Source: an optimization exercise on an open RTL-to-GDS flow (aim: small area, a short achievable clock period and few clock cycles per item). Production flows keep margins and buffers that such runs may drop.
RTL that was checked went through simulation tests only; none was proved equivalent to the original.
Not every run is shown, and edits may drop behaviour that the tests do not exercise.
The RTL of runs 6 and 7 was laid out without a check of its function.
Power is estimated from default activity; no workload was simulated.

## flow/design.v in outline (module list and top-level ports)
// module mux2X1: 8 lines
// module carry_lookahead_adder_8_bit: 19 lines
// module CLA_8bit_slice: 38 lines
// module carry_lookahead_adder_32_bit: 13 lines
// module mpa_bx: 6 lines
// module mpa_xor: 5 lines
// module mpa_and: 5 lines
// module mpa_gp: 6 lines
// module mpa_nd: 6 lines
// module mpa_ng: 5 lines
// module mp_adder: 1062 lines
module mp_adder (
    input  wire         iAddSub,
    input  wire         iClk,
    input  wire         iRst,
    input  wire         iStart,
    input  wire [511:0] iOpA,
    input  wire [511:0] iOpB,
    output wire [512:0] oRes,
    output wire         oDone);
  // ...
==> flow/flow/run.sh <==
#!/bin/bash
# Standard ORFS layout (standard.sh), with the port buffers that
# buffer_ports inserts on every input and output made buf_1 cells instead of
# the cell it picks by default; the resizer still sizes them as timing needs.
set -euo pipefail
export BUFFER_PORTS_ARGS="-buffer_cell sky130_fd_sc_hd__buf_1"
bash standard.sh > standard_flow.log 2>&1
==> flow/standard.sh <==
#!/bin/bash
# synth_recipe.tcl (not shown) runs the flow's synth.tcl, then flattens the netlist and writes it again
# the make line also repeats each setting of config.mk as NAME=value (left out here)
make -C /OpenROAD-flow-scripts/flow DESIGN_CONFIG=/design/flow/config.mk WORK_HOME=/design/flow/orfs CLKGATE_MAP_FILE= SYNTH_SCRIPT=/design/flow/synth_recipe.tcl "${@:-finish}"
==> flow/config.mk <==
export PLATFORM = sky130hd
export DESIGN_NAME = mp_adder
export DESIGN_NICKNAME = mp_adder
export VERILOG_FILES = /design/flow/design.v
export SDC_FILE = /design/flow/constraint.sdc
export NUM_CORES = 4
export LEC_CHECK = 0
export CAP_MARGIN = 20
export CORE_AREA = 10 10 550 550
export DIE_AREA = 0 0 560 560
export SLEW_MARGIN = 20
export SYNTH_HIERARCHICAL = 1
==> flow/constraint.sdc <==
create_clock -name core_clock -period 5.0 [get_ports {iClk}]
set_input_delay 1.0000 -clock core_clock [delete_from_list [all_inputs] [get_ports {iClk}]]
set_output_delay 1.0000 -clock core_clock [all_outputs]
set_load 0.01 [all_outputs]
Figure 1. Metal 1 (run 1).
(1.5 px per um)
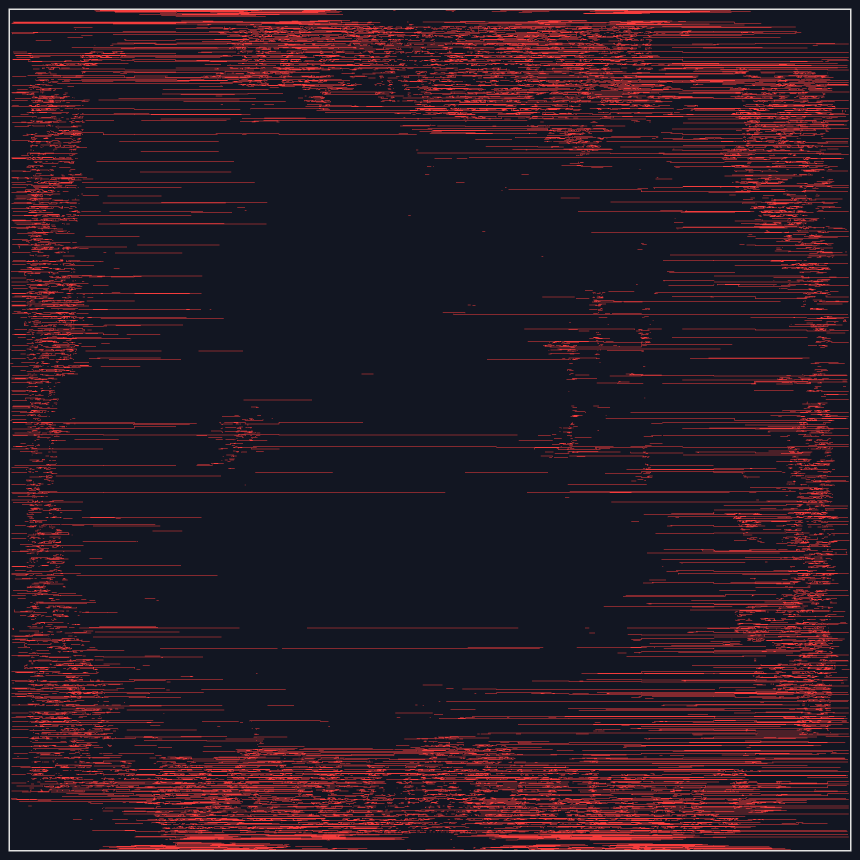
share of all routed wire: 37%
main direction: horizontal
nets with wire on the layer: 6475

Figure 2. Met2 routing (run 1).
(1 px per um)
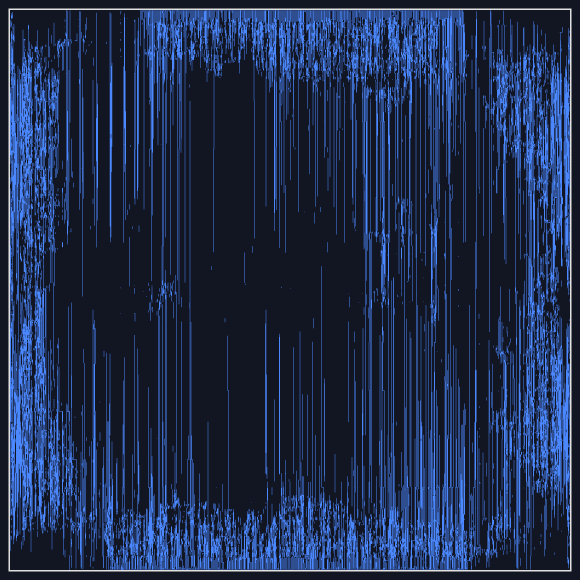
longest straight run: 359 um
wire length on this layer: 137 mm
nets with wire on the layer: 6170
main direction: vertical
share of all routed wire: 47%

Figure 3. Met3 routing (run 1).
(1 px per um)
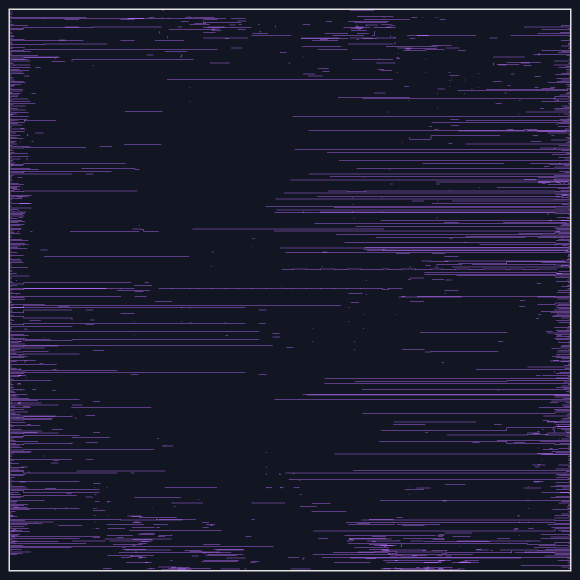
nets with wire on the layer: 1106
wire length on this layer: 36.5 mm
longest straight run: 317 um
main direction: horizontal
share of all routed wire: 13%

Figure 4. The metal 4 layer (run 1).
(1.5 px per um)
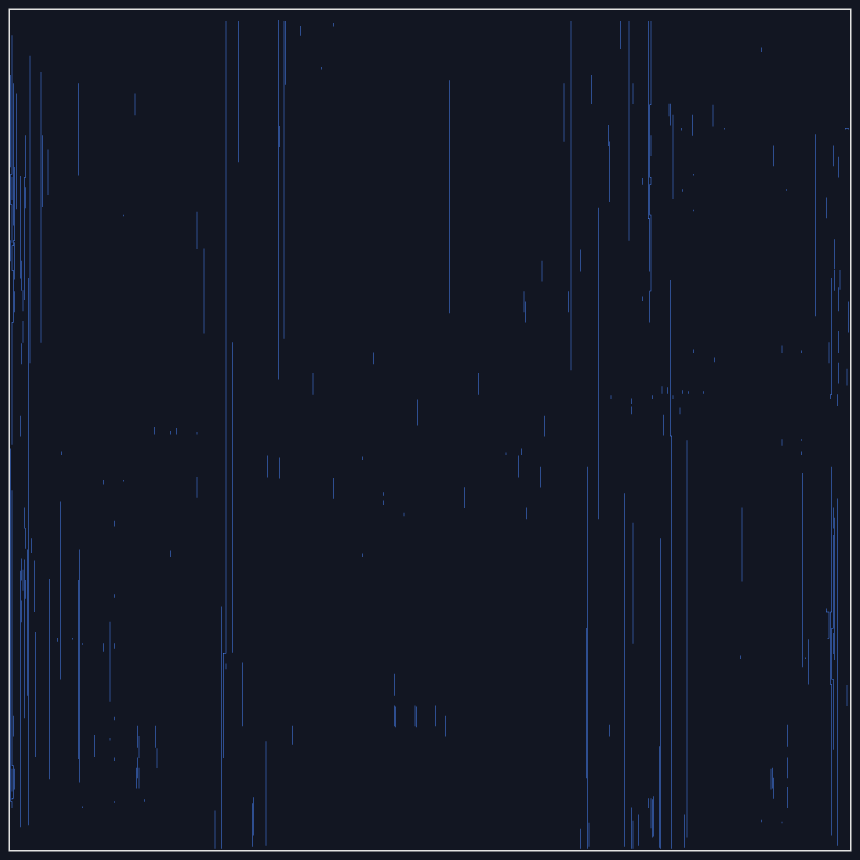
main direction: vertical
share of all routed wire: 3.6%

==> out/results.md, run 1 <==
| Result | This run |
|:---|:---|
| Required time reported for the critical path endpoint | 4.00 ns |
| Drc violations | 0 |
| Vias after detailed routing | 36.8k |
| Total power per unit cell area | 334 nW/um2 |
| Mean post-synth cell area | 7.53 um2 |
| Initial Utilization | 0.106 |
| Hold-critical path depth | 2 |
| Number of sinks driven by the clock tree | 129 |
| Number of buffers added by the clock tree synthesis step | 21 |
| Power attributed to combinational cells | 12.7 mW |
| Count of buffer and inverter cells on the critical path | 5 |
| Sequential cell area fraction in the yosys report | 0.0836 |
| Post-synthesis share of cell area spent on full adders, half adders and majority gates | 0 |
| Status | timing/DRC/antenna clean |
| Worst stage delay on the critical path | 0.45 ns |
| Power in sequential cells | 1.45 mW |
| Post-synthesis cell type count | 10 |
| TritonCTS clock tree | done |
| Number of flip-flops in the largest register | 127 |
| Most common cell after layout, fill and taps aside | sky130_fd_sc_hd__xor2_1 |
| Violation count after the first detailed-routing iteration | 2583 |
| Max cap viols | 0 |
| Leading cell types in the layout, fill and taps excluded | sky130_fd_sc_hd__xor2_1, sky130_fd_sc_hd__buf_1, sky130_fd_sc_hd__and2_1 |
| Number of levels the H-tree was split into | 4 |
| Synthesized netlist net count | 5130 |
| Main combinational cell family by area after synthesis | XOR/XNOR gates |
| Clk Tree Root Cell | sky130_fd_sc_hd__clkbuf_16 |
| Area used by sequential logic in the layout | 2580 um2 |
| Portion of netlist area occupied by mux cells | 0 |
| Path class of the lowest-slack min-delay path | in2reg |
| Final Hold Slack | 0.666 ns |
| Type of destination of the critical path | output port |
| Count of mapped cells out of synthesis | 4102 |
| Number of antenna violations at the first check in global routing | 202 |
| Total track usage | 0.175 |
| Number of buffers inserted for hold repair after clock tree synthesis | 0 |
| Element type at the critical path start | input pin |
| Share of power burned in registers | 0.091 |
| FP Rows | 198 |
| Setup repair after global routing missed its margin | false |
| Largest net degree at the start of global routing | 45 |
| Drt total wl | 291000 um |
| Achievable Freq | 212 MHz |
| Slew at the pin closest to its max-slew limit | 0.741 ns |
| Number of logic stages on the critical path including buffering | 11 |
Testbench counts for the RTL of run 1, summed over its fixed seeds: cycles 768, items 384.
## run 1: per-layer routing
layer	vias up	wire length, um	GRT usage
li1	17200	-	-
met1	17300	106000	0.186
met2	1755	137000	0.299
met3	477	36500	0.0932
met4	134	10400	0.0513
met5	-	894	0
## run 1: stage by stage
step                      setup TNS (ns)  area, um2  setup WS, ns
final                                  0      47400         0.286
after global routing                   0      47300         0.158
after CTS                              0      47200         0.281
after detailed placement           -1.09      46600       -0.0760
after global placement            -0.774      46600       -0.0589
after floorplan                        0      30900         0.228
## run 1: synthesized netlist by cell type (all sizes together)
| cell type | instances | area share |
|---|---|---|
| a21o | 833 | 0.20 |
| buf | 1 | 0.00024 |
| nand2 | 256 | 0.031 |
| nor2 | 128 | 0.016 |
| a21oi | 256 | 0.041 |
| dfxtp | 129 | 0.084 |
| nor2b | 2 | 0.00089 |
| o21ai | 128 | 0.021 |
| and2 | 833 | 0.17 |
| xor2 | 1536 | 0.44 |
## run 1: area by class of cell
cell class,instances,area share
Clock buffer,25,0.0120
Antenna cell,49,0.00259
Sequential cell,129,0.0545
Tap cell,3900,0.103
Clock inverter,8,0.00214
Multi-Input combinational cell,3972,0.598
Timing Repair Buffer,1727,0.228
==> run 2: changes to the inputs <==
--- a/flow/config.mk
+++ b/flow/config.mk
@@ -8,5 +8,6 @@
 export CAP_MARGIN = 20
 export CORE_AREA = 10 10 550 550
 export DIE_AREA = 0 0 560 560
+export GPL_TIMING_DRIVEN = 0
 export SLEW_MARGIN = 20
 export SYNTH_HIERARCHICAL = 1
Figure 5. Clock tree branches (run 2).
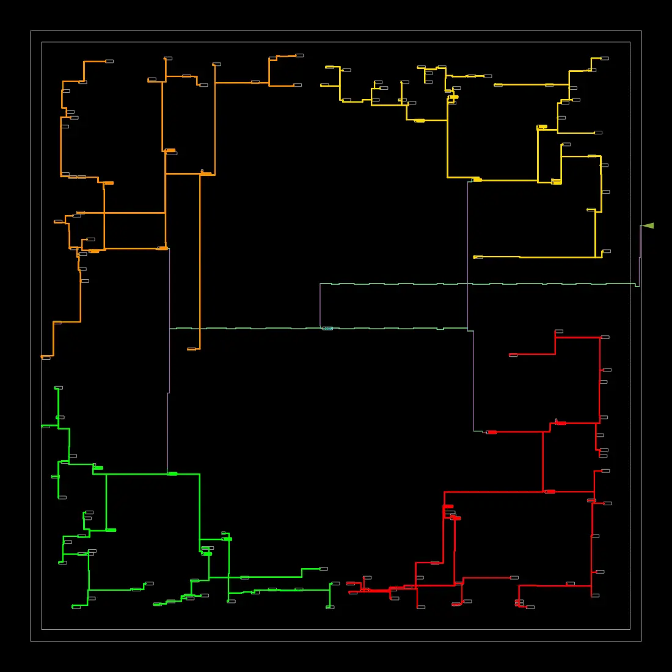
sequential cell count: 129
number of buffers added by the clock tree synthesis step: 21
number of sinks driven by the clock tree: 129
number of levels the H-tree was split into: 4
Clk Tree Root Cell: sky130_fd_sc_hd__clkbuf_16

Figure 6. Met3 routing (run 2).
(1 px per um)
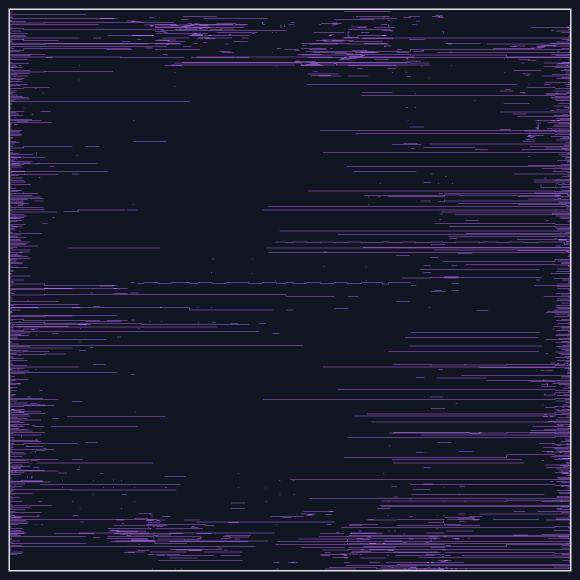
share of all routed wire: 13%
longest straight run: 307 um
main direction: horizontal
nets with wire on the layer: 1194
wire length on this layer: 38.1 mm

==> run 2 against run 1 <==
  * The layout now fails its checks (negative setup slack)
  * Sequential cell count unchanged
  * Non-clock buffer count shrank 73
  * Cell count is 0.52% lower
  * Die area unchanged
  * Global-route usage increased by 0.11 points
  * Worst hold slack better by 0.015 ns
  * Final area shrank 4.8%
  * First-iteration DRC count is 6.6% higher
  * Sequential share of layout area up 0.27 points
==> out/results.md, run 2 <==
| Result | This run |
|:---|:---|
| Number of flip-flops in the largest register | 127 |
| Proportion of cell area spent on the clock network | 0.0150 |
| Initial Utilization | 0.106 |
| Busiest metal layer after global routing | met2 |
| Most common cell after layout, fill and taps aside | sky130_fd_sc_hd__buf_1 |
| Tapcell count | 3900 |
| Number of enable flip-flop cells after synthesis | 0 |
| Count of mapped cells out of synthesis | 4102 |
| Status | complete, but fails checks |
| Hold-critical path depth | 2 |
| Total placed instance area | 42300 um2 |
| Max cap viols | 0 |
| Drc violations | 0 |
| Count of buffer and inverter cells on the critical path | 11 |
| TritonCTS clock tree | done |
| Number of buffers inserted for hold repair after clock tree synthesis | 0 |
| Number of antenna violations at the first check in global routing | 199 |
| Final Hold Slack | 0.681 ns |
| Final WS setup | -0.0221 ns |
| DR WL met3 | 38100 um |
| Path class of the lowest-slack min-delay path | in2reg |
| Fraction of met2 tracks used by global routing | 0.287 |
| Most frequent cells after synthesis | sky130_fd_sc_hd__xor2_1, sky130_fd_sc_hd__a21o_1, sky130_fd_sc_hd__and2_1 |
| Violated checks | negative setup slack |
| Vias after detailed routing | 37.1k |
| Leading cell types in the layout, fill and taps excluded | sky130_fd_sc_hd__buf_1, sky130_fd_sc_hd__xor2_1, sky130_fd_sc_hd__and2_1 |
| Slew at the pin closest to its max-slew limit | 1.03 ns |
| Worst stage delay on the critical path | 0.29 ns |
| Achievable Freq | 199 MHz |
| Clock buffer instance count of the final layout | 25 |
| Area used by sequential logic in the layout | 2580 um2 |
| Cell group occupying the most layout area | multi-input gates |
| Mean post-synth cell area | 7.53 um2 |
| FFs w/ async S/R, synth | 0 |
| Type of destination of the critical path | flip-flop |
| Buffer count excluding the clock tree in the final layout | 1654 |
| Sequential cell area fraction in the yosys report | 0.0836 |
| Final number of setup-violating endpoints | 13 |
| Number of logic stages on the critical path including buffering | 22 |
Figure 7. IR drop over the die (run 2).
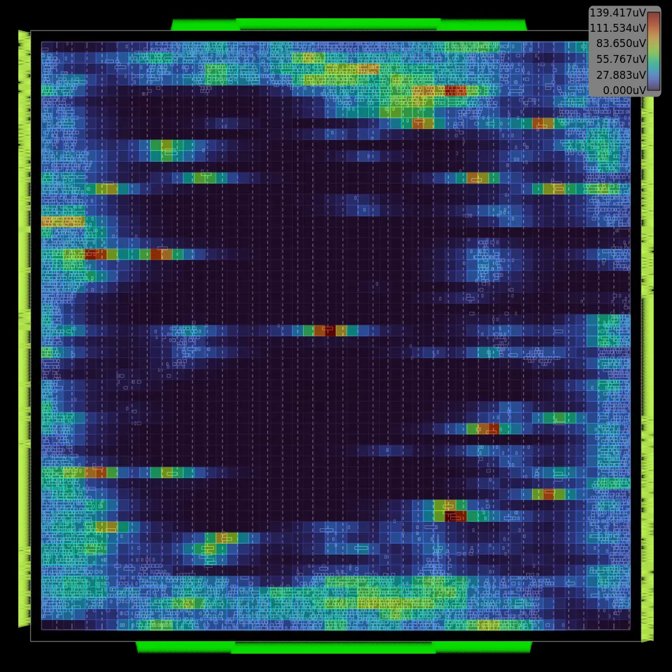
post-route total power: 14.0 mW
total power per unit cell area: 310 nW/um2
Internal: 5.26 mW

Figure 8. The metal 4 layer (run 2).
(1.5 px per um)
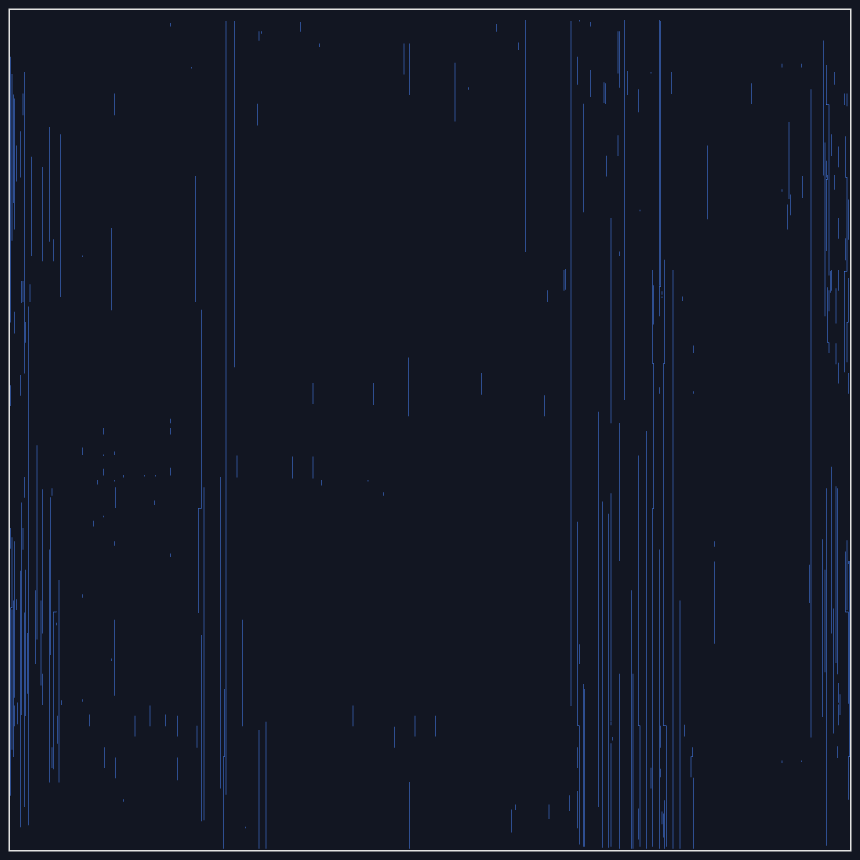
main direction: vertical
share of all routed wire: 5.1%
longest straight run: 515 um
nets with wire on the layer: 214
wire length on this layer: 14900 um

[run 2: cell types whose count changed in the layout (fill, tap and decap cells not counted), moves of 12 or more]
cell                        change
sky130_fd_sc_hd__clkbuf_2      +12
sky130_fd_sc_hd__buf_16        +19
sky130_fd_sc_hd__buf_4        -229
sky130_fd_sc_hd__buf_2         +15
sky130_fd_sc_hd__buf_1        +269
sky130_fd_sc_hd__xor2_1        -46
sky130_fd_sc_hd__buf_12       -179
sky130_fd_sc_hd__a21o_1        -14
sky130_fd_sc_hd__xor2_2        +38
sky130_fd_sc_hd__diode_2       +22
sky130_fd_sc_hd__bufbuf_16     +20
sky130_fd_sc_hd__a21o_4        +16
[run 2: cells by family (layout without fill, tap and decap cells)]
family	after synthesis	count (layout)	share of synthesized area
xor gates and xnor gates	1536	1536	0.435
DFF	129	129	0.0836
other	0	71	0
AOI/OAI and AO/OA	1217	1218	0.265
buffers and inverters	1	1686	0.000243
and+or+nand+nor	1219	1219	0.216
[run 2: power by group]
part           switching, mW  internal [mW]
Sequential             0.158           1.24
Clock                  0.839          0.958
Combinational           7.73           3.06
==> run 3: changes to the inputs <==
--- a/flow/config.mk
+++ b/flow/config.mk
@@ -9,5 +9,6 @@
 export CORE_AREA = 10 10 550 550
 export DIE_AREA = 0 0 560 560
 export GPL_TIMING_DRIVEN = 0
+export SETUP_SLACK_MARGIN = 0.5
 export SLEW_MARGIN = 20
 export SYNTH_HIERARCHICAL = 1
Figure 9. Metal 1 (run 3).
(1.5 px per um)
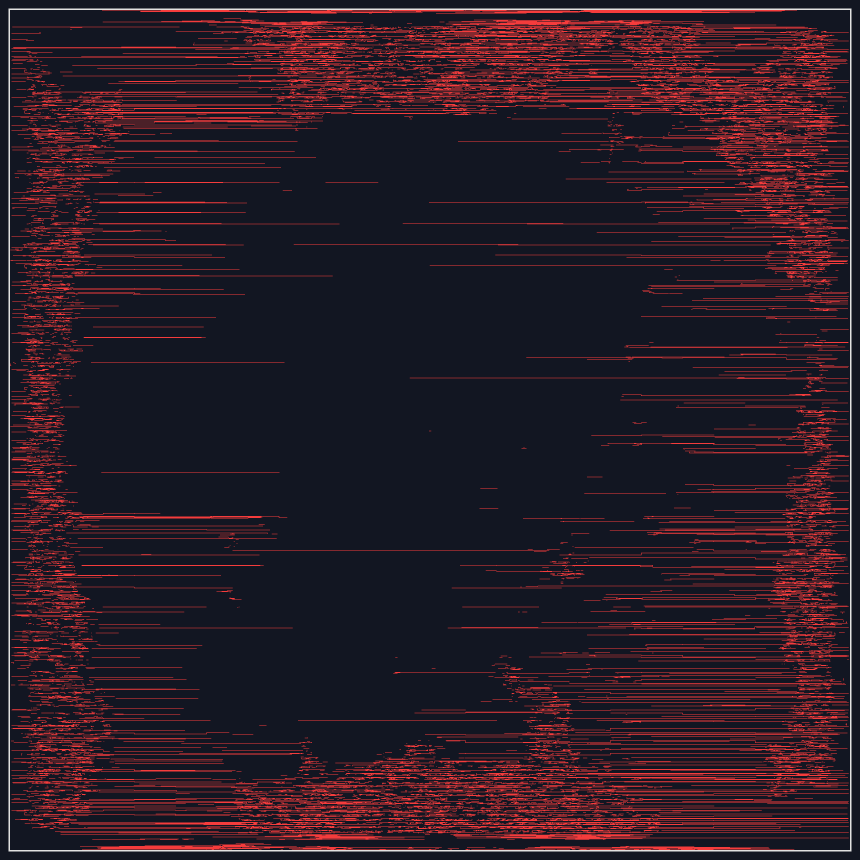
drt total wl: 294000 um
met1 usage: 0.182
vias after detailed routing: 37.3k

Figure 10. IR drop over the die (run 3).
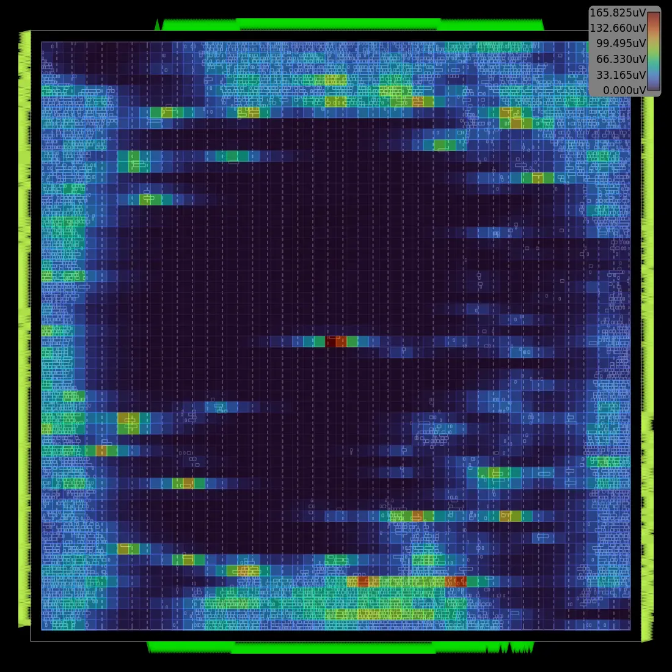
total power per unit cell area: 307 nW/um2
Internal: 5.74 mW
post-route total power: 14.7 mW
net switching component of the power: 8.98 mW

==> run 3 against run 2 <==
  * Now clean on timing, DRC and antenna
  * First-iteration DRC count is 15% lower
  * Die area stayed put
  * Final area is 6.5% higher
  * Clock power hardly changed
  * Via count is 0.63% higher
  * Cell count is 1.4% higher
==> out/results.md, run 3 <==
| Result | This run |
|:---|:---|
| Top-count cell post-synth | sky130_fd_sc_hd__xor2_1 |
| Top Consumer | combinational logic |
| Total placed instance area | 42200 um2 |
| Switching part of the total power | 0.610 |
| Post-Place Worst Slack | -3.02 ns |
| Final number of setup-violating endpoints | 0 |
| FP Rows | 198 |
| Clock power frac | 0.123 |
| Violation count after the first detailed-routing iteration | 2344 |
| Status | timing/DRC/antenna clean |
| Area used by sequential logic in the layout | 2580 um2 |
| Largest area contributor in the netlist | sky130_fd_sc_hd__xor2_1 |
| Number of sinks driven by the clock tree | 129 |
| Required time reported for the critical path endpoint | 5.45 ns |
| Type of destination of the critical path | flip-flop |
| Sequential cell area fraction in the yosys report | 0.0836 |
| Combinational cell fraction of total power | 0.782 |
| Clock group power | 1.81 mW |
| Drc violations | 0 |
| Count of buffer and inverter cells on the critical path | 12 |
| Final Hold Slack | 0.668 ns |
| Leading cell types in the layout, fill and taps excluded | sky130_fd_sc_hd__buf_1, sky130_fd_sc_hd__xor2_1, sky130_fd_sc_hd__and2_1 |
| Path class of the lowest-slack min-delay path | in2reg |
| Number of flip-flops in the largest register | 127 |
| Leading post-synthesis cells by cell area | sky130_fd_sc_hd__xor2_1, sky130_fd_sc_hd__a21o_1, sky130_fd_sc_hd__and2_1 |
| Share of power burned in registers | 0.095 |
| Count of mapped cells out of synthesis | 4102 |
| Mean post-synth cell area | 7.53 um2 |
| Number of buffers inserted for hold repair after clock tree synthesis | 0 |
| Number of antenna violations at the first check in global routing | 153 |
Figure 11. Clock tree branches (run 3).
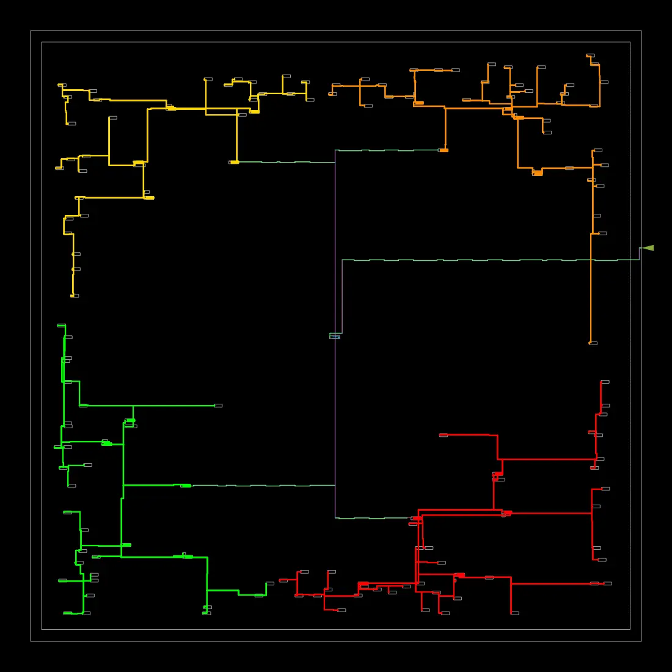

Figure 12. Met3 routing (run 3).
(1 px per um)
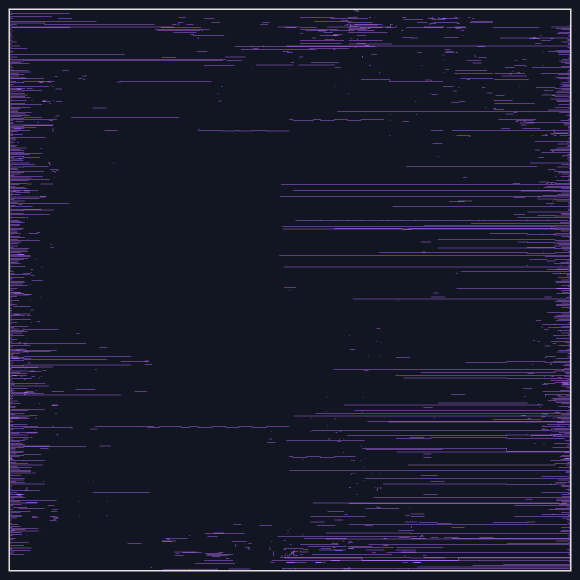
nets with wire on the layer: 1171
longest straight run: 291 um
wire length on this layer: 27.8 mm

-- run 3: cell counts after synthesis --
No cell type changed its count.
-- run 3: cell type report --
type | count | area share
Antenna cell | 74 | 0.00386
Tap cell | 3900 | 0.102
Timing Repair Buffer | 1785 | 0.197
Clock inverter | 7 | 0.00247
Multi-Input combinational cell | 3973 | 0.629
Clock buffer | 26 | 0.0120
Buffer | 1 | 0.000156
Sequential cell | 129 | 0.0538
-- run 3: repair_timing --
item,CTS,global route
gates resized for setup,344,232
buffers inserted,129,57
hold endpoints to repair,0,0
gates cloned,27,5
pin swaps,91,123
setup endpoints to repair,544,202
-- run 3: layer usage --
metal  share of wire  global-route usage  vias to the layer above
met5          0.0011                   0                        -
met2            0.49               0.315                     1797
li1                -                   -                    17200
met4           0.057              0.0724                       50
met3           0.095              0.0676                      419
met1            0.36               0.182                    17800
-- run 3: logic make-up after synthesis --
family,after synthesis,synth area share
XOR/XNOR,1536,0.435
AND/OR/NAND/NOR,1219,0.216
AO/OA/AOI/OAI,1217,0.265
flip-flops,129,0.0836
buffers and inverters,1,0.000243
==> run 4: changes to the inputs <==
--- a/flow/config.mk
+++ b/flow/config.mk
@@ -9,6 +9,6 @@
 export CORE_AREA = 10 10 550 550
 export DIE_AREA = 0 0 560 560
 export GPL_TIMING_DRIVEN = 0
-export SETUP_SLACK_MARGIN = 0.5
+export SETUP_SLACK_MARGIN = 1.0
 export SLEW_MARGIN = 20
 export SYNTH_HIERARCHICAL = 1
Figure 13. Clock tree branches (run 4).
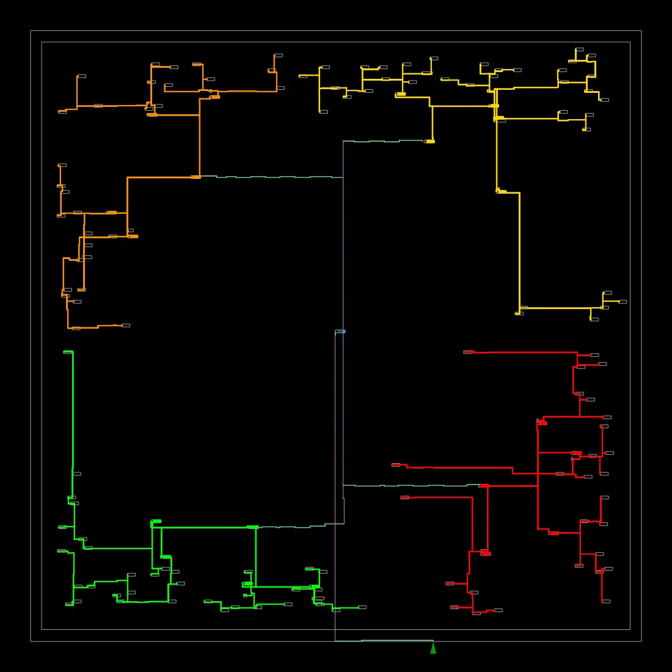

Figure 14. Met2 routing (run 4).
(1 px per um)
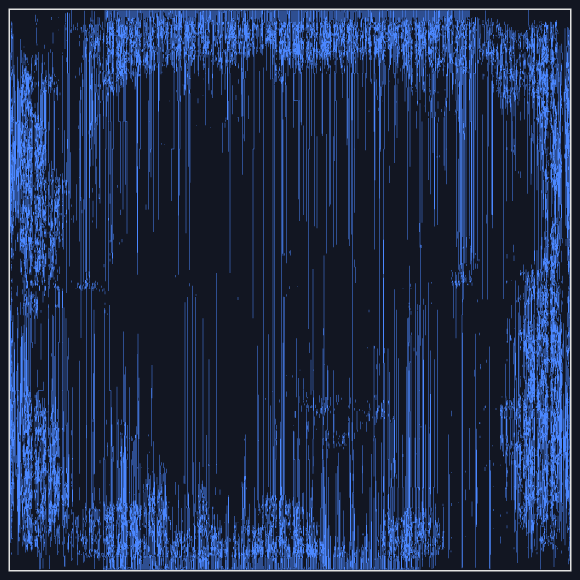
main direction: vertical
nets with wire on the layer: 6624
wire length on this layer: 137 mm

==> run 4 against run 3 <==
  * Highest routed layer unchanged
  * Clock power decreased by 3%
  * Largest cell class unchanged
  * Maximum frequency decreased by 0.65%
  * Via count increased by 6.6%
  * Total power increased by 12%
  * Core utilization increased by 3.4 points
  * Critical path depth decreased by 7
  * Clock-buffer cell count unchanged
  * Sequential power increased by 4%
  * Die area unchanged
==> out/results.md, run 4 <==
| Result | This run |
|:---|:---|
| Status | timing/DRC/antenna clean |
| Leakage | 26.3 nW |
| Element type at the critical path start | input pin |
| Non-Filler Cell Area, Final | 58000 um2 |
| Drc violations | 0 |
| FFs w/ async S/R, synth | 0 |
| Total placed instance area | 42200 um2 |
| TritonCTS clock tree | done |
| Mean post-synth cell area | 7.53 um2 |
| Crit path top cell by count | sky130_fd_sc_hd__buf_16 |
| Leading post-synthesis cells by cell area | sky130_fd_sc_hd__xor2_1, sky130_fd_sc_hd__a21o_1, sky130_fd_sc_hd__and2_1 |
| Top-count cell post-synth | sky130_fd_sc_hd__xor2_1 |
| Final count of hold timing violations | 0 |
| Most frequent cells after synthesis | sky130_fd_sc_hd__xor2_1, sky130_fd_sc_hd__a21o_1, sky130_fd_sc_hd__and2_1 |
| Wirelength per Cell | 30.5 um |
| Largest net degree at the start of global routing | 34 |
| Total track usage | 0.179 |
| Path class of the lowest-slack min-delay path | in2reg |
| Power in sequential cells | 1.47 mW |
| Most common cell after layout, fill and taps aside | sky130_fd_sc_hd__buf_1 |
| Largest area contributor in the netlist | sky130_fd_sc_hd__xor2_1 |
| Violation count after the first detailed-routing iteration | 2965 |
| Clock power frac | 0.107 |
| Leading cell types in the layout, fill and taps excluded | sky130_fd_sc_hd__buf_1, sky130_fd_sc_hd__xor2_1, sky130_fd_sc_hd__a21o_1 |
| Type of destination of the critical path | output port |
| Setup repair after global routing missed its margin | true |
| Post-CTS setup-driven buffer insertion count | 101 |
| Required time reported for the critical path endpoint | 4.00 ns |
| Initial Utilization | 0.106 |
| Hold-critical path depth | 2 |
| Top Consumer | combinational logic |
| Max cap viols | 0 |
| Most frequently used flop master after synthesis | sky130_fd_sc_hd__dfxtp_1 |
| Clk Tree Root Cell | sky130_fd_sc_hd__clkbuf_16 |
| Number of antenna violations at the first check in global routing | 246 |
| Number of flip-flops in the largest register | 127 |
| Clk pin slew, worst setup/hold paths | 0.08 ns |
| Sequential cell area fraction in the yosys report | 0.0836 |
| Power attributed to combinational cells | 13.2 mW |
| Number of buffers added by the clock tree synthesis step | 21 |
| FP Rows | 198 |
| Vias after detailed routing | 39.8k |
| Count of mapped cells out of synthesis | 4102 |
| Synthesized netlist net count | 5130 |
| Number of levels the H-tree was split into | 4 |
| Drt total wl | 311000 um |
| Post_cts resized | 367 |
| Number of logic stages on the critical path including buffering | 16 |
| Combinational cell fraction of total power | 0.804 |
| Post-synthesis cell type count | 10 |
| Number of buffers inserted for hold repair after clock tree synthesis | 0 |
| Switching part of the total power | 0.562 |
| Worst stage delay on the critical path | 0.21 ns |
| Final number of setup-violating endpoints | 0 |
| Number of sinks driven by the clock tree | 129 |
| Count of buffer and inverter cells on the critical path | 10 |
| Number of enable flip-flop cells after synthesis | 0 |
| Achievable Freq | 213 MHz |
| Area fraction of the dominant cell type after synthesis | 0.435 |
Figure 15. IR drop over the die (run 4).
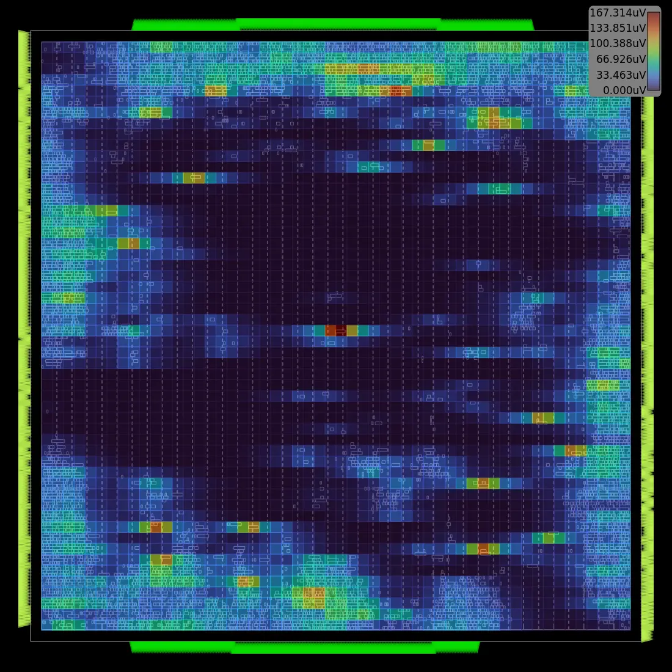
post-route total power: 16.5 mW
total power per unit cell area: 284 nW/um2
net switching component of the power: 9.25 mW
Internal: 7.22 mW

Figure 16. Met3 routing (run 4).
(1 px per um)
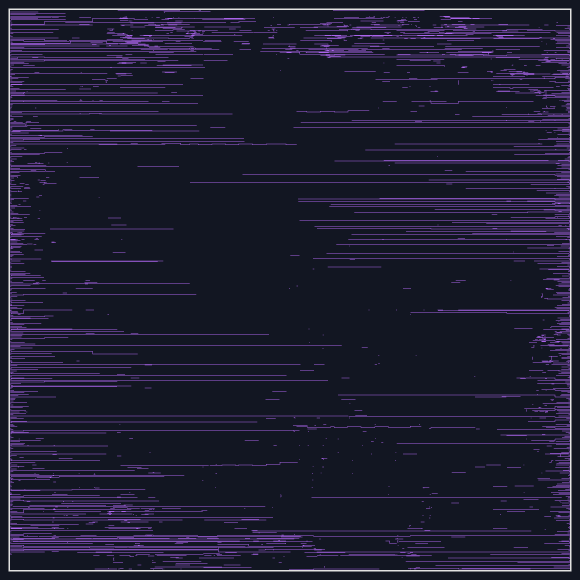
longest straight run: 379 um
share of all routed wire: 14%
main direction: horizontal
wire length on this layer: 42.6 mm

==> run 4: cell counts after synthesis <==
No cell type changed its count.
==> run 4: routing by layer <==
metal,part of all wire,global-route usage
met1,0.38,0.208
met5,0.0030,0
met2,0.44,0.288
met3,0.14,0.0935
met4,0.044,0.0450
==> run 4: logic make-up after synthesis <==
group,share of synthesized area
AOI/OAI and AO/OA,0.265
xor gates and xnor gates,0.435
buffers and inverters,0.000243
DFF,0.0836
and+or+nand+nor,0.216
==> run 4: through the flow <==
stage / utilization / TNS, ns / worst slack (ns) / total power [mW] / hold slack [ns]
floorplan: - / 0 / 1.07 / 6.02 / 1.06
global placement: 0.143 / - / -38.18 / 11.6 / 1.22
detailed placement: 0.145 / -367.09 / -3.29 / 11.6 / 1.22
CTS: 0.159 / 0 / 0.371 / 14.2 / 0.546
global route: 0.199 / 0 / 0.253 / 17.4 / 0.591
finish: 0.199 / 0 / 0.308 / 16.5 / 0.638
==> run 4: layout make-up <==
class / instances / area share
repair buffers: 2093 / 0.242
clock inverters: 7 / 0.00164
flip-flops and latches: 129 / 0.0445
diodes: 81 / 0.00350
plain buffers: 1 / 0.000130
clock buffers: 26 / 0.00973
well taps: 3900 / 0.0842
multi-input cells: 3976 / 0.615
==> run 5: changes to the inputs <==
==> flow/flow/run.sh (replaced) <==
#!/bin/bash
# Standard ORFS layout (standard.sh) with two changes to how it is done:
# - buffer_ports gives every input and output port a buf_1 cell (the resizer
#   still sizes them as timing needs) instead of the cell it picks by default;
# - before the resize step's repair_design, high-fanout nets are buffered with
#   gain-based buffer trees (flow/pre_resize.tcl).
set -euo pipefail
export BUFFER_PORTS_ARGS="-buffer_cell sky130_fd_sc_hd__buf_1"
export PRE_RESIZE_TCL="$(pwd)/flow/pre_resize.tcl"
bash standard.sh > standard_flow.log 2>&1
==> flow/flow/pre_resize.tcl (new file) <==
# Runs inside ORFS's resize step (3_4), after global placement and before its
# repair_design: gain-based buffering of the high-fanout nets, which builds
# buffer trees from the sink locations instead of chains along the wire.
log_cmd repair_design -buffer_gain 4.0 -verbose
--- a/flow/config.mk
+++ b/flow/config.mk
@@ -9,6 +9,5 @@
 export CORE_AREA = 10 10 550 550
 export DIE_AREA = 0 0 560 560
 export GPL_TIMING_DRIVEN = 0
-export SETUP_SLACK_MARGIN = 1.0
 export SLEW_MARGIN = 20
 export SYNTH_HIERARCHICAL = 1
Figure 17. IR drop over the die (run 5).
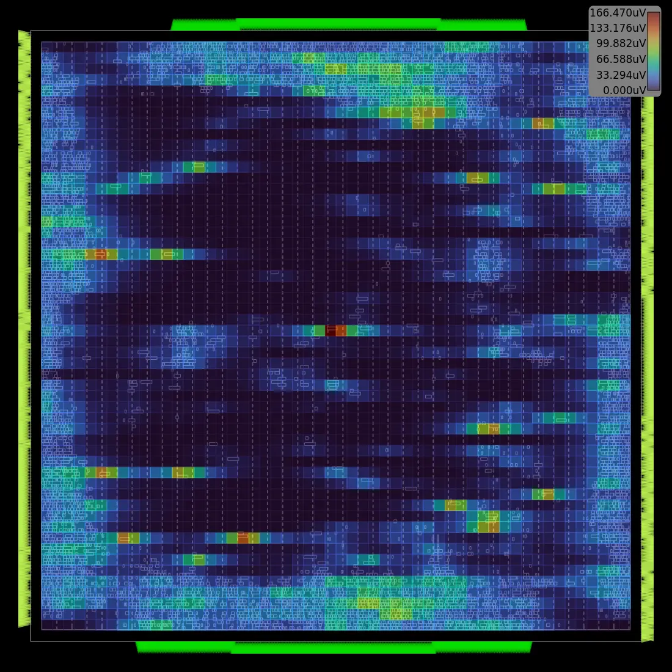
net switching component of the power: 9.13 mW
post-route total power: 14.6 mW
total power per unit cell area: 301 nW/um2
Internal: 5.49 mW

Figure 18. Met3 routing (run 5).
(1 px per um)
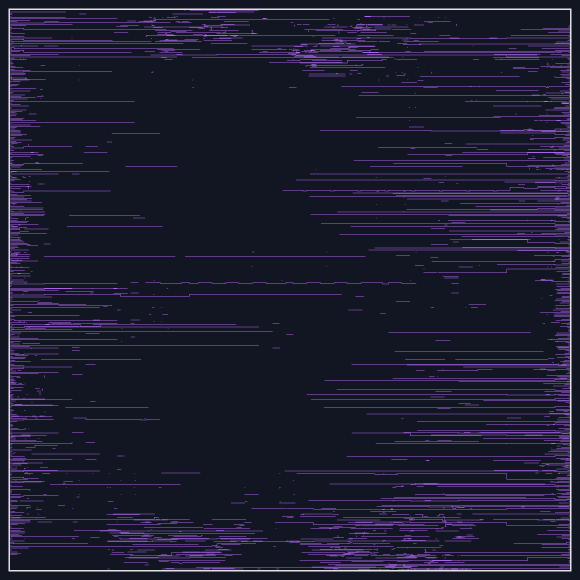
share of all routed wire: 13%
longest straight run: 270 um
main direction: horizontal
wire length on this layer: 41.9 mm
nets with wire on the layer: 1283

==> run 5 against run 4 <==
  * The layout now fails its checks (negative setup slack)
  * Clock-buffer cell count unchanged
  * Largest cell class unchanged
  * Combinational power decreased by 13%
  * Critical endpoint is now rC[91]$_DFF_P_
  * Clock power decreased by 3%
  * Core utilization decreased by 3.2 points
  * First-iteration DRC count decreased by 2.3%
==> out/results.md, run 5 <==
| Result | This run |
|:---|:---|
| Leakage | 22.1 nW |
| Element type at the critical path start | input pin |
| Clk Tree Root Cell | sky130_fd_sc_hd__clkbuf_16 |
| Number of flip-flops in the largest register | 127 |
| Final count of hold timing violations | 0 |
| Simple-Gate Fraction of Synth Area | 0.216 |
| Required time reported for the critical path endpoint | 5.47 ns |
| Crit path top cell by count | sky130_fd_sc_hd__buf_16 |
| TritonCTS clock tree | done |
| Wirelength per Cell | 33.7 um |
| Initial Utilization | 0.106 |
| Drc violations | 0 |
| Number of antenna violations at the first check in global routing | 215 |
| Number of levels the H-tree was split into | 4 |
| Violation count after the first detailed-routing iteration | 2898 |
| Non-Filler Cell Area, Final | 48700 um2 |
| Number of logic stages on the critical path including buffering | 24 |
| Count of mapped cells out of synthesis | 4102 |
| Slew at the pin closest to its max-slew limit | 1.06 ns |
| Setup total negative slack | -0.272 ns |
| Total track usage | 0.201 |
| Most frequent cells after synthesis | sky130_fd_sc_hd__xor2_1, sky130_fd_sc_hd__a21o_1, sky130_fd_sc_hd__and2_1 |
| I/O pin total | 1542 |
| Number of buffers added by the clock tree synthesis step | 21 |
| Worst stage delay on the critical path | 0.25 ns |
| Xor-xnor portion of the synthesized cell area | 0.435 |
| Vias after detailed routing | 38.7k |
| Most common cell after layout, fill and taps aside | sky130_fd_sc_hd__buf_1 |
| Mean post-synth cell area | 7.53 um2 |
| Post-CTS setup-driven buffer insertion count | 187 |
| Sequential cell area fraction in the yosys report | 0.0836 |
| Largest net degree at the start of global routing | 20 |
| Main combinational cell family by area after synthesis | XOR/XNOR gates |
| Drt total wl | 335000 um |
| Leading post-synthesis cells by cell area | sky130_fd_sc_hd__xor2_1, sky130_fd_sc_hd__a21o_1, sky130_fd_sc_hd__and2_1 |
| Largest area contributor in the netlist | sky130_fd_sc_hd__xor2_1 |
| Violated checks | negative setup slack |
| Clk pin slew, worst setup/hold paths | 0.08 ns |
| Post-synthesis cell type count | 10 |
| Achievable Freq | 198 MHz |
| Hold-critical path depth | 2 |
| Number of enable flip-flop cells after synthesis | 0 |
| Path class of the lowest-slack min-delay path | in2reg |
| FP Rows | 198 |
| Setup repair after global routing missed its margin | true |
| FFs w/ async S/R, synth | 0 |
| Compound-Gate Fraction of Synth Area | 0.265 |
| Max cap viols | 0 |
| Peak ir drop on the vdd network | 0.145 mV |
| Synthesized netlist net count | 5130 |
| Post-synthesis share of cell area spent on full adders, half adders and majority gates | 0 |
| Post_cts resized | 357 |
| Final number of setup-violating endpoints | 13 |
| Leading cell types in the layout, fill and taps excluded | sky130_fd_sc_hd__buf_1, sky130_fd_sc_hd__xor2_1, sky130_fd_sc_hd__a21o_1 |
| Final WS setup | -0.0519 ns |
| Status | complete, but fails checks |
| Type of destination of the critical path | flip-flop |
| Count of buffer and inverter cells on the critical path | 13 |
| Top-count cell post-synth | sky130_fd_sc_hd__xor2_1 |
| Total placed instance area | 43000 um2 |
Figure 19. Met2 routing (run 5).
(1 px per um)
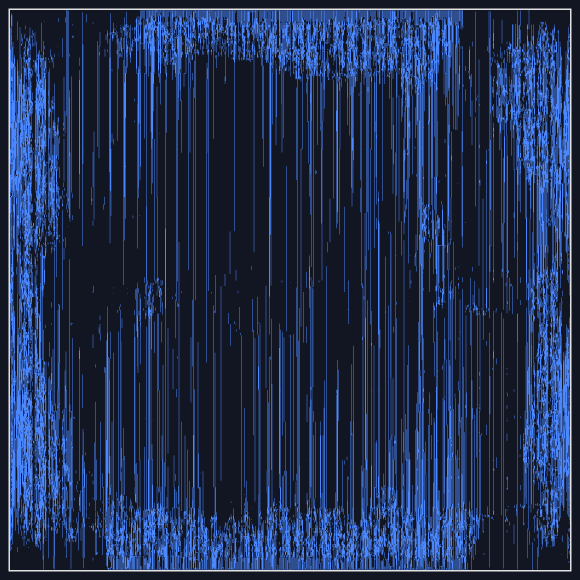
share of all routed wire: 45%
longest straight run: 480 um
nets with wire on the layer: 6297
wire length on this layer: 151 mm

Figure 20. Clock tree branches (run 5).
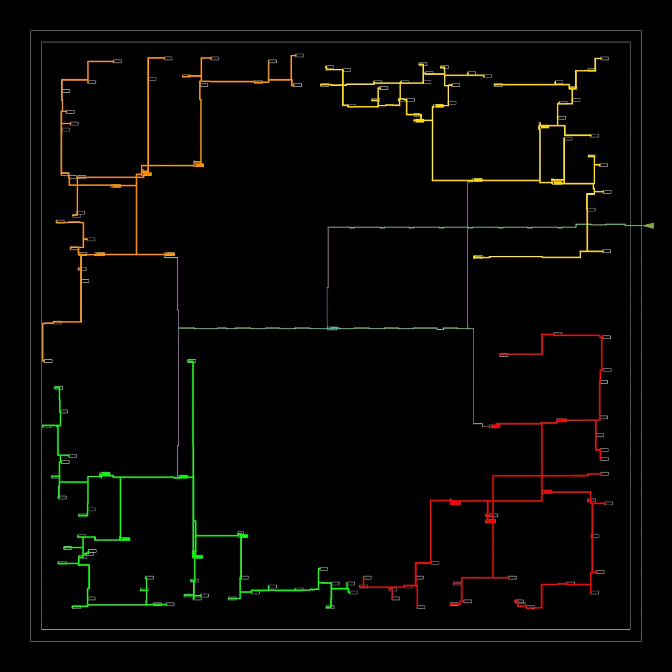

-- run 5: cell counts after synthesis --
Identical to the previous run, type by type.
-- run 5: where the power goes --
part,switching (mW),internal [mW]
sequential,0.159,1.24
combinational,8.12,3.40
clock,0.845,0.855
-- run 5: layer usage --
metal  routed length [um]  track usage  vias to the layer above
met5                  962            0                        -
met2               151000        0.330                     2241
met4                19500       0.0910                      140
li1                     -            -                    17300
met1               122000        0.215                    18400
met3                41900        0.101                      609
-- run 5: final cells by class --
type                    instances  area [um2]
diodes                         75         188
well taps                    3900        4880
repair buffers               1840       10000
fillers                     33500      242000
plain buffers                   1        7.51
flip-flops and latches        129        2580
clock buffers                  26         564
multi-input cells            3972       30400
clock inverters                 5        53.8
-- run 5: metrics by stage --
step | hold slack, ns | utilization | instances | total power, mW | setup slack [ns]
after floorplan | 1.06 | - | 4102 | 6.02 | 0.228
after global placement | 1.25 | 0.143 | 9543 | 12.0 | -38.38
after detailed placement | 1.22 | 0.148 | 9615 | 12.3 | -3.05
after CTS | 0.555 | 0.163 | 9841 | 14.8 | -0.0263
after global routing | 0.591 | 0.167 | 9912 | 15.5 | -0.0741
final | 0.630 | 0.167 | 9948 | 14.6 | -0.0519
--- run 6: outline of the changes from run 5 ---
flow/design.v: 1174 -> 1033 lines; modules unchanged: 4
  mp_adder: edited, 1062 -> 954 lines
  removed: mpa_bx, mpa_xor, mpa_and, mpa_gp, mpa_nd, mpa_ng
==> flow/run.sh (new file) <==
#!/bin/bash
# synth_recipe.tcl (not shown) runs the flow's synth.tcl, then flattens the netlist and writes it again
# the make line also repeats each setting of config.mk as NAME=value (left out here)
make -C /OpenROAD-flow-scripts/flow DESIGN_CONFIG=/design/flow/config.mk WORK_HOME=/design/flow/orfs CLKGATE_MAP_FILE= SYNTH_SCRIPT=/design/flow/synth_recipe.tcl finish
--- a/flow/config.mk
+++ b/flow/config.mk
@@ -6,8 +6,7 @@
 export NUM_CORES = 4
 export LEC_CHECK = 0
+export ABC_AREA = 1
 export CAP_MARGIN = 20
 export CORE_AREA = 10 10 550 550
 export DIE_AREA = 0 0 560 560
-export GPL_TIMING_DRIVEN = 0
 export SLEW_MARGIN = 20
-export SYNTH_HIERARCHICAL = 1
removed: flow/flow/run.sh
removed: flow/flow/pre_resize.tcl
removed: flow/standard.sh
Figure 21. Clock tree branches (run 6).
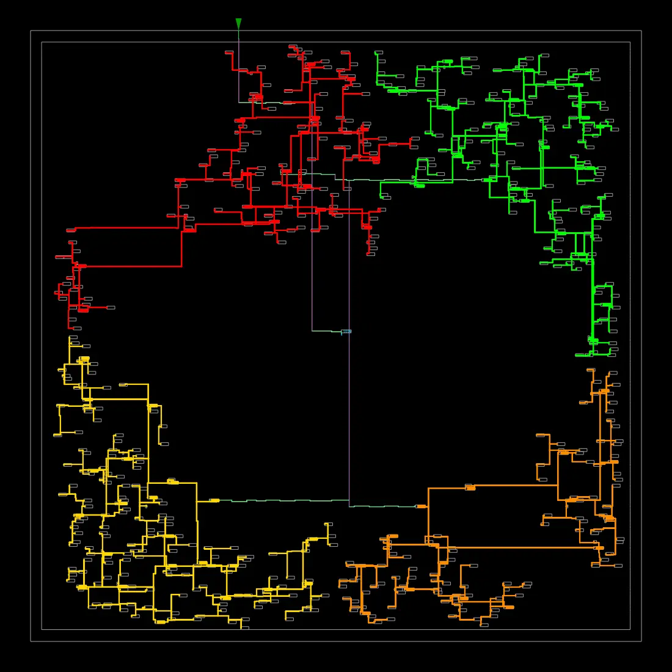
sequential cell count: 513
number of sinks driven by the clock tree: 513
number of levels the H-tree was split into: 3
number of buffers added by the clock tree synthesis step: 80

Figure 22. The metal 4 layer (run 6).
(1.5 px per um)
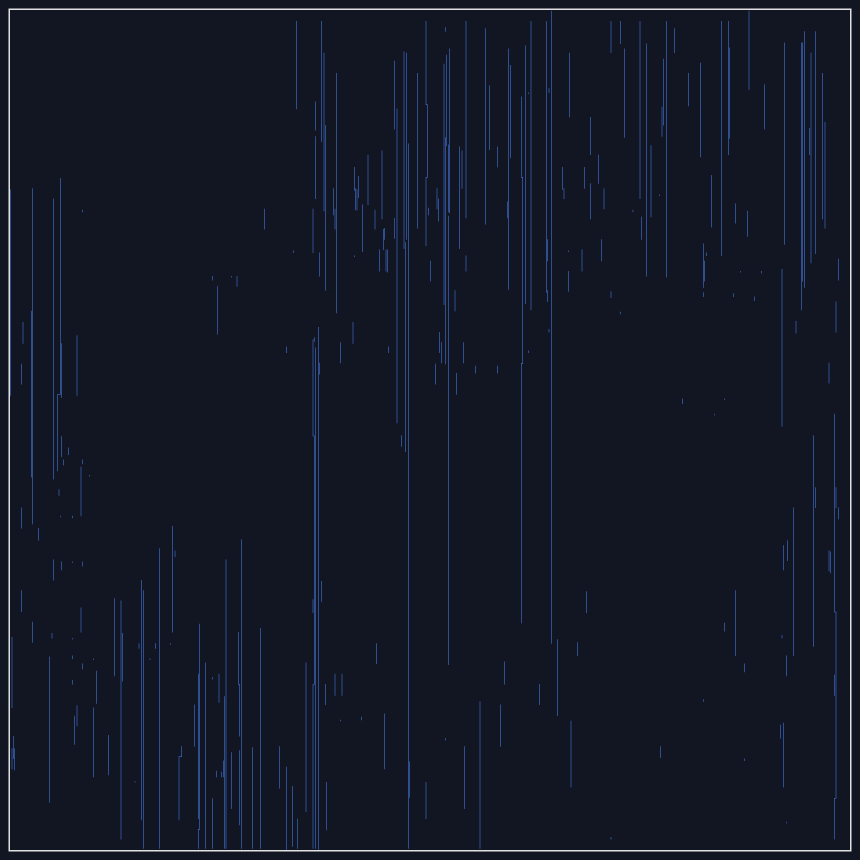
vias after detailed routing: 57.3k
drt total wl: 354000 um

==> run 6 against run 5 <==
  * Now clean on timing, DRC and antenna
  * Sequential power increased to 3.8 times the previous value
  * Cell count increased by 39%
  * Setup slack improved by 0.56 ns
  * First-iteration DRC count increased by 59%
  * Non-clock buffer count increased by 329
  * Critical path depth decreased by 1
  * Final area increased by 52%
  * Worst hold slack improved by 0.14 ns
  * Wire length increased by 5.6%
  * Clock-buffer cell count increased by 92
  * Clock power increased to 3.4 times the previous value
  * Critical path type unchanged
  * Critical endpoint is now rD[279]$_DFF_P_
==> out/results.md, run 6 <==
| Result | This run |
|:---|:---|
| Status | timing/DRC/antenna clean |
| Path class of the lowest-slack min-delay path | in2reg |
| Number of multi-input combinational cells in the layout | 6004 |
| Sequential cell area fraction in the yosys report | 0.220 |
| Buffer count excluding the clock tree in the final layout | 2170 |
| Final count of hold timing violations | 0 |
| Max cap viols | 0 |
| Total track usage | 0.213 |
| Count of mapped cells out of synthesis | 7662 |
| Element type at the critical path start | input pin |
| Violation count after the first detailed-routing iteration | 4597 |
| Hold-critical path depth | 3 |
| Post-route total power | 24.1 mW |
| Most frequent cells after synthesis | sky130_fd_sc_hd__nand2_1, sky130_fd_sc_hd__inv_1, sky130_fd_sc_hd__xnor2_1 |
| Leading cell types in the layout, fill and taps excluded | sky130_fd_sc_hd__nand2_1, sky130_fd_sc_hd__clkdlybuf4s50_1, sky130_fd_sc_hd__inv_1 |
| Post-synthesis cell type count | 62 |
| Top-count cell post-synth | sky130_fd_sc_hd__nand2_1 |
| TritonCTS clock tree | done |
| Switching part of the total power | 0.435 |
| Final number of setup-violating endpoints | 0 |
| Top Consumer | combinational logic |
| Final Hold Slack | 0.772 ns |
| Achievable Freq | 223 MHz |
| Clock buffer instance count of the final layout | 118 |
| Filler instances | 32.5k |
| Power attributed to combinational cells | 13.1 mW |
| Number of logic stages on the critical path including buffering | 23 |
| Clk Tree Root Cell | sky130_fd_sc_hd__clkbuf_16 |
| Internal | 13.7 mW |
| Largest net degree at the start of global routing | 84 |
| Fraction of the core area covered by cells at the end of the flow | 0.254 |
| Number of buffers inserted for hold repair after clock tree synthesis | 0 |
| Peak ir drop on the vdd network | 0.242 mV |
| Top metal layer carrying routed signals | met5 |
| Setup repair after global routing missed its margin | false |
| DR WL met3 | 44800 um |
| Synthesized netlist net count | 8690 |
| Total met2 wirelength after detailed routing | 157000 um |
| Sequential share of cell area | 0.139 |
| Inverters, non-clock | 1036 |
| Area fraction of the dominant cell type after synthesis | 0.220 |
Figure 23. Met2 routing (run 6).
(1 px per um)
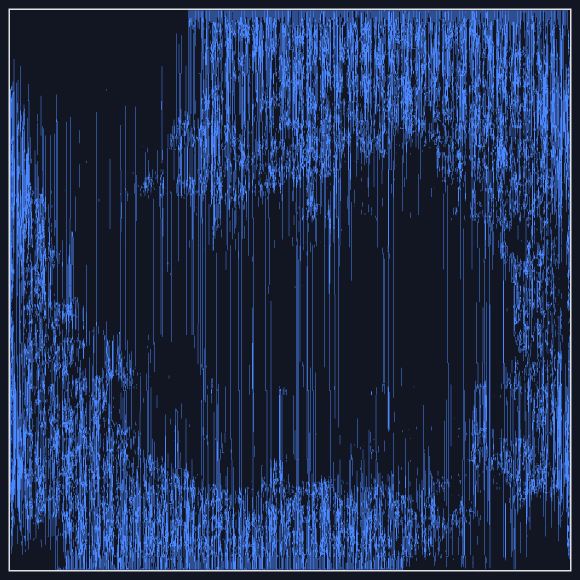
fraction of met2 tracks used by global routing: 0.340

Figure 24. Metal 1 (run 6).
(1.5 px per um)
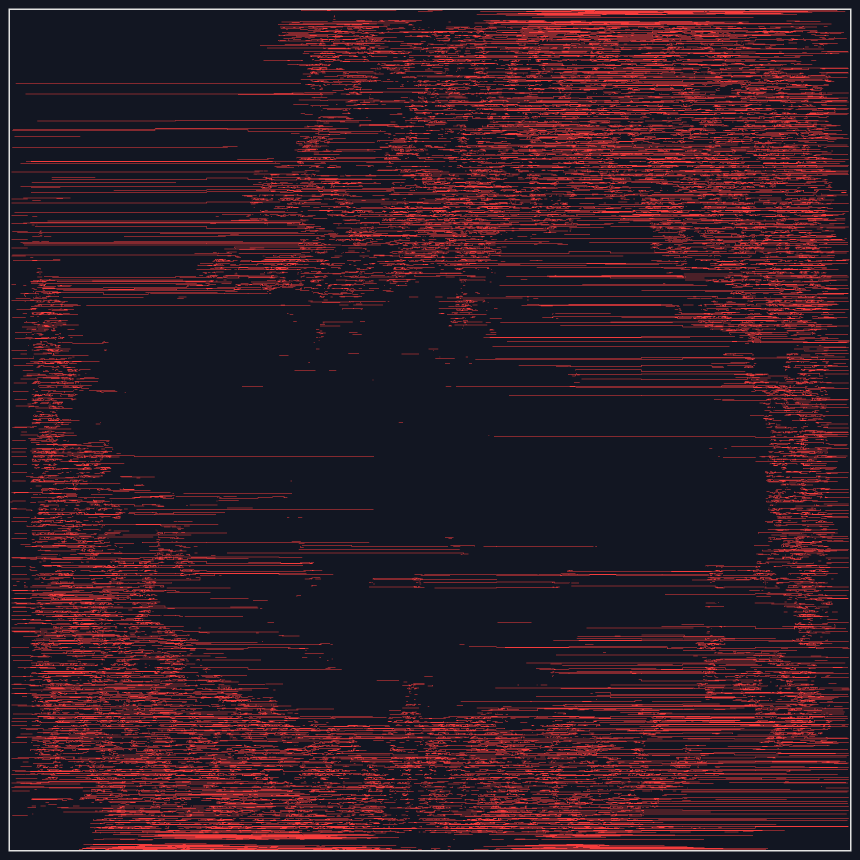
met1 usage: 0.243

==> run 6: cell count changes after synthesis, moves of 463 or more <==
cell,delta
sky130_fd_sc_hd__nand3_1,+695
sky130_fd_sc_hd__nor2_1,+463
sky130_fd_sc_hd__xor2_1,-1076
sky130_fd_sc_hd__inv_1,+1010
sky130_fd_sc_hd__and2_1,-823
sky130_fd_sc_hd__a21o_1,-828
sky130_fd_sc_hd__nand2_1,+2463
sky130_fd_sc_hd__xnor2_1,+762
==> run 6: cells by family (layout without fill, tap and decap cells) <==
| family | Yosys count | count (layout) | synth area share |
|---|---|---|---|
| and+or+nand+nor | 4336 | 4336 | 0.386 |
| xor gates and xnor gates | 1239 | 1239 | 0.235 |
| buffers and inverters | 1145 | 3341 | 0.105 |
| DFF | 513 | 513 | 0.220 |
| AOI/OAI and AO/OA | 425 | 425 | 0.0534 |
| muxes | 4 | 4 | 0.000963 |
| other | 0 | 100 | 0 |
==> run 6: per-stage QoR <==
stage	area, um2	instances
finish	73900	13900
global route	73700	13800
CTS	73600	13800
detailed placement	71100	13600
global placement	71100	13600
floorplan	46800	7662
==> run 7: changes to the inputs <==
--- a/flow/design.v
+++ b/flow/design.v
@@ -1011,23 +1011,13 @@
         assign d[j*4+3] = ci & p[0] & p[1] & p[2] | g[2] | g[1] & p[2] | g[0] & p[1] & p[2];
         assign d[j*4+4] = dg[j];
     end endgenerate
-    reg [511:1] rD;
-    reg        rCout;
-    reg        rDone;
+    reg [512:0] rRes;
+    reg         rDone;
     always @(posedge iClk) begin
-        rD    <= d[511:1];
-        rCout <= d[512] & ~iAddSub;
+        rRes <= {d[512] & ~iAddSub, x ^ d[511:0]};
         if (iRst) rDone <= 1'b0;
         else      rDone <= iStart;
     end
-    wire [511:0] dq;
-    generate for (j = 0; j < 512; j = j + 1) begin : chk
-        if (j == 0) begin : c0
-            assign dq[0] = 1'b0;
-        end else begin : cn
-            assign dq[j*1] = rD[j];
-        end
-    end endgenerate
-    assign oRes  = {rCout, x ^ dq};
+    assign oRes  = rRes;
     assign oDone = rDone;
 endmodule
==> flow/flow/run.sh (new file) <==
#!/bin/bash
# Standard ORFS layout (standard.sh), with the port buffers that
# buffer_ports inserts on every input and output made buf_1 cells instead of
# the cell it picks by default; the resizer still sizes them as timing needs.
set -euo pipefail
export BUFFER_PORTS_ARGS="-buffer_cell sky130_fd_sc_hd__buf_1"
bash standard.sh > standard_flow.log 2>&1
==> flow/standard.sh (new file) <==
#!/bin/bash
# synth_recipe.tcl (not shown) runs the flow's synth.tcl, then flattens the netlist and writes it again
# the make line also repeats each setting of config.mk as NAME=value (left out here)
make -C /OpenROAD-flow-scripts/flow DESIGN_CONFIG=/design/flow/config.mk WORK_HOME=/design/flow/orfs CLKGATE_MAP_FILE= SYNTH_SCRIPT=/design/flow/synth_recipe.tcl "${@:-finish}"
removed: flow/run.sh
Figure 25. Clock tree branches (run 7).
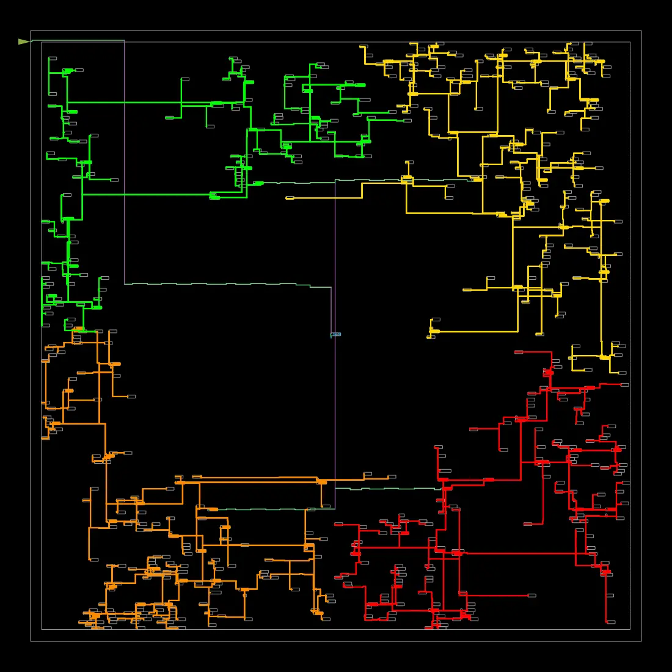
number of buffers added by the clock tree synthesis step: 87
number of sinks driven by the clock tree: 514
sequential cell count: 514

Figure 26. Met3 routing (run 7).
(1 px per um)
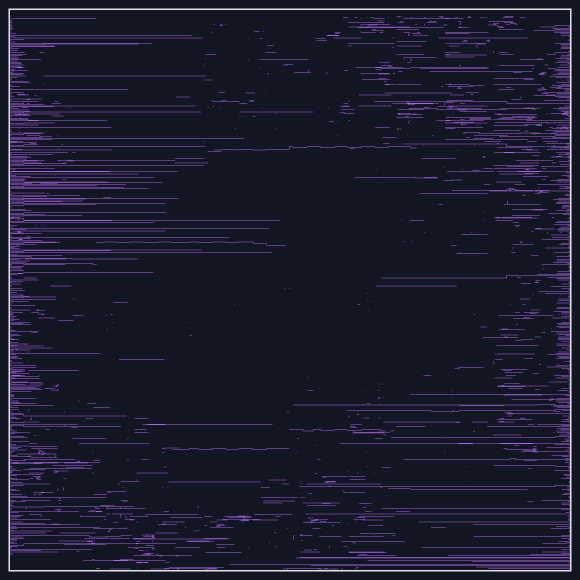
nets with wire on the layer: 1377
share of all routed wire: 9.5%
wire length on this layer: 32.2 mm
longest straight run: 340 um
main direction: horizontal

==> run 7 against run 6 <==
  * Still clean
  * Area after synthesis up 0.67%
  * Sequential cell count up 1
  * Sequential power up 16%
  * Clock-buffer cell count up 2
==> out/results.md, run 7 <==
| Result | This run |
|:---|:---|
| Clk Tree Root Cell | sky130_fd_sc_hd__clkbuf_16 |
| Compound-Gate Fraction of Synth Area | 0.0571 |
| FFs w/ async S/R, synth | 0 |
| Top-count cell post-synth | sky130_fd_sc_hd__nand2_1 |
| Hold-critical path depth | 3 |
| Final Hold Slack | 0.441 ns |
| Slew at the pin closest to its max-slew limit | 0.951 ns |
| Simple-Gate Fraction of Synth Area | 0.403 |
| Fraction of the core area covered by cells at the end of the flow | 0.223 |
| Count of buffer and inverter cells on the critical path | 8 |
| Area used by sequential logic in the layout | 10300 um2 |
| Required time reported for the critical path endpoint | 5.66 ns |
| Met1 usage | 0.236 |
| Top metal layer carrying routed signals | met5 |
| Number of levels the H-tree was split into | 3 |
| Drc violations | 0 |
| Status | timing/DRC/antenna clean |
| Met1 Routed Length | 135000 um |
| Element type at the critical path start | input pin |
| Most frequent cells after synthesis | sky130_fd_sc_hd__nand2_1, sky130_fd_sc_hd__inv_1, sky130_fd_sc_hd__nand3_1 |
| Area fraction of the dominant cell type after synthesis | 0.219 |
| Number of logic stages on the critical path including buffering | 24 |
| Most frequently used flop master after synthesis | sky130_fd_sc_hd__dfxtp_1 |
| Worst stage delay on the critical path | 0.30 ns |
| Path class of the lowest-slack min-delay path | in2reg |
| Routing usage on met3 | 0.0730 |
| Number of antenna violations at the first check in global routing | 143 |
| Final count of hold timing violations | 0 |
| Leakage | 31.4 nW |
| Synthesized netlist net count | 8759 |
| Filler instances | 33.5k |
| Violation count after the first detailed-routing iteration | 4493 |
| Count of mapped cells out of synthesis | 7731 |
| Sequential cell area fraction in the yosys report | 0.219 |
| Main combinational cell family by area after synthesis | simple AND/OR/NAND/NOR gates |
| TritonCTS clock tree | done |
| Clk pin slew, worst setup/hold paths | 0.06 ns |
| Achievable Freq | 228 MHz |
| Drt total wl | 339000 um |
| Combined area of the multi-input logic cells | 32100 um2 |
| Total met2 wirelength after detailed routing | 155000 um |
| Xor-xnor portion of the synthesized cell area | 0.220 |
| Post-CTS setup-driven buffer insertion count | 0 |
| Crit path top cell by count | sky130_fd_sc_hd__nand2_1 |
| Instance count after placement with tap cells included | 13.6k |
| Vias after detailed routing | 57.5k |
| Leading post-synthesis cells by cell area | sky130_fd_sc_hd__dfxtp_1, sky130_fd_sc_hd__nand2_1, sky130_fd_sc_hd__xor2_1 |
| Post_cts resized | 0 |
| Number of flip-flops in the largest register | 513 |
| Initial Utilization | 0.162 |
Figure 27. IR drop over the die (run 7).
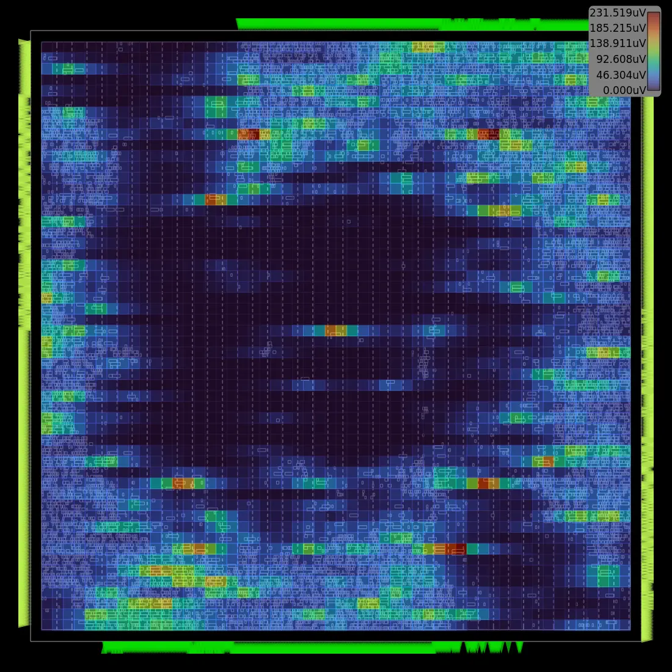
net switching component of the power: 11.0 mW
Internal: 12.9 mW
total power per unit cell area: 369 nW/um2
post-route total power: 23.9 mW

Figure 28. Met2 routing (run 7).
(1 px per um)
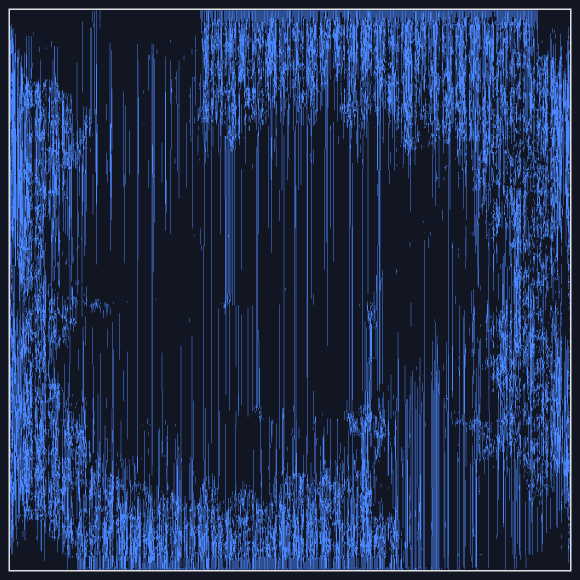
longest straight run: 432 um
wire length on this layer: 155 mm
share of all routed wire: 46%
main direction: vertical
nets with wire on the layer: 8926

run 7: changes by cell type after synthesis, sizes merged, moves of 19 or more:
| cell | change |
|---|---|
| nand2 | +19 |
| nand3b | +22 |
| a21boi | +23 |
| a21oi | +34 |
| xnor2 | -221 |
| nor3 | -19 |
| xor2 | +161 |
| nor2 | +81 |
| nand4 | +30 |
| o21ai | -32 |
| inv | -68 |
run 7: layout make-up:
type | count | area share
flip-flops and latches | 514 | 0.159
diodes | 65 | 0.00251
repair buffers | 2126 | 0.165
clock inverters | 31 | 0.00848
clock buffers | 120 | 0.0385
well taps | 3900 | 0.0753
inverters | 972 | 0.0564
multi-input cells | 6130 | 0.495
run 7: power breakdown:
part / internal [mW] / leakage [nW] / switching, mW
clock network: 4.15 / 1.49 / 2.61
registers: 5.30 / 4.34 / 0.883
logic: 3.42 / 25.6 / 7.55
run 7: per-stage QoR:
stage                     setup WS (ns)  instance area [um2]  setup TNS [ns]
after floorplan                    1.44                47100               0
after global routing              0.276                64700               0
after global placement           -0.138                61600           -3.28
after CTS                         0.688                64600               0
after detailed placement         -0.157                61600           -5.48
final                             0.612                64800               0
==> run 8: changes to the inputs <==
--- a/flow/design.v
+++ b/flow/design.v
@@ -1011,13 +1011,30 @@
         assign d[j*4+3] = ci & p[0] & p[1] & p[2] | g[2] | g[1] & p[2] | g[0] & p[1] & p[2];
         assign d[j*4+4] = dg[j];
     end endgenerate
-    reg [512:0] rRes;
-    reg         rDone;
+    reg [127:1] rD;
+    reg        rCout;
+    reg        rSub;
+    reg        rDone;
     always @(posedge iClk) begin
-        rRes <= {d[512] & ~iAddSub, x ^ d[511:0]};
+        rD    <= {d[508], d[504], d[500], d[496], d[492], d[488], d[484], d[480], d[476], d[472], d[468], d[464], d[460], d[456], d[452], d[448], d[444], d[440], d[436], d[432], d[428], d[424], d[420], d[416], d[412], d[408], d[404], d[400], d[396], d[392], d[388], d[384], d[380], d[376], d[372], d[368], d[364], d[360], d[356], d[352], d[348], d[344], d[340], d[336], d[332], d[328], d[324], d[320], d[316], d[312], d[308], d[304], d[300], d[296], d[292], d[288], d[284], d[280], d[276], d[272], d[268], d[264], d[260], d[256], d[252], d[248], d[244], d[240], d[236], d[232], d[228], d[224], d[220], d[216], d[212], d[208], d[204], d[200], d[196], d[192], d[188], d[184], d[180], d[176], d[172], d[168], d[164], d[160], d[156], d[152], d[148], d[144], d[140], d[136], d[132], d[128], d[124], d[120], d[116], d[112], d[108], d[104], d[100], d[96], d[92], d[88], d[84], d[80], d[76], d[72], d[68], d[64], d[60], d[56], d[52], d[48], d[44], d[40], d[36], d[32], d[28], d[24], d[20], d[16], d[12], d[8], d[4]};
+        rCout <= d[512] & ~iAddSub;
+        rSub  <= iAddSub;
         if (iRst) rDone <= 1'b0;
         else      rDone <= iStart;
     end
-    assign oRes  = rRes;
+    wire [511:0] dq;
+    wire [511:0] prq = x ^ {512{rSub}};
+    generate for (j = 0; j < 128; j = j + 1) begin : chk
+        if (j == 0) begin : c0
+            assign dq[0] = 1'b0;
+        end else begin : cn
+            assign dq[j*4] = rD[j];
+        end
+        genvar i;
+        for (i = 1; i < 4; i = i + 1) begin : r
+            assign dq[j*4+i] = prq[j*4+i-1] ? dq[j*4+i-1] : iOpB[j*4+i-1];
+        end
+    end endgenerate
+    assign oRes  = {rCout, x ^ dq};
     assign oDone = rDone;
 endmodule
--- a/flow/config.mk
+++ b/flow/config.mk
@@ -9,4 +9,5 @@
 export CAP_MARGIN = 20
 export CORE_AREA = 10 10 550 550
 export DIE_AREA = 0 0 560 560
+export SETUP_SLACK_MARGIN = 1.5
 export SLEW_MARGIN = 20
Figure 29. The metal 4 layer (run 8).
(1.5 px per um)
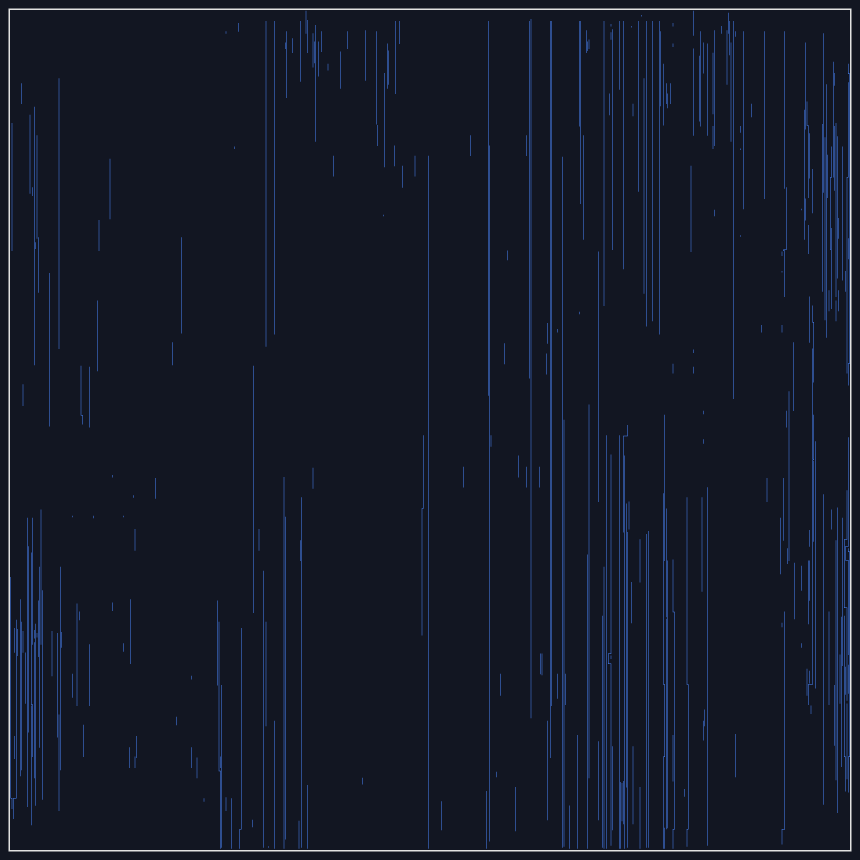
longest straight run: 491 um
main direction: vertical
share of all routed wire: 6.6%

Figure 30. IR drop over the die (run 8).
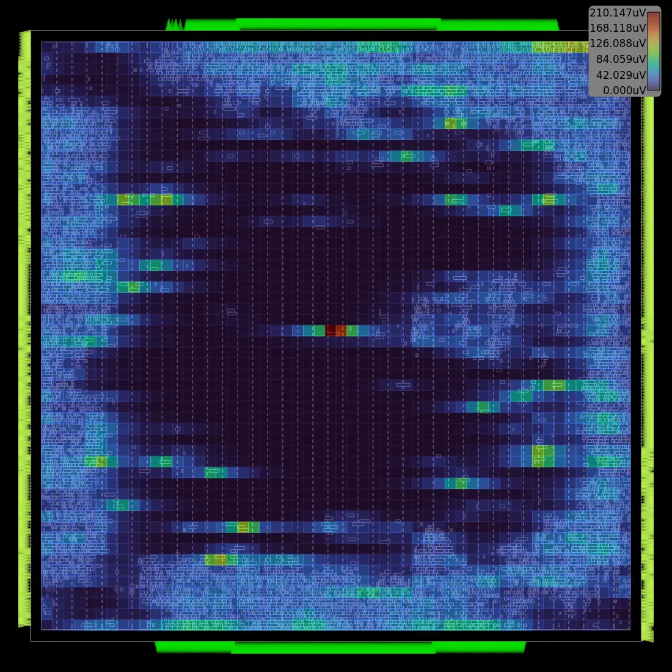
net switching component of the power: 10.1 mW
Internal: 7.59 mW
total power per unit cell area: 265 nW/um2

==> run 8 against run 7 <==
  * First-iteration DRC count up 2.1%
  * Non-clock buffer count down 31
  * Worst hold slack gained 0.13 ns
  * Setup slack gained 0.40 ns
  * Area after synthesis down 19%
  * Clock power down 73%
  * Core utilization is 0.69 points higher
  * Critical path depth fell by 17
  * Sequential share of layout area down 12 points
  * Clock-buffer cell count down 90
  * Highest routed layer unchanged
==> out/results.md, run 8 <==
| Result | This run |
|:---|:---|
| Status | timing/DRC/antenna clean |
| Met1 Routed Length | 127000 um |
| Slew at the pin closest to its max-slew limit | 0.909 ns |
| Area used by sequential logic in the layout | 2610 um2 |
| Filler instances | 32.4k |
| Post_cts resized | 1705 |
| Combinational cell fraction of total power | 0.812 |
| FFs w/ async S/R, synth | 0 |
| Max cap viols | 0 |
| Wirelength per Cell | 27.6 um |
| Number of multi-input combinational cells in the layout | 5483 |
| TritonCTS clock tree | done |
| Largest area contributor in the netlist | sky130_fd_sc_hd__xor2_1 |
| Number of flip-flops in the largest register | 127 |
| Post-route total power | 17.7 mW |
| Worst stage delay on the critical path | 0.76 ns |
| Sequential cell count | 130 |
| Proportion of cell area occupied by multi-input gates | 0.596 |
| Busiest metal layer after global routing | met2 |
| Final number of setup-violating endpoints | 0 |
| Post-synthesis cell type count | 54 |
| Most frequent cells after synthesis | sky130_fd_sc_hd__nand2_1, sky130_fd_sc_hd__xor2_1, sky130_fd_sc_hd__inv_1 |
| DR WL met3 | 40400 um |
| Cell group occupying the most layout area | multi-input gates |
| Switching part of the total power | 0.571 |
| Most frequently used flop master after synthesis | sky130_fd_sc_hd__dfxtp_1 |
| Most common cell after layout, fill and taps aside | sky130_fd_sc_hd__nand2_1 |
| Clk pin slew, worst setup/hold paths | 0.08 ns |
| Type of destination of the critical path | output port |
| Inverters, non-clock | 922 |
| Proportion of cell area spent on the clock network | 0.0108 |
| Fraction of met2 tracks used by global routing | 0.343 |
| Clk Tree Root Cell | sky130_fd_sc_hd__clkbuf_16 |
| Initial Utilization | 0.132 |
| Share of final layout cell area taken by non-clock buffers | 0.222 |
| Post-CTS setup-driven buffer insertion count | 284 |
| Synthesized netlist net count | 7682 |
| Total track usage | 0.207 |
| Path class of the lowest-slack min-delay path | in2reg |
| Share of power burned in registers | 0.086 |
| Number of buffers added by the clock tree synthesis step | 25 |
| Leakage | 30.2 nW |
| Leading cell types in the layout, fill and taps excluded | sky130_fd_sc_hd__nand2_1, sky130_fd_sc_hd__buf_1, sky130_fd_sc_hd__inv_1 |
| Mean post-synth cell area | 5.74 um2 |
| Violation count after the first detailed-routing iteration | 4589 |
| Setup total negative slack | 0 ns |
| Clock buffer instance count of the final layout | 30 |
| Diodes inserted | 117 |
| Sequential share of cell area | 0.0390 |
| Number of antenna violations at the first check in global routing | 196 |
| Top-count cell post-synth | sky130_fd_sc_hd__nand2_1 |
| Tapcell count | 3900 |
| Number of levels the H-tree was split into | 4 |
| Fraction of the core area covered by cells at the end of the flow | 0.230 |
| Peak ir drop on the vdd network | 0.198 mV |
Testbench counts for the RTL of run 8, summed over its fixed seeds: cycles 768, items 384.
Figure 31. Met3 routing (run 8).
(1 px per um)
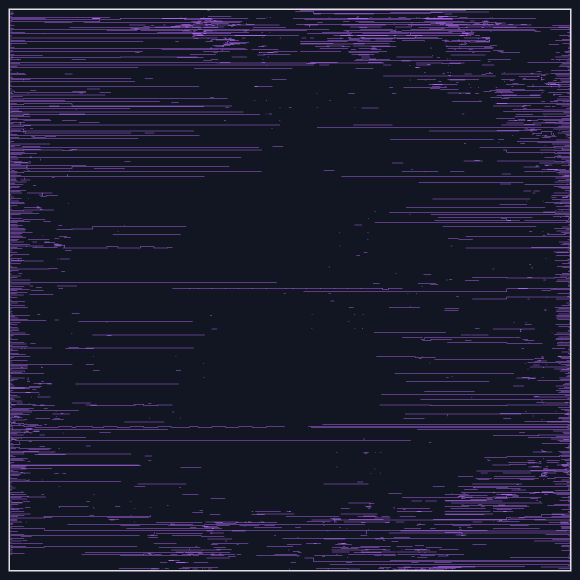
vias after detailed routing: 52.2k
drt total wl: 350000 um
routing usage on met3: 0.0893

Figure 32. Metal 1 (run 8).
(1.5 px per um)
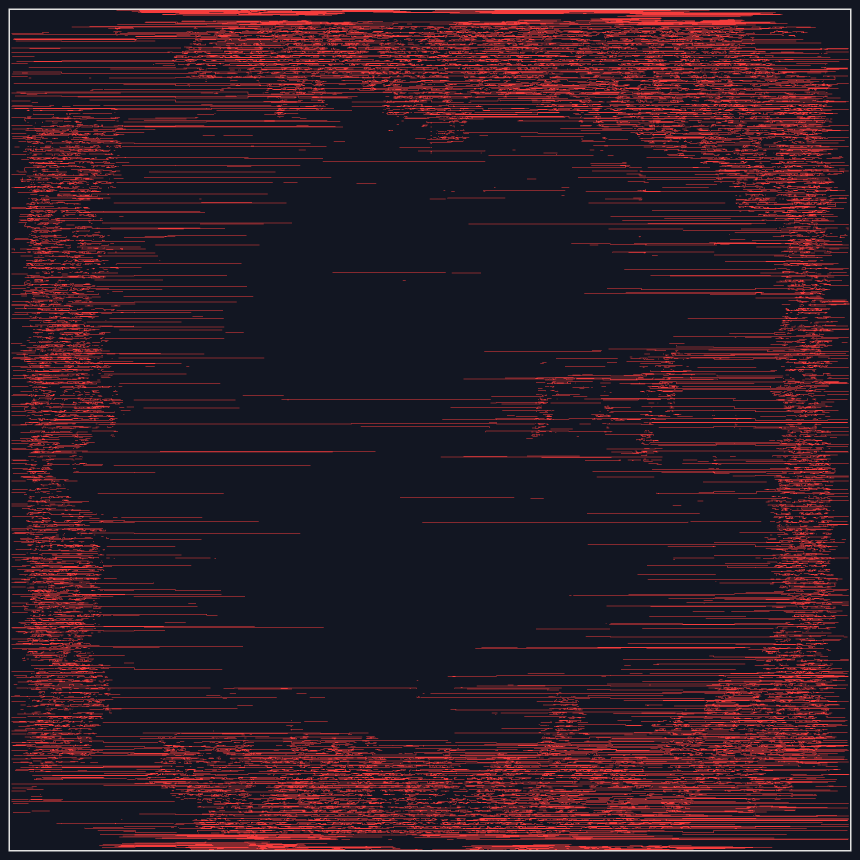
share of all routed wire: 36%
nets with wire on the layer: 9071
longest straight run: 255 um
wire length on this layer: 127 mm
main direction: horizontal

[run 8: kinds of logic (layout without fill, tap and decap cells)]
logic type      count (synthesis)  count (layout)  share of synthesized area
compound gates                716             716                      0.103
xor+xnor                     1649            1649                      0.379
buf+inv                      1043            3049                      0.120
simple gates                 3092            3094                      0.323
other cells                     0             117                          0
mux                            24              24                    0.00628
flops                         130             130                     0.0681
[run 8: power groups by stage]
stage / Combinational [mW] / Clock, mW / Sequential [mW]
5_1_grt: 15.2 / 1.93 / 1.54
4_1_cts: 13.1 / 1.94 / 1.51
2_1_floorplan: 5.20 / 0 / 1.41
3_3_place_gp: 10.8 / 0 / 1.51
3_5_place_dp: 10.8 / 0 / 1.51
6_report: 14.4 / 1.81 / 1.52
[run 8: critical path, delay by kind of cell]
kind	cells	cell delay, ns
xor+xnor	3	1.23
buf+inv	2	0.35
compound gates	2	0.41
[run 8: metrics by stage]
step                cell area (um2)  hold WS, ns  worst slack (ns)  cells
detailed placement            49300         1.16           -0.0775  12100
global placement              49300         1.16            -0.102  12100
finish                        66800        0.575              1.01  12700
global route                  66700        0.537             0.936  12600
CTS                           60600        0.500              1.03  12400
floorplan                     38200         1.03              1.69   6654
==> run 9: changes to the inputs <==
--- a/flow/config.mk
+++ b/flow/config.mk
@@ -9,5 +9,4 @@
 export CAP_MARGIN = 20
 export CORE_AREA = 10 10 550 550
 export DIE_AREA = 0 0 560 560
-export SETUP_SLACK_MARGIN = 1.5
 export SLEW_MARGIN = 20
Figure 33. IR drop over the die (run 9).
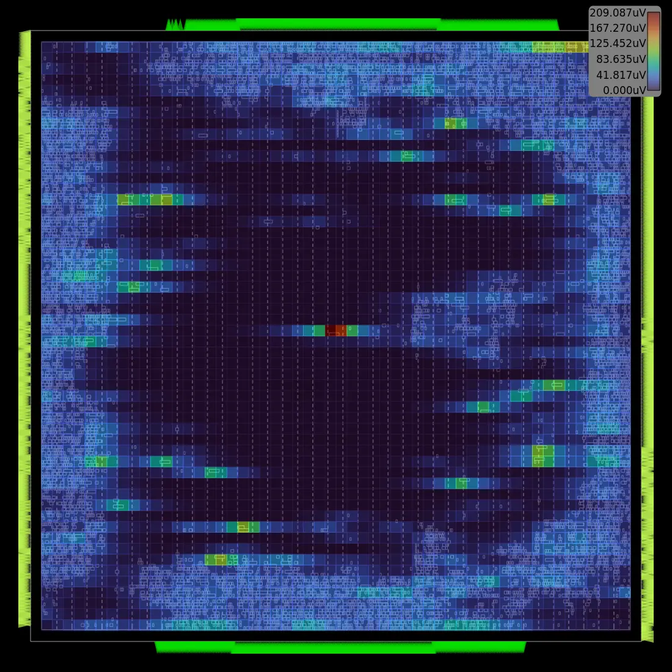
net switching component of the power: 8.67 mW
total power per unit cell area: 278 nW/um2
Internal: 5.29 mW
post-route total power: 14.0 mW

Figure 34. Met3 routing (run 9).
(1 px per um)
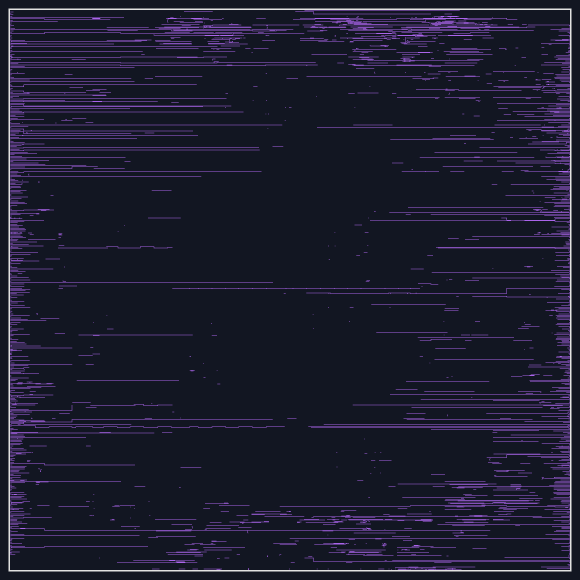
wire length on this layer: 35.1 mm
share of all routed wire: 11%
main direction: horizontal
longest straight run: 446 um
nets with wire on the layer: 1367

==> run 9 against run 8 <==
  * First-iteration DRC count is 14% lower
  * Final area is 25% lower
  * Setup slack worse by 0.45 ns
  * Critical path type is now in2reg
  * Core utilization is 5.7 points lower
  * Global-route usage is 1.5 points lower
  * Combinational power is 26% lower
  * Critical path depth is 12 higher
  * Die area stayed put
  * Still clean
  * Sequential cell count stayed put
  * Wire length is 8.9% lower
  * Synthesized cell count stayed put
==> out/results.md, run 9 <==
| Result | This run |
|:---|:---|
| Crit path top cell by count | sky130_fd_sc_hd__nand2_1 |
| Largest net degree at the start of global routing | 50 |
| Routing usage on met3 | 0.0812 |
| Post-synthesis share of cell area spent on full adders, half adders and majority gates | 0 |
| Count of mapped cells out of synthesis | 6654 |
| Power in sequential cells | 1.49 mW |
| Number of flip-flops in the largest register | 127 |
| Clk pin slew, worst setup/hold paths | 0.08 ns |
| Switching part of the total power | 0.621 |
| Area used by sequential logic in the layout | 2610 um2 |
| Required time reported for the critical path endpoint | 5.50 ns |
| Synthesized netlist net count | 7682 |
| Area fraction of the dominant cell type after synthesis | 0.268 |
| Path class of the lowest-slack min-delay path | in2reg |
| Top Consumer | combinational logic |
| Portion of netlist area occupied by mux cells | 0.00628 |
| Number of antenna violations at the first check in global routing | 184 |
| Compound-Gate Fraction of Synth Area | 0.103 |
| Main combinational cell family by area after synthesis | XOR/XNOR gates |
| Leading post-synthesis cells by cell area | sky130_fd_sc_hd__xor2_1, sky130_fd_sc_hd__nand2_1, sky130_fd_sc_hd__xnor2_1 |
| Top-count cell post-synth | sky130_fd_sc_hd__nand2_1 |
| Number of buffers added by the clock tree synthesis step | 25 |
| FFs w/ async S/R, synth | 0 |
| Leading cell types in the layout, fill and taps excluded | sky130_fd_sc_hd__nand2_1, sky130_fd_sc_hd__buf_1, sky130_fd_sc_hd__xor2_1 |
| Max cap viols | 0 |
| Non-Filler Cell Area, Final | 50300 um2 |
| Number of sinks driven by the clock tree | 130 |
| Number of buffers inserted for hold repair after clock tree synthesis | 0 |
| Achievable Freq | 226 MHz |
| Simple-Gate Fraction of Synth Area | 0.323 |
| Most frequent cells after synthesis | sky130_fd_sc_hd__nand2_1, sky130_fd_sc_hd__xor2_1, sky130_fd_sc_hd__inv_1 |
| Violation count after the first detailed-routing iteration | 3931 |
| Post_cts resized | 0 |
| Peak ir drop on the vdd network | 0.196 mV |
| Clock group power | 1.80 mW |
| Post-synthesis cell type count | 54 |
| Total track usage | 0.192 |
| Filler instances | 34.2k |
| FP Rows | 198 |
| Wirelength per Cell | 26.1 um |
| Combinational cell fraction of total power | 0.765 |
| Status | timing/DRC/antenna clean |
| TritonCTS clock tree | done |
| Leakage | 23.7 nW |
| Final Hold Slack | 0.578 ns |
| Fraction of met2 tracks used by global routing | 0.319 |
| Most frequently used flop master after synthesis | sky130_fd_sc_hd__dfxtp_1 |
| Largest area contributor in the netlist | sky130_fd_sc_hd__xor2_1 |
| Number of enable flip-flop cells after synthesis | 0 |
| Post-CTS setup-driven buffer insertion count | 0 |
| Power attributed to combinational cells | 10.7 mW |
Figure 35. Metal 1 (run 9).
(1.5 px per um)
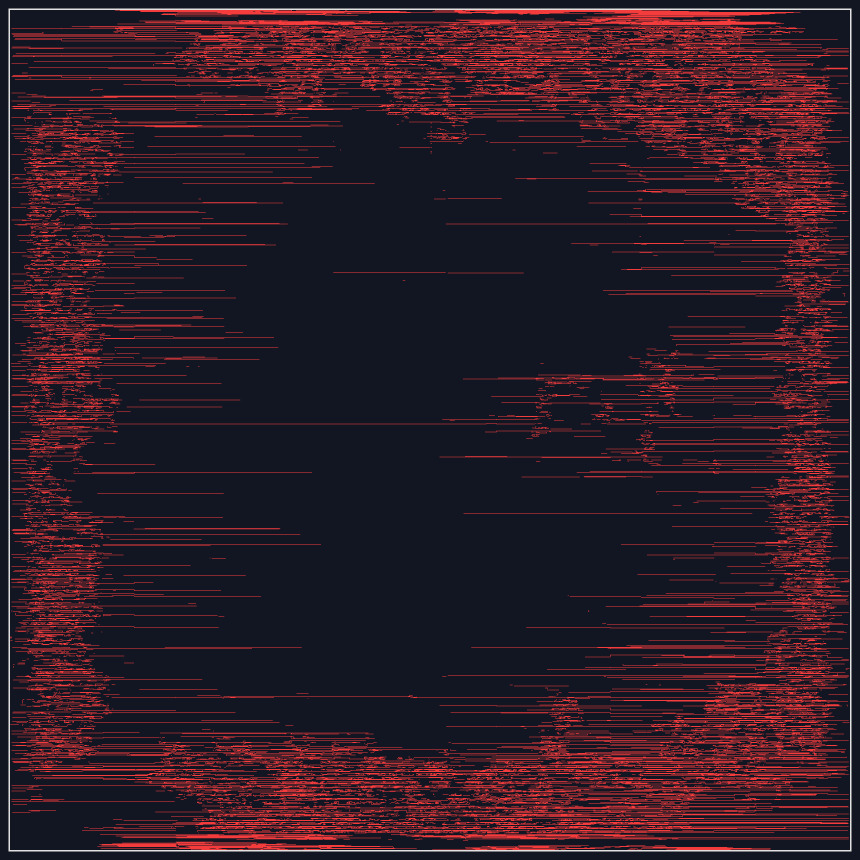
share of all routed wire: 38%
wire length on this layer: 122 mm

Figure 36. The metal 4 layer (run 9).
(1.5 px per um)
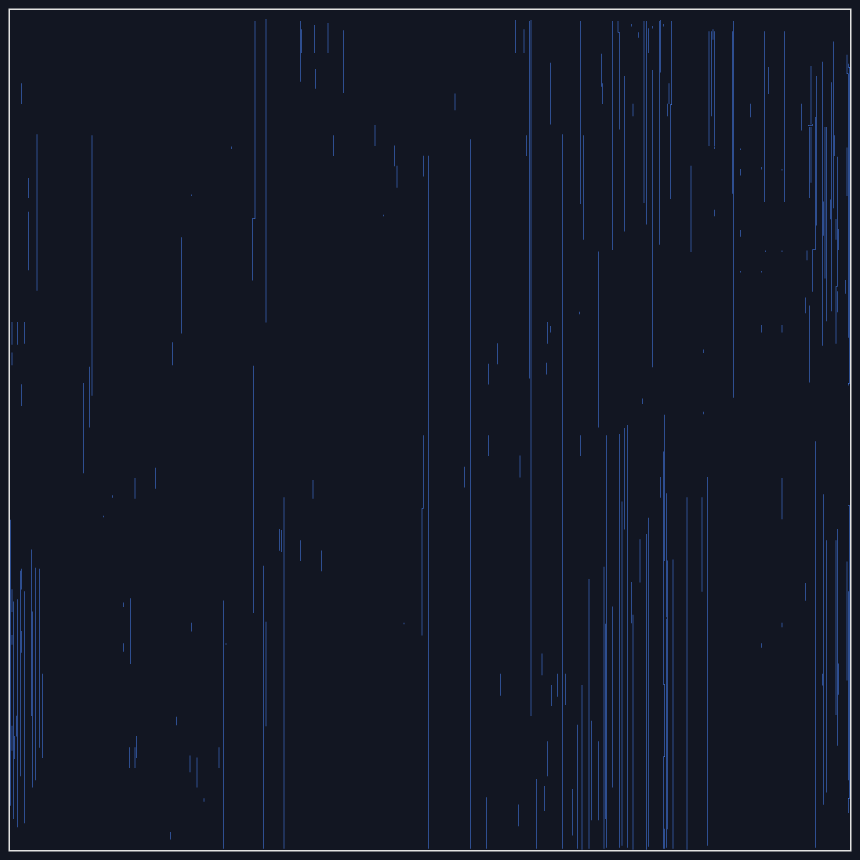
longest straight run: 476 um
nets with wire on the layer: 205

## run 9: cell counts after synthesis
No cell type changed its count.
## run 9: cell type report
class / count / share of cell area
diodes: 100 / 0.00498
clock buffers: 30 / 0.0136
clock inverters: 2 / 0.000722
inverters: 916 / 0.0687
multi-input cells: 5481 / 0.617
flip-flops and latches: 130 / 0.0518
well taps: 3900 / 0.0970
repair buffers: 1653 / 0.146
## run 9: critical path: cells and delay by family
kind,cells,cell delay (ns)
AO/OA/AOI/OAI,2,0.24
XOR/XNOR,1,0.11
buffers and inverters,5,1.16
AND/OR/NAND/NOR,11,2.23
## run 9: logic make-up after synthesis
logic type                Yosys count
xor gates and xnor gates         1649
and+or+nand+nor                  3092
AOI/OAI and AO/OA                 716
buffers and inverters            1043
DFF                               130
muxes                              24
## run 9: per-stage QoR
step | setup WS, ns | util | total power, mW | std cells
after floorplan | 1.69 | - | 6.61 | 6654
after global placement | -0.102 | 0.170 | 12.3 | 12100
after detailed placement | -0.0775 | 0.170 | 12.3 | 12100
after CTS | 0.560 | 0.172 | 14.3 | 12100
after global routing | 0.469 | 0.173 | 14.9 | 12200
final | 0.568 | 0.173 | 14.0 | 12200
==> run 10: changes to the inputs <==
==> flow/run.sh (new file) <==
#!/bin/bash
# synth_recipe.tcl (not shown) runs the flow's synth.tcl, then flattens the netlist and writes it again
# the make line also repeats each setting of config.mk as NAME=value (left out here)
make -C /OpenROAD-flow-scripts/flow DESIGN_CONFIG=/design/flow/config.mk WORK_HOME=/design/flow/orfs CLKGATE_MAP_FILE= SYNTH_SCRIPT=/design/flow/synth_recipe.tcl finish
removed: flow/flow/run.sh
removed: flow/standard.sh
Figure 37. Met3 routing (run 10).
(1 px per um)
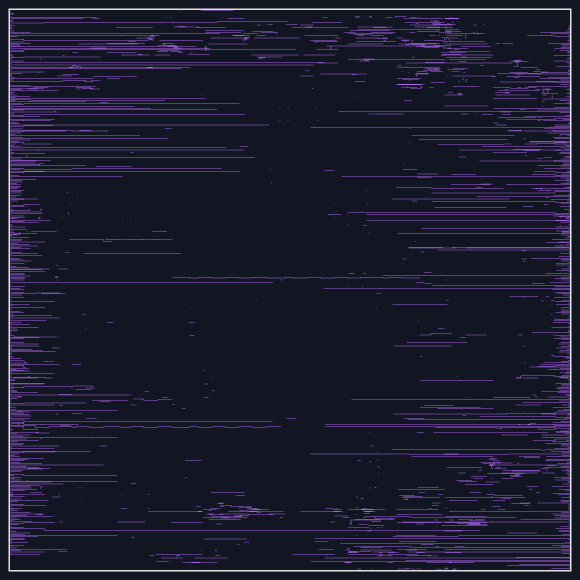
nets with wire on the layer: 1273
share of all routed wire: 11%
wire length on this layer: 35.3 mm
longest straight run: 435 um
main direction: horizontal

Figure 38. IR drop over the die (run 10).
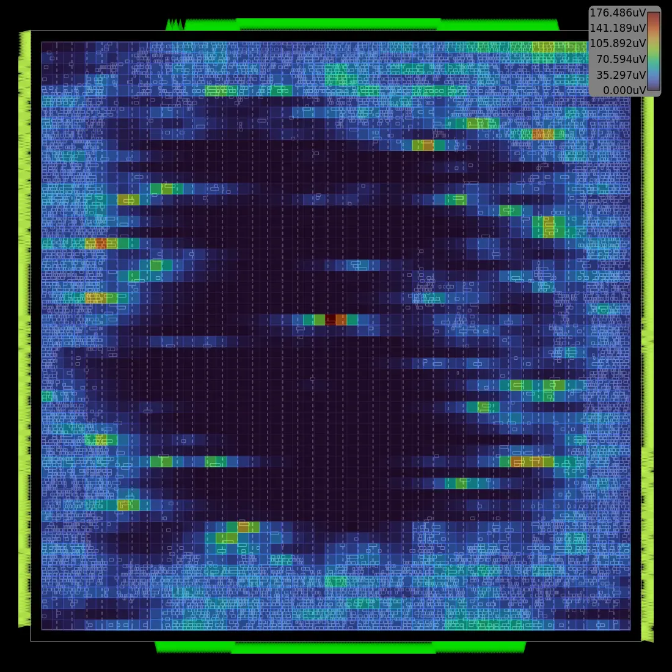
net switching component of the power: 8.75 mW
post-route total power: 16.3 mW
Internal: 7.58 mW
total power per unit cell area: 270 nW/um2

==> run 10 against run 9 <==
  * First-iteration DRC count increased by 4.8%
  * Total power is 17% higher
  * Clock power is essentially flat
  * Via count shrank 1.1%
  * Critical path type is now in2out
  * Largest cell class unchanged
==> out/results.md, run 10 <==
| Result | This run |
|:---|:---|
| Proportion of cell area occupied by multi-input gates | 0.513 |
| Proportion of cell area spent on the clock network | 0.0118 |
| Mean post-synth cell area | 5.74 um2 |
| Final number of setup-violating endpoints | 0 |
| Final count of hold timing violations | 0 |
| Area used by sequential logic in the layout | 2610 um2 |
| Achievable Freq | 208 MHz |
| Drc violations | 0 |
| Clk pin slew, worst setup/hold paths | 0.07 ns |
| Setup total negative slack | 0 ns |
| Synthesized netlist net count | 7682 |
| Status | timing/DRC/antenna clean |
| Max cap viols | 0 |
| Number of multi-input combinational cells in the layout | 5481 |
| Most frequent cells after synthesis | sky130_fd_sc_hd__nand2_1, sky130_fd_sc_hd__xor2_1, sky130_fd_sc_hd__inv_1 |
| Final Hold Slack | 0.962 ns |
| Post-synthesis cell type count | 54 |
| Sequential cell area fraction in the yosys report | 0.0681 |
| Number of logic stages on the critical path including buffering | 10 |
| Buffer count excluding the clock tree in the final layout | 1689 |
| TritonCTS clock tree | done |
| Count of buffer and inverter cells on the critical path | 4 |
| Combined area of the multi-input logic cells | 31000 um2 |
| Leading post-synthesis cells by cell area | sky130_fd_sc_hd__xor2_1, sky130_fd_sc_hd__nand2_1, sky130_fd_sc_hd__xnor2_1 |
| Number of buffers added by the clock tree synthesis step | 25 |
| Setup repair after global routing missed its margin | false |
| Most frequently used flop master after synthesis | sky130_fd_sc_hd__dfxtp_1 |
| Non-Filler Cell Area, Final | 60500 um2 |
| Most common cell after layout, fill and taps aside | sky130_fd_sc_hd__nand2_1 |
| I/O pin total | 1542 |
| Clk Tree Root Cell | sky130_fd_sc_hd__clkbuf_16 |
| Clock buffer instance count of the final layout | 30 |
| Slew at the pin closest to its max-slew limit | 0.846 ns |
| Cell group occupying the most layout area | multi-input gates |
| Diodes inserted | 93 |
| Final WS setup | 0.200 ns |
| Path class of the lowest-slack min-delay path | in2reg |
| Post-Place Worst Slack | -0.125 ns |
| Top-count cell post-synth | sky130_fd_sc_hd__nand2_1 |
| Number of flip-flops in the largest register | 127 |
| Leading cell types in the layout, fill and taps excluded | sky130_fd_sc_hd__nand2_1, sky130_fd_sc_hd__clkdlybuf4s50_1, sky130_fd_sc_hd__xor2_1 |
| Tapcell count | 3900 |
| FP Rows | 198 |
| Sequential cell count | 130 |
Figure 39. Metal 1 (run 10).
(1.5 px per um)
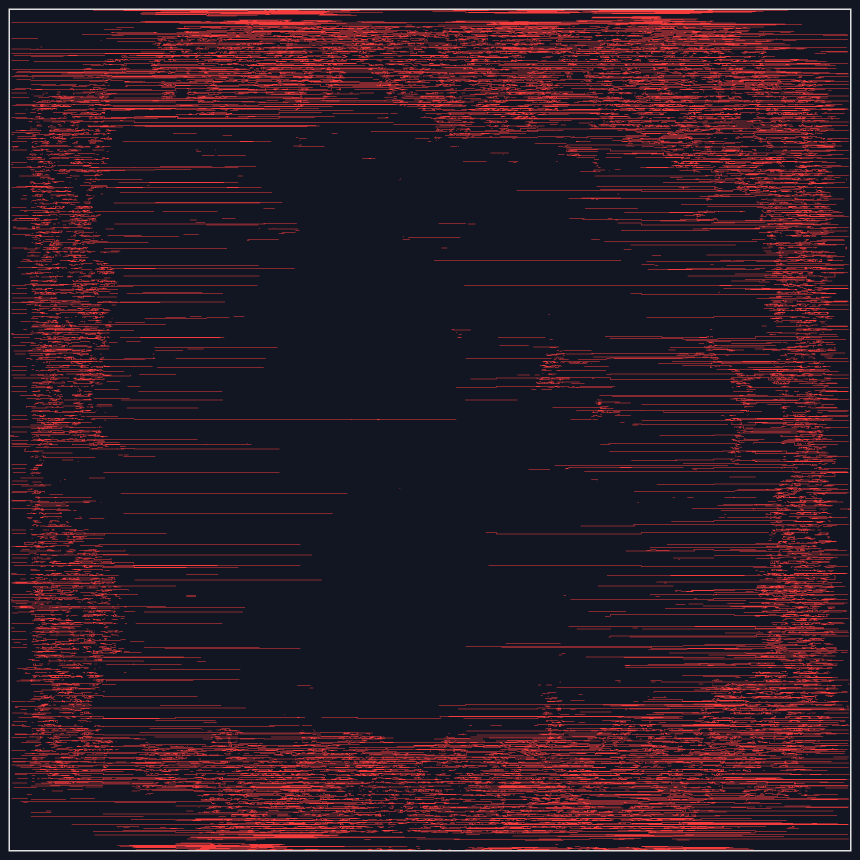
drt total wl: 321000 um
vias after detailed routing: 48.1k

Figure 40. The metal 4 layer (run 10).
(1.5 px per um)
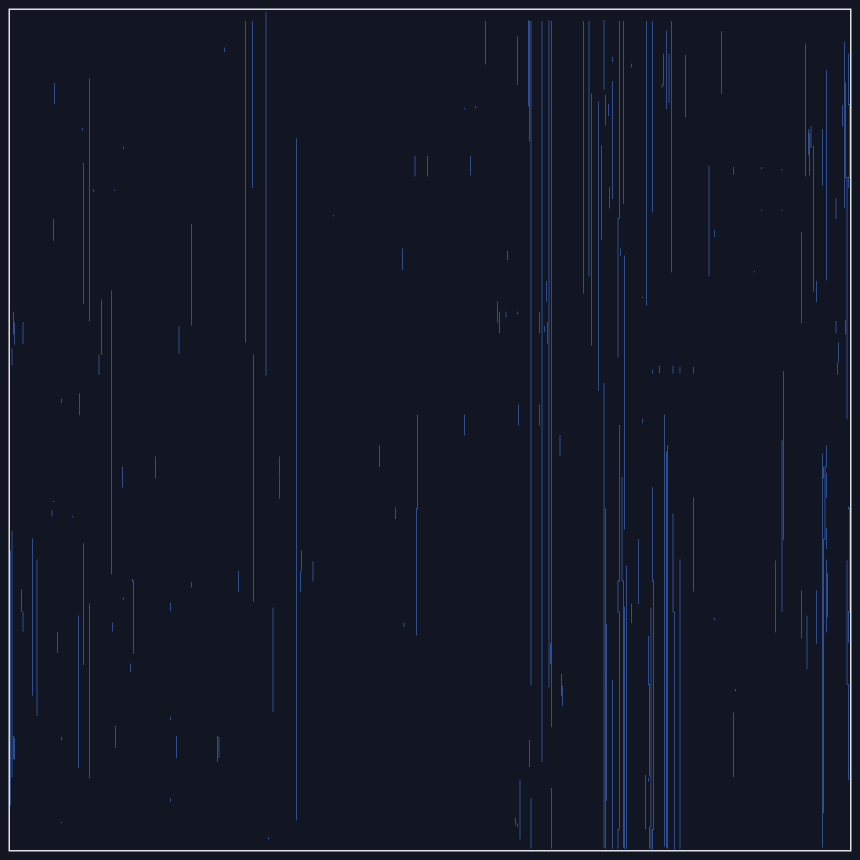
nets with wire on the layer: 181
share of all routed wire: 4.3%

==> run 10: cell counts after synthesis <==
Identical to the previous run, type by type.
==> run 10: routing by layer <==
| metal | wire (um) | GRT usage | up-vias |
|---|---|---|---|
| met4 | 13800 | 0.0713 | 86 |
| met3 | 35300 | 0.0838 | 414 |
| met5 | 558 | 0 | - |
| met1 | 123000 | 0.217 | 22000 |
| met2 | 148000 | 0.324 | 2102 |
| li1 | - | - | 23500 |
==> run 10: stage by stage <==
stage | std cells | utilization
after floorplan | 6654 | -
after global placement | 12100 | 0.205
after detailed placement | 12100 | 0.205
after CTS | 12100 | 0.207
after global routing | 12200 | 0.208
final | 12200 | 0.208
==> run 10: power by group <==
part,leakage [nW],switching [mW],internal [mW]
combinational,26.8,7.75,5.30
sequential,1.10,0.201,1.28
clock,0.355,0.794,0.996
total,28.3,8.75,7.58
==> run 10: logic make-up (layout without fill, tap and decap cells) <==
logic type      count (synthesis)  in the layout  synth area share
compound gates                716            716             0.103
xor+xnor                     1649           1649             0.379
buf+inv                      1043           2638             0.120
flops                         130            130            0.0681
mux                            24             24           0.00628
other cells                     0             93                 0
simple gates                 3092           3092             0.323

==> notes/layouts.md <==
Pictures saved along the way, in no particular order.

The metal 4 layer.
(1.5 px per um)
(a)
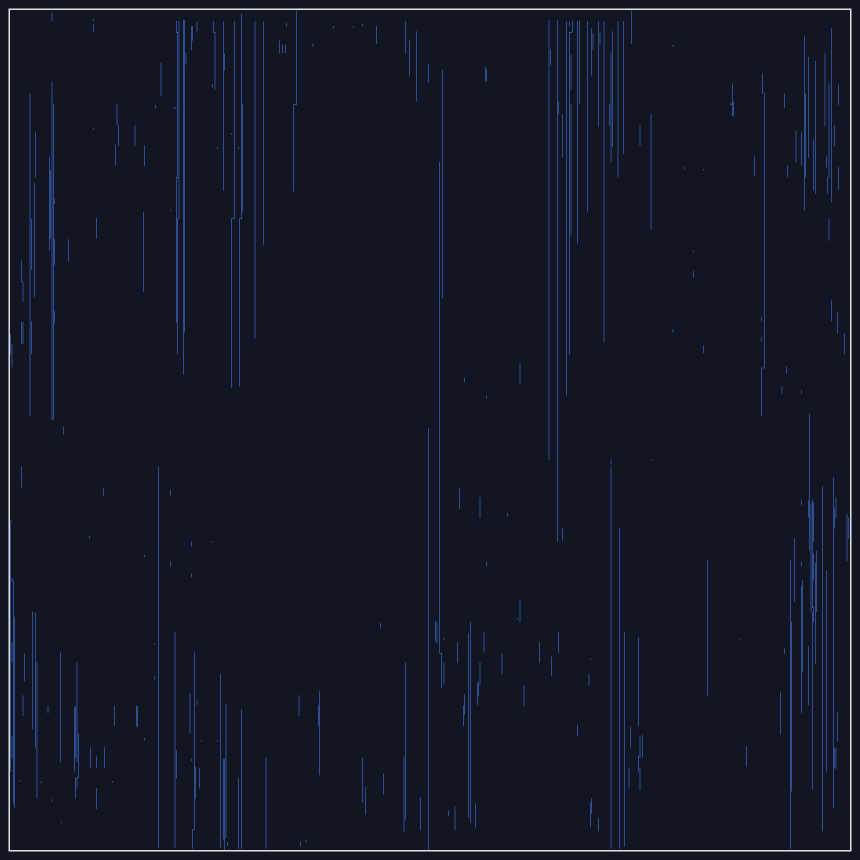
(b)
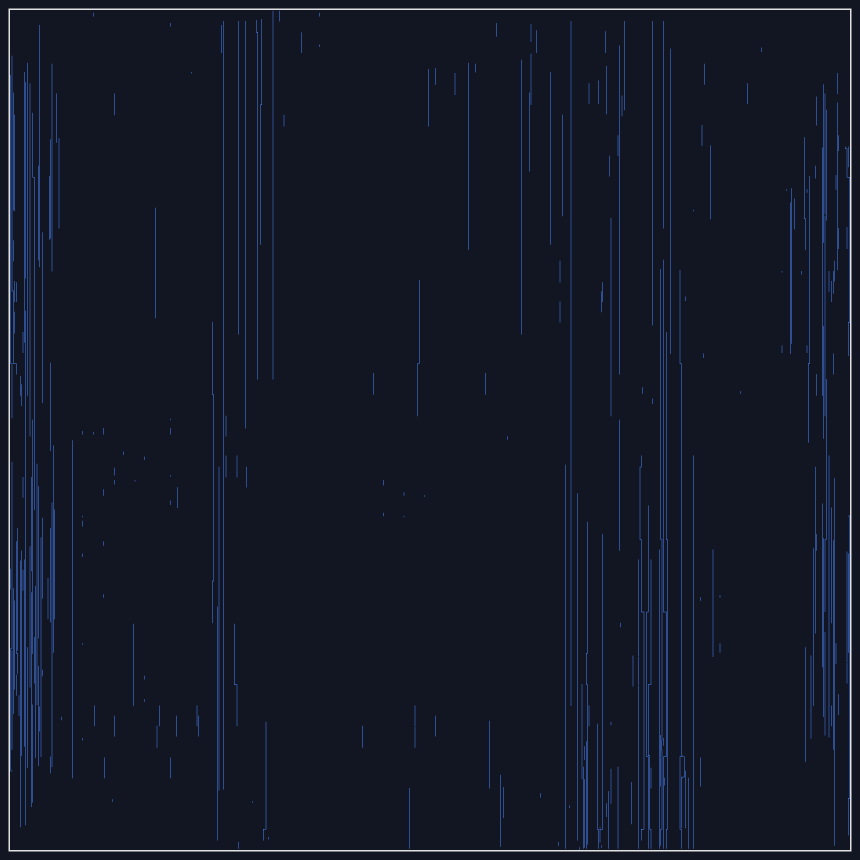
(c)
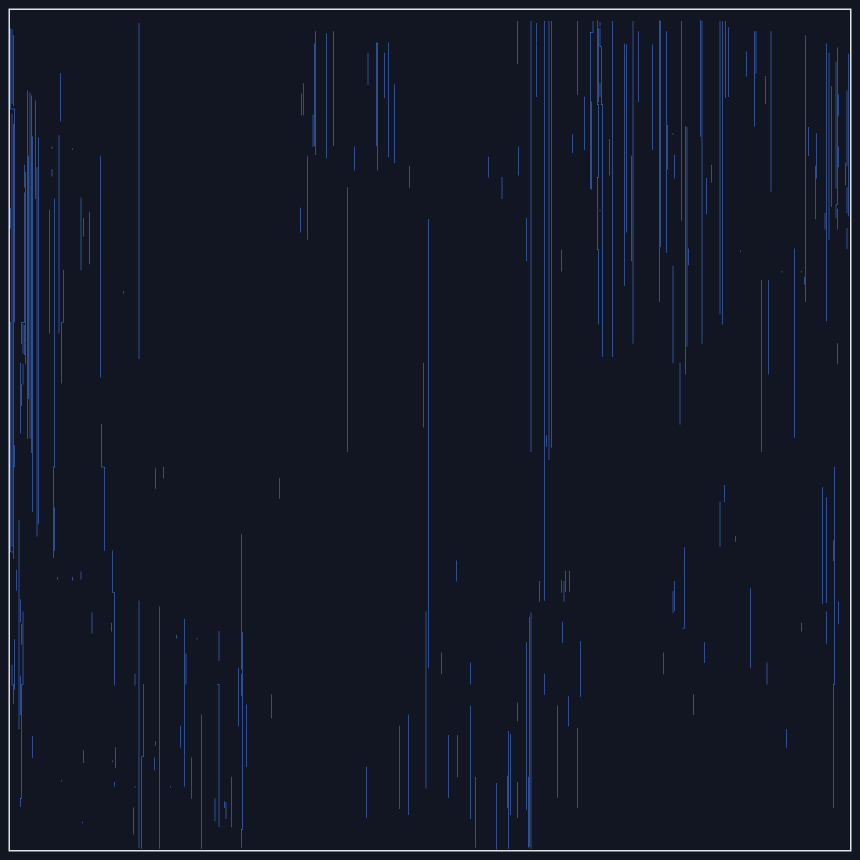
(d)
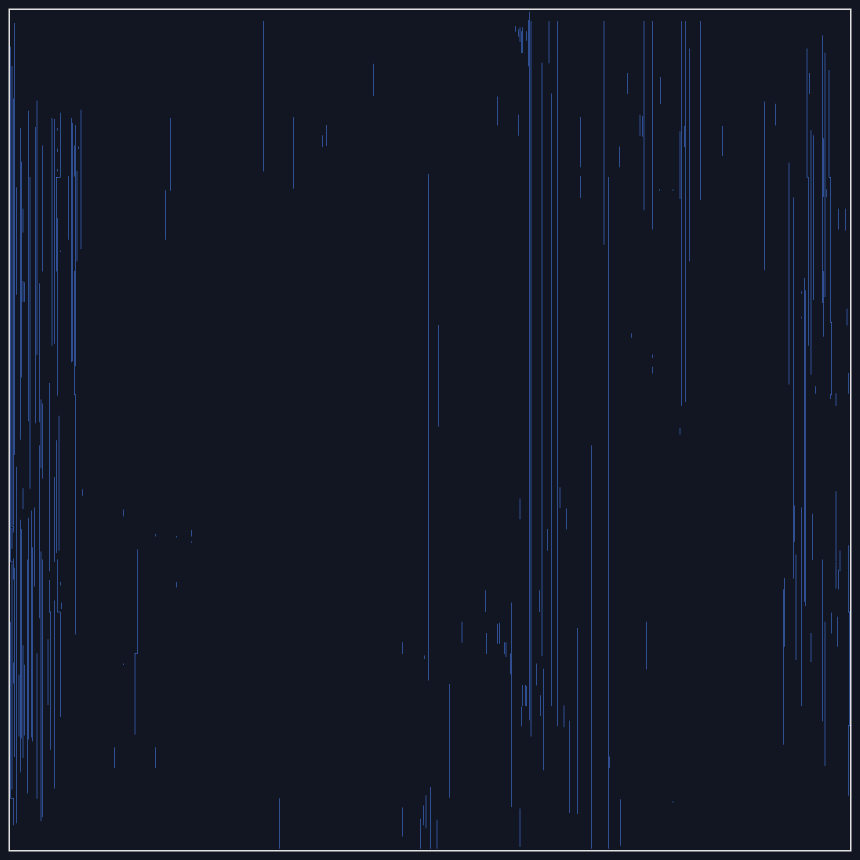
run 4 -> (a)
run 7 -> (c)
run 3 -> (d)
run 5 -> (b)

Key to (a):
main direction: vertical
longest straight run: 348 um
share of all routed wire: 4.4%
wire length on this layer: 13700 um


==> gallery <==
Metal 1.
(1.5 px per um)
panel A
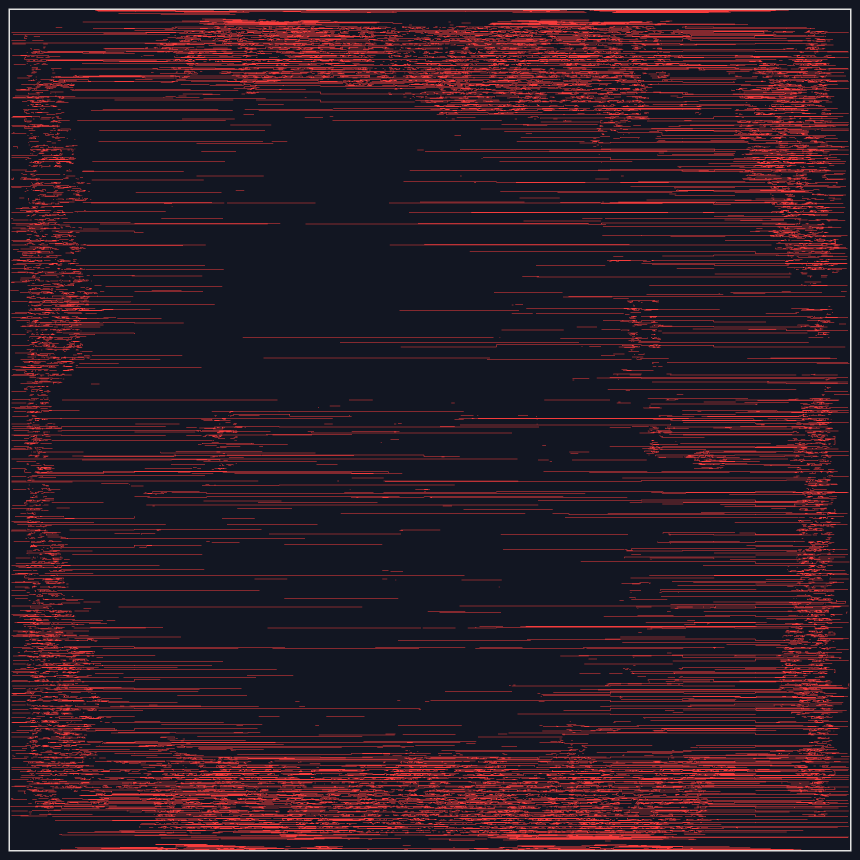
panel B
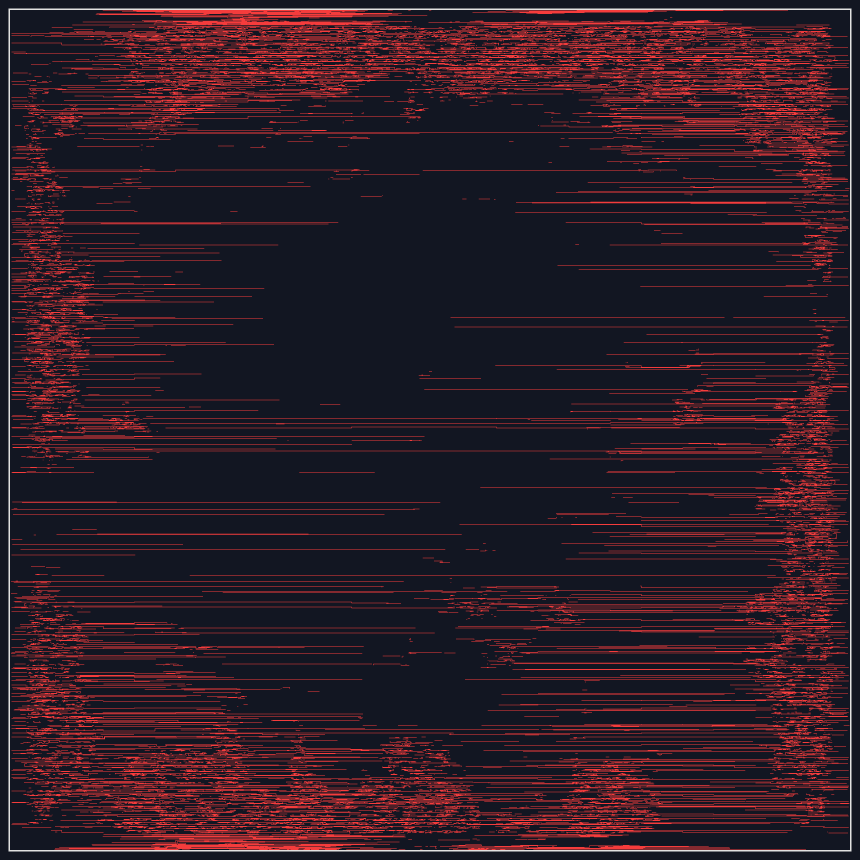
panel C
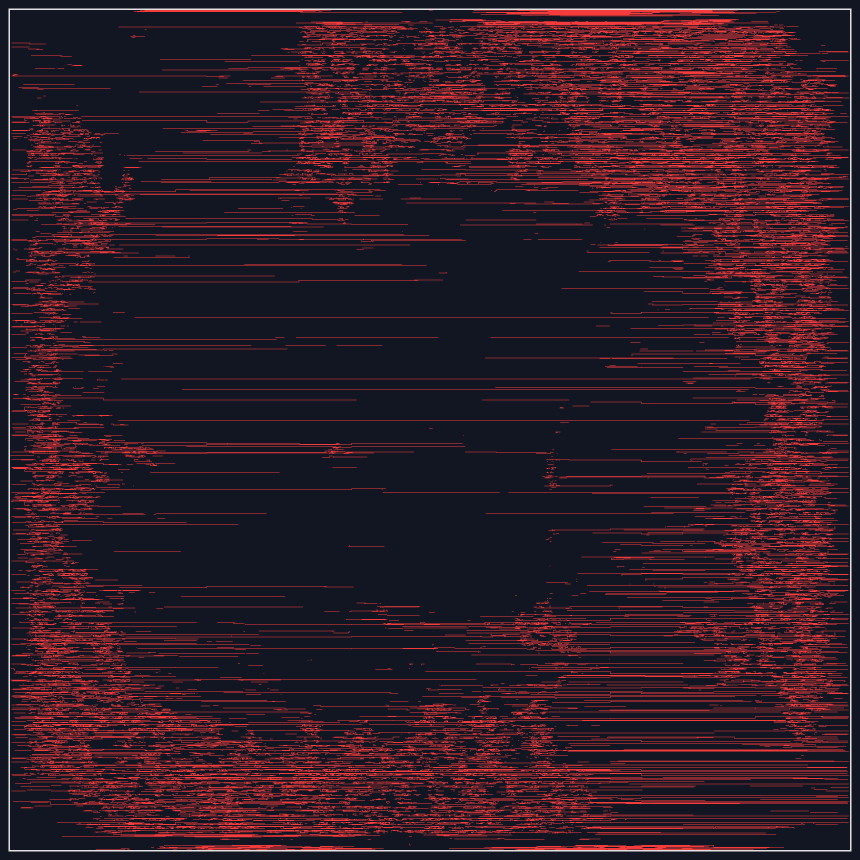
panel B -> run 4
panel C -> run 7
panel A -> run 5

## afterwards: timing with drivers on the ports
How much do the figures lean on ideal ports? The routed layouts below were timed once more, with nothing changed but the port constraints.
Step 1, drivers: a clkbuf_16 drives iClk and a buf_2 each remaining input, both assumed.
Step 2, shift: input delay + t, output delay - t, t = (earliest + latest rising clock arrival at the registers) / 2. This alone moves slack from input paths to output paths.
Slacks: no drivers / after step 1 / after step 2; pairs: no drivers / after step 1.
run | t, ns | setup slack, ns | worst setup path after step 2
run 1 | 0.654 | 0.286 / 0.213 / -0.080 | input to register
run 2 | 0.640 | -0.022 / -0.080 / -0.637 | input to register
run 3 | 0.636 | 0.338 / 0.311 / -0.320 | input to register
run 4 | 0.653 | 0.308 / 0.244 / -0.317 | input to register
run 5 | 0.647 | -0.052 / -0.001 / -0.648 | input to register
run 6 | 0.842 | 0.507 / 0.511 / -0.331 | input to register
run 7 | 0.886 | 0.612 / 0.677 / -0.209 | input to register
run 8 | 0.649 | 1.014 / 0.971 / 0.752 | input to register
run 9 | 0.645 | 0.568 / 0.445 / -0.030 | input to register
run 10 | 0.641 | 0.200 / 0.090 / -0.043 | input to register
Met with ideal ports but missed after step 2: setup timing in 7 of these runs. The setup slack of run 6, which loses most, moves by +0.004 ns with the drivers and by -0.838 ns with both steps.
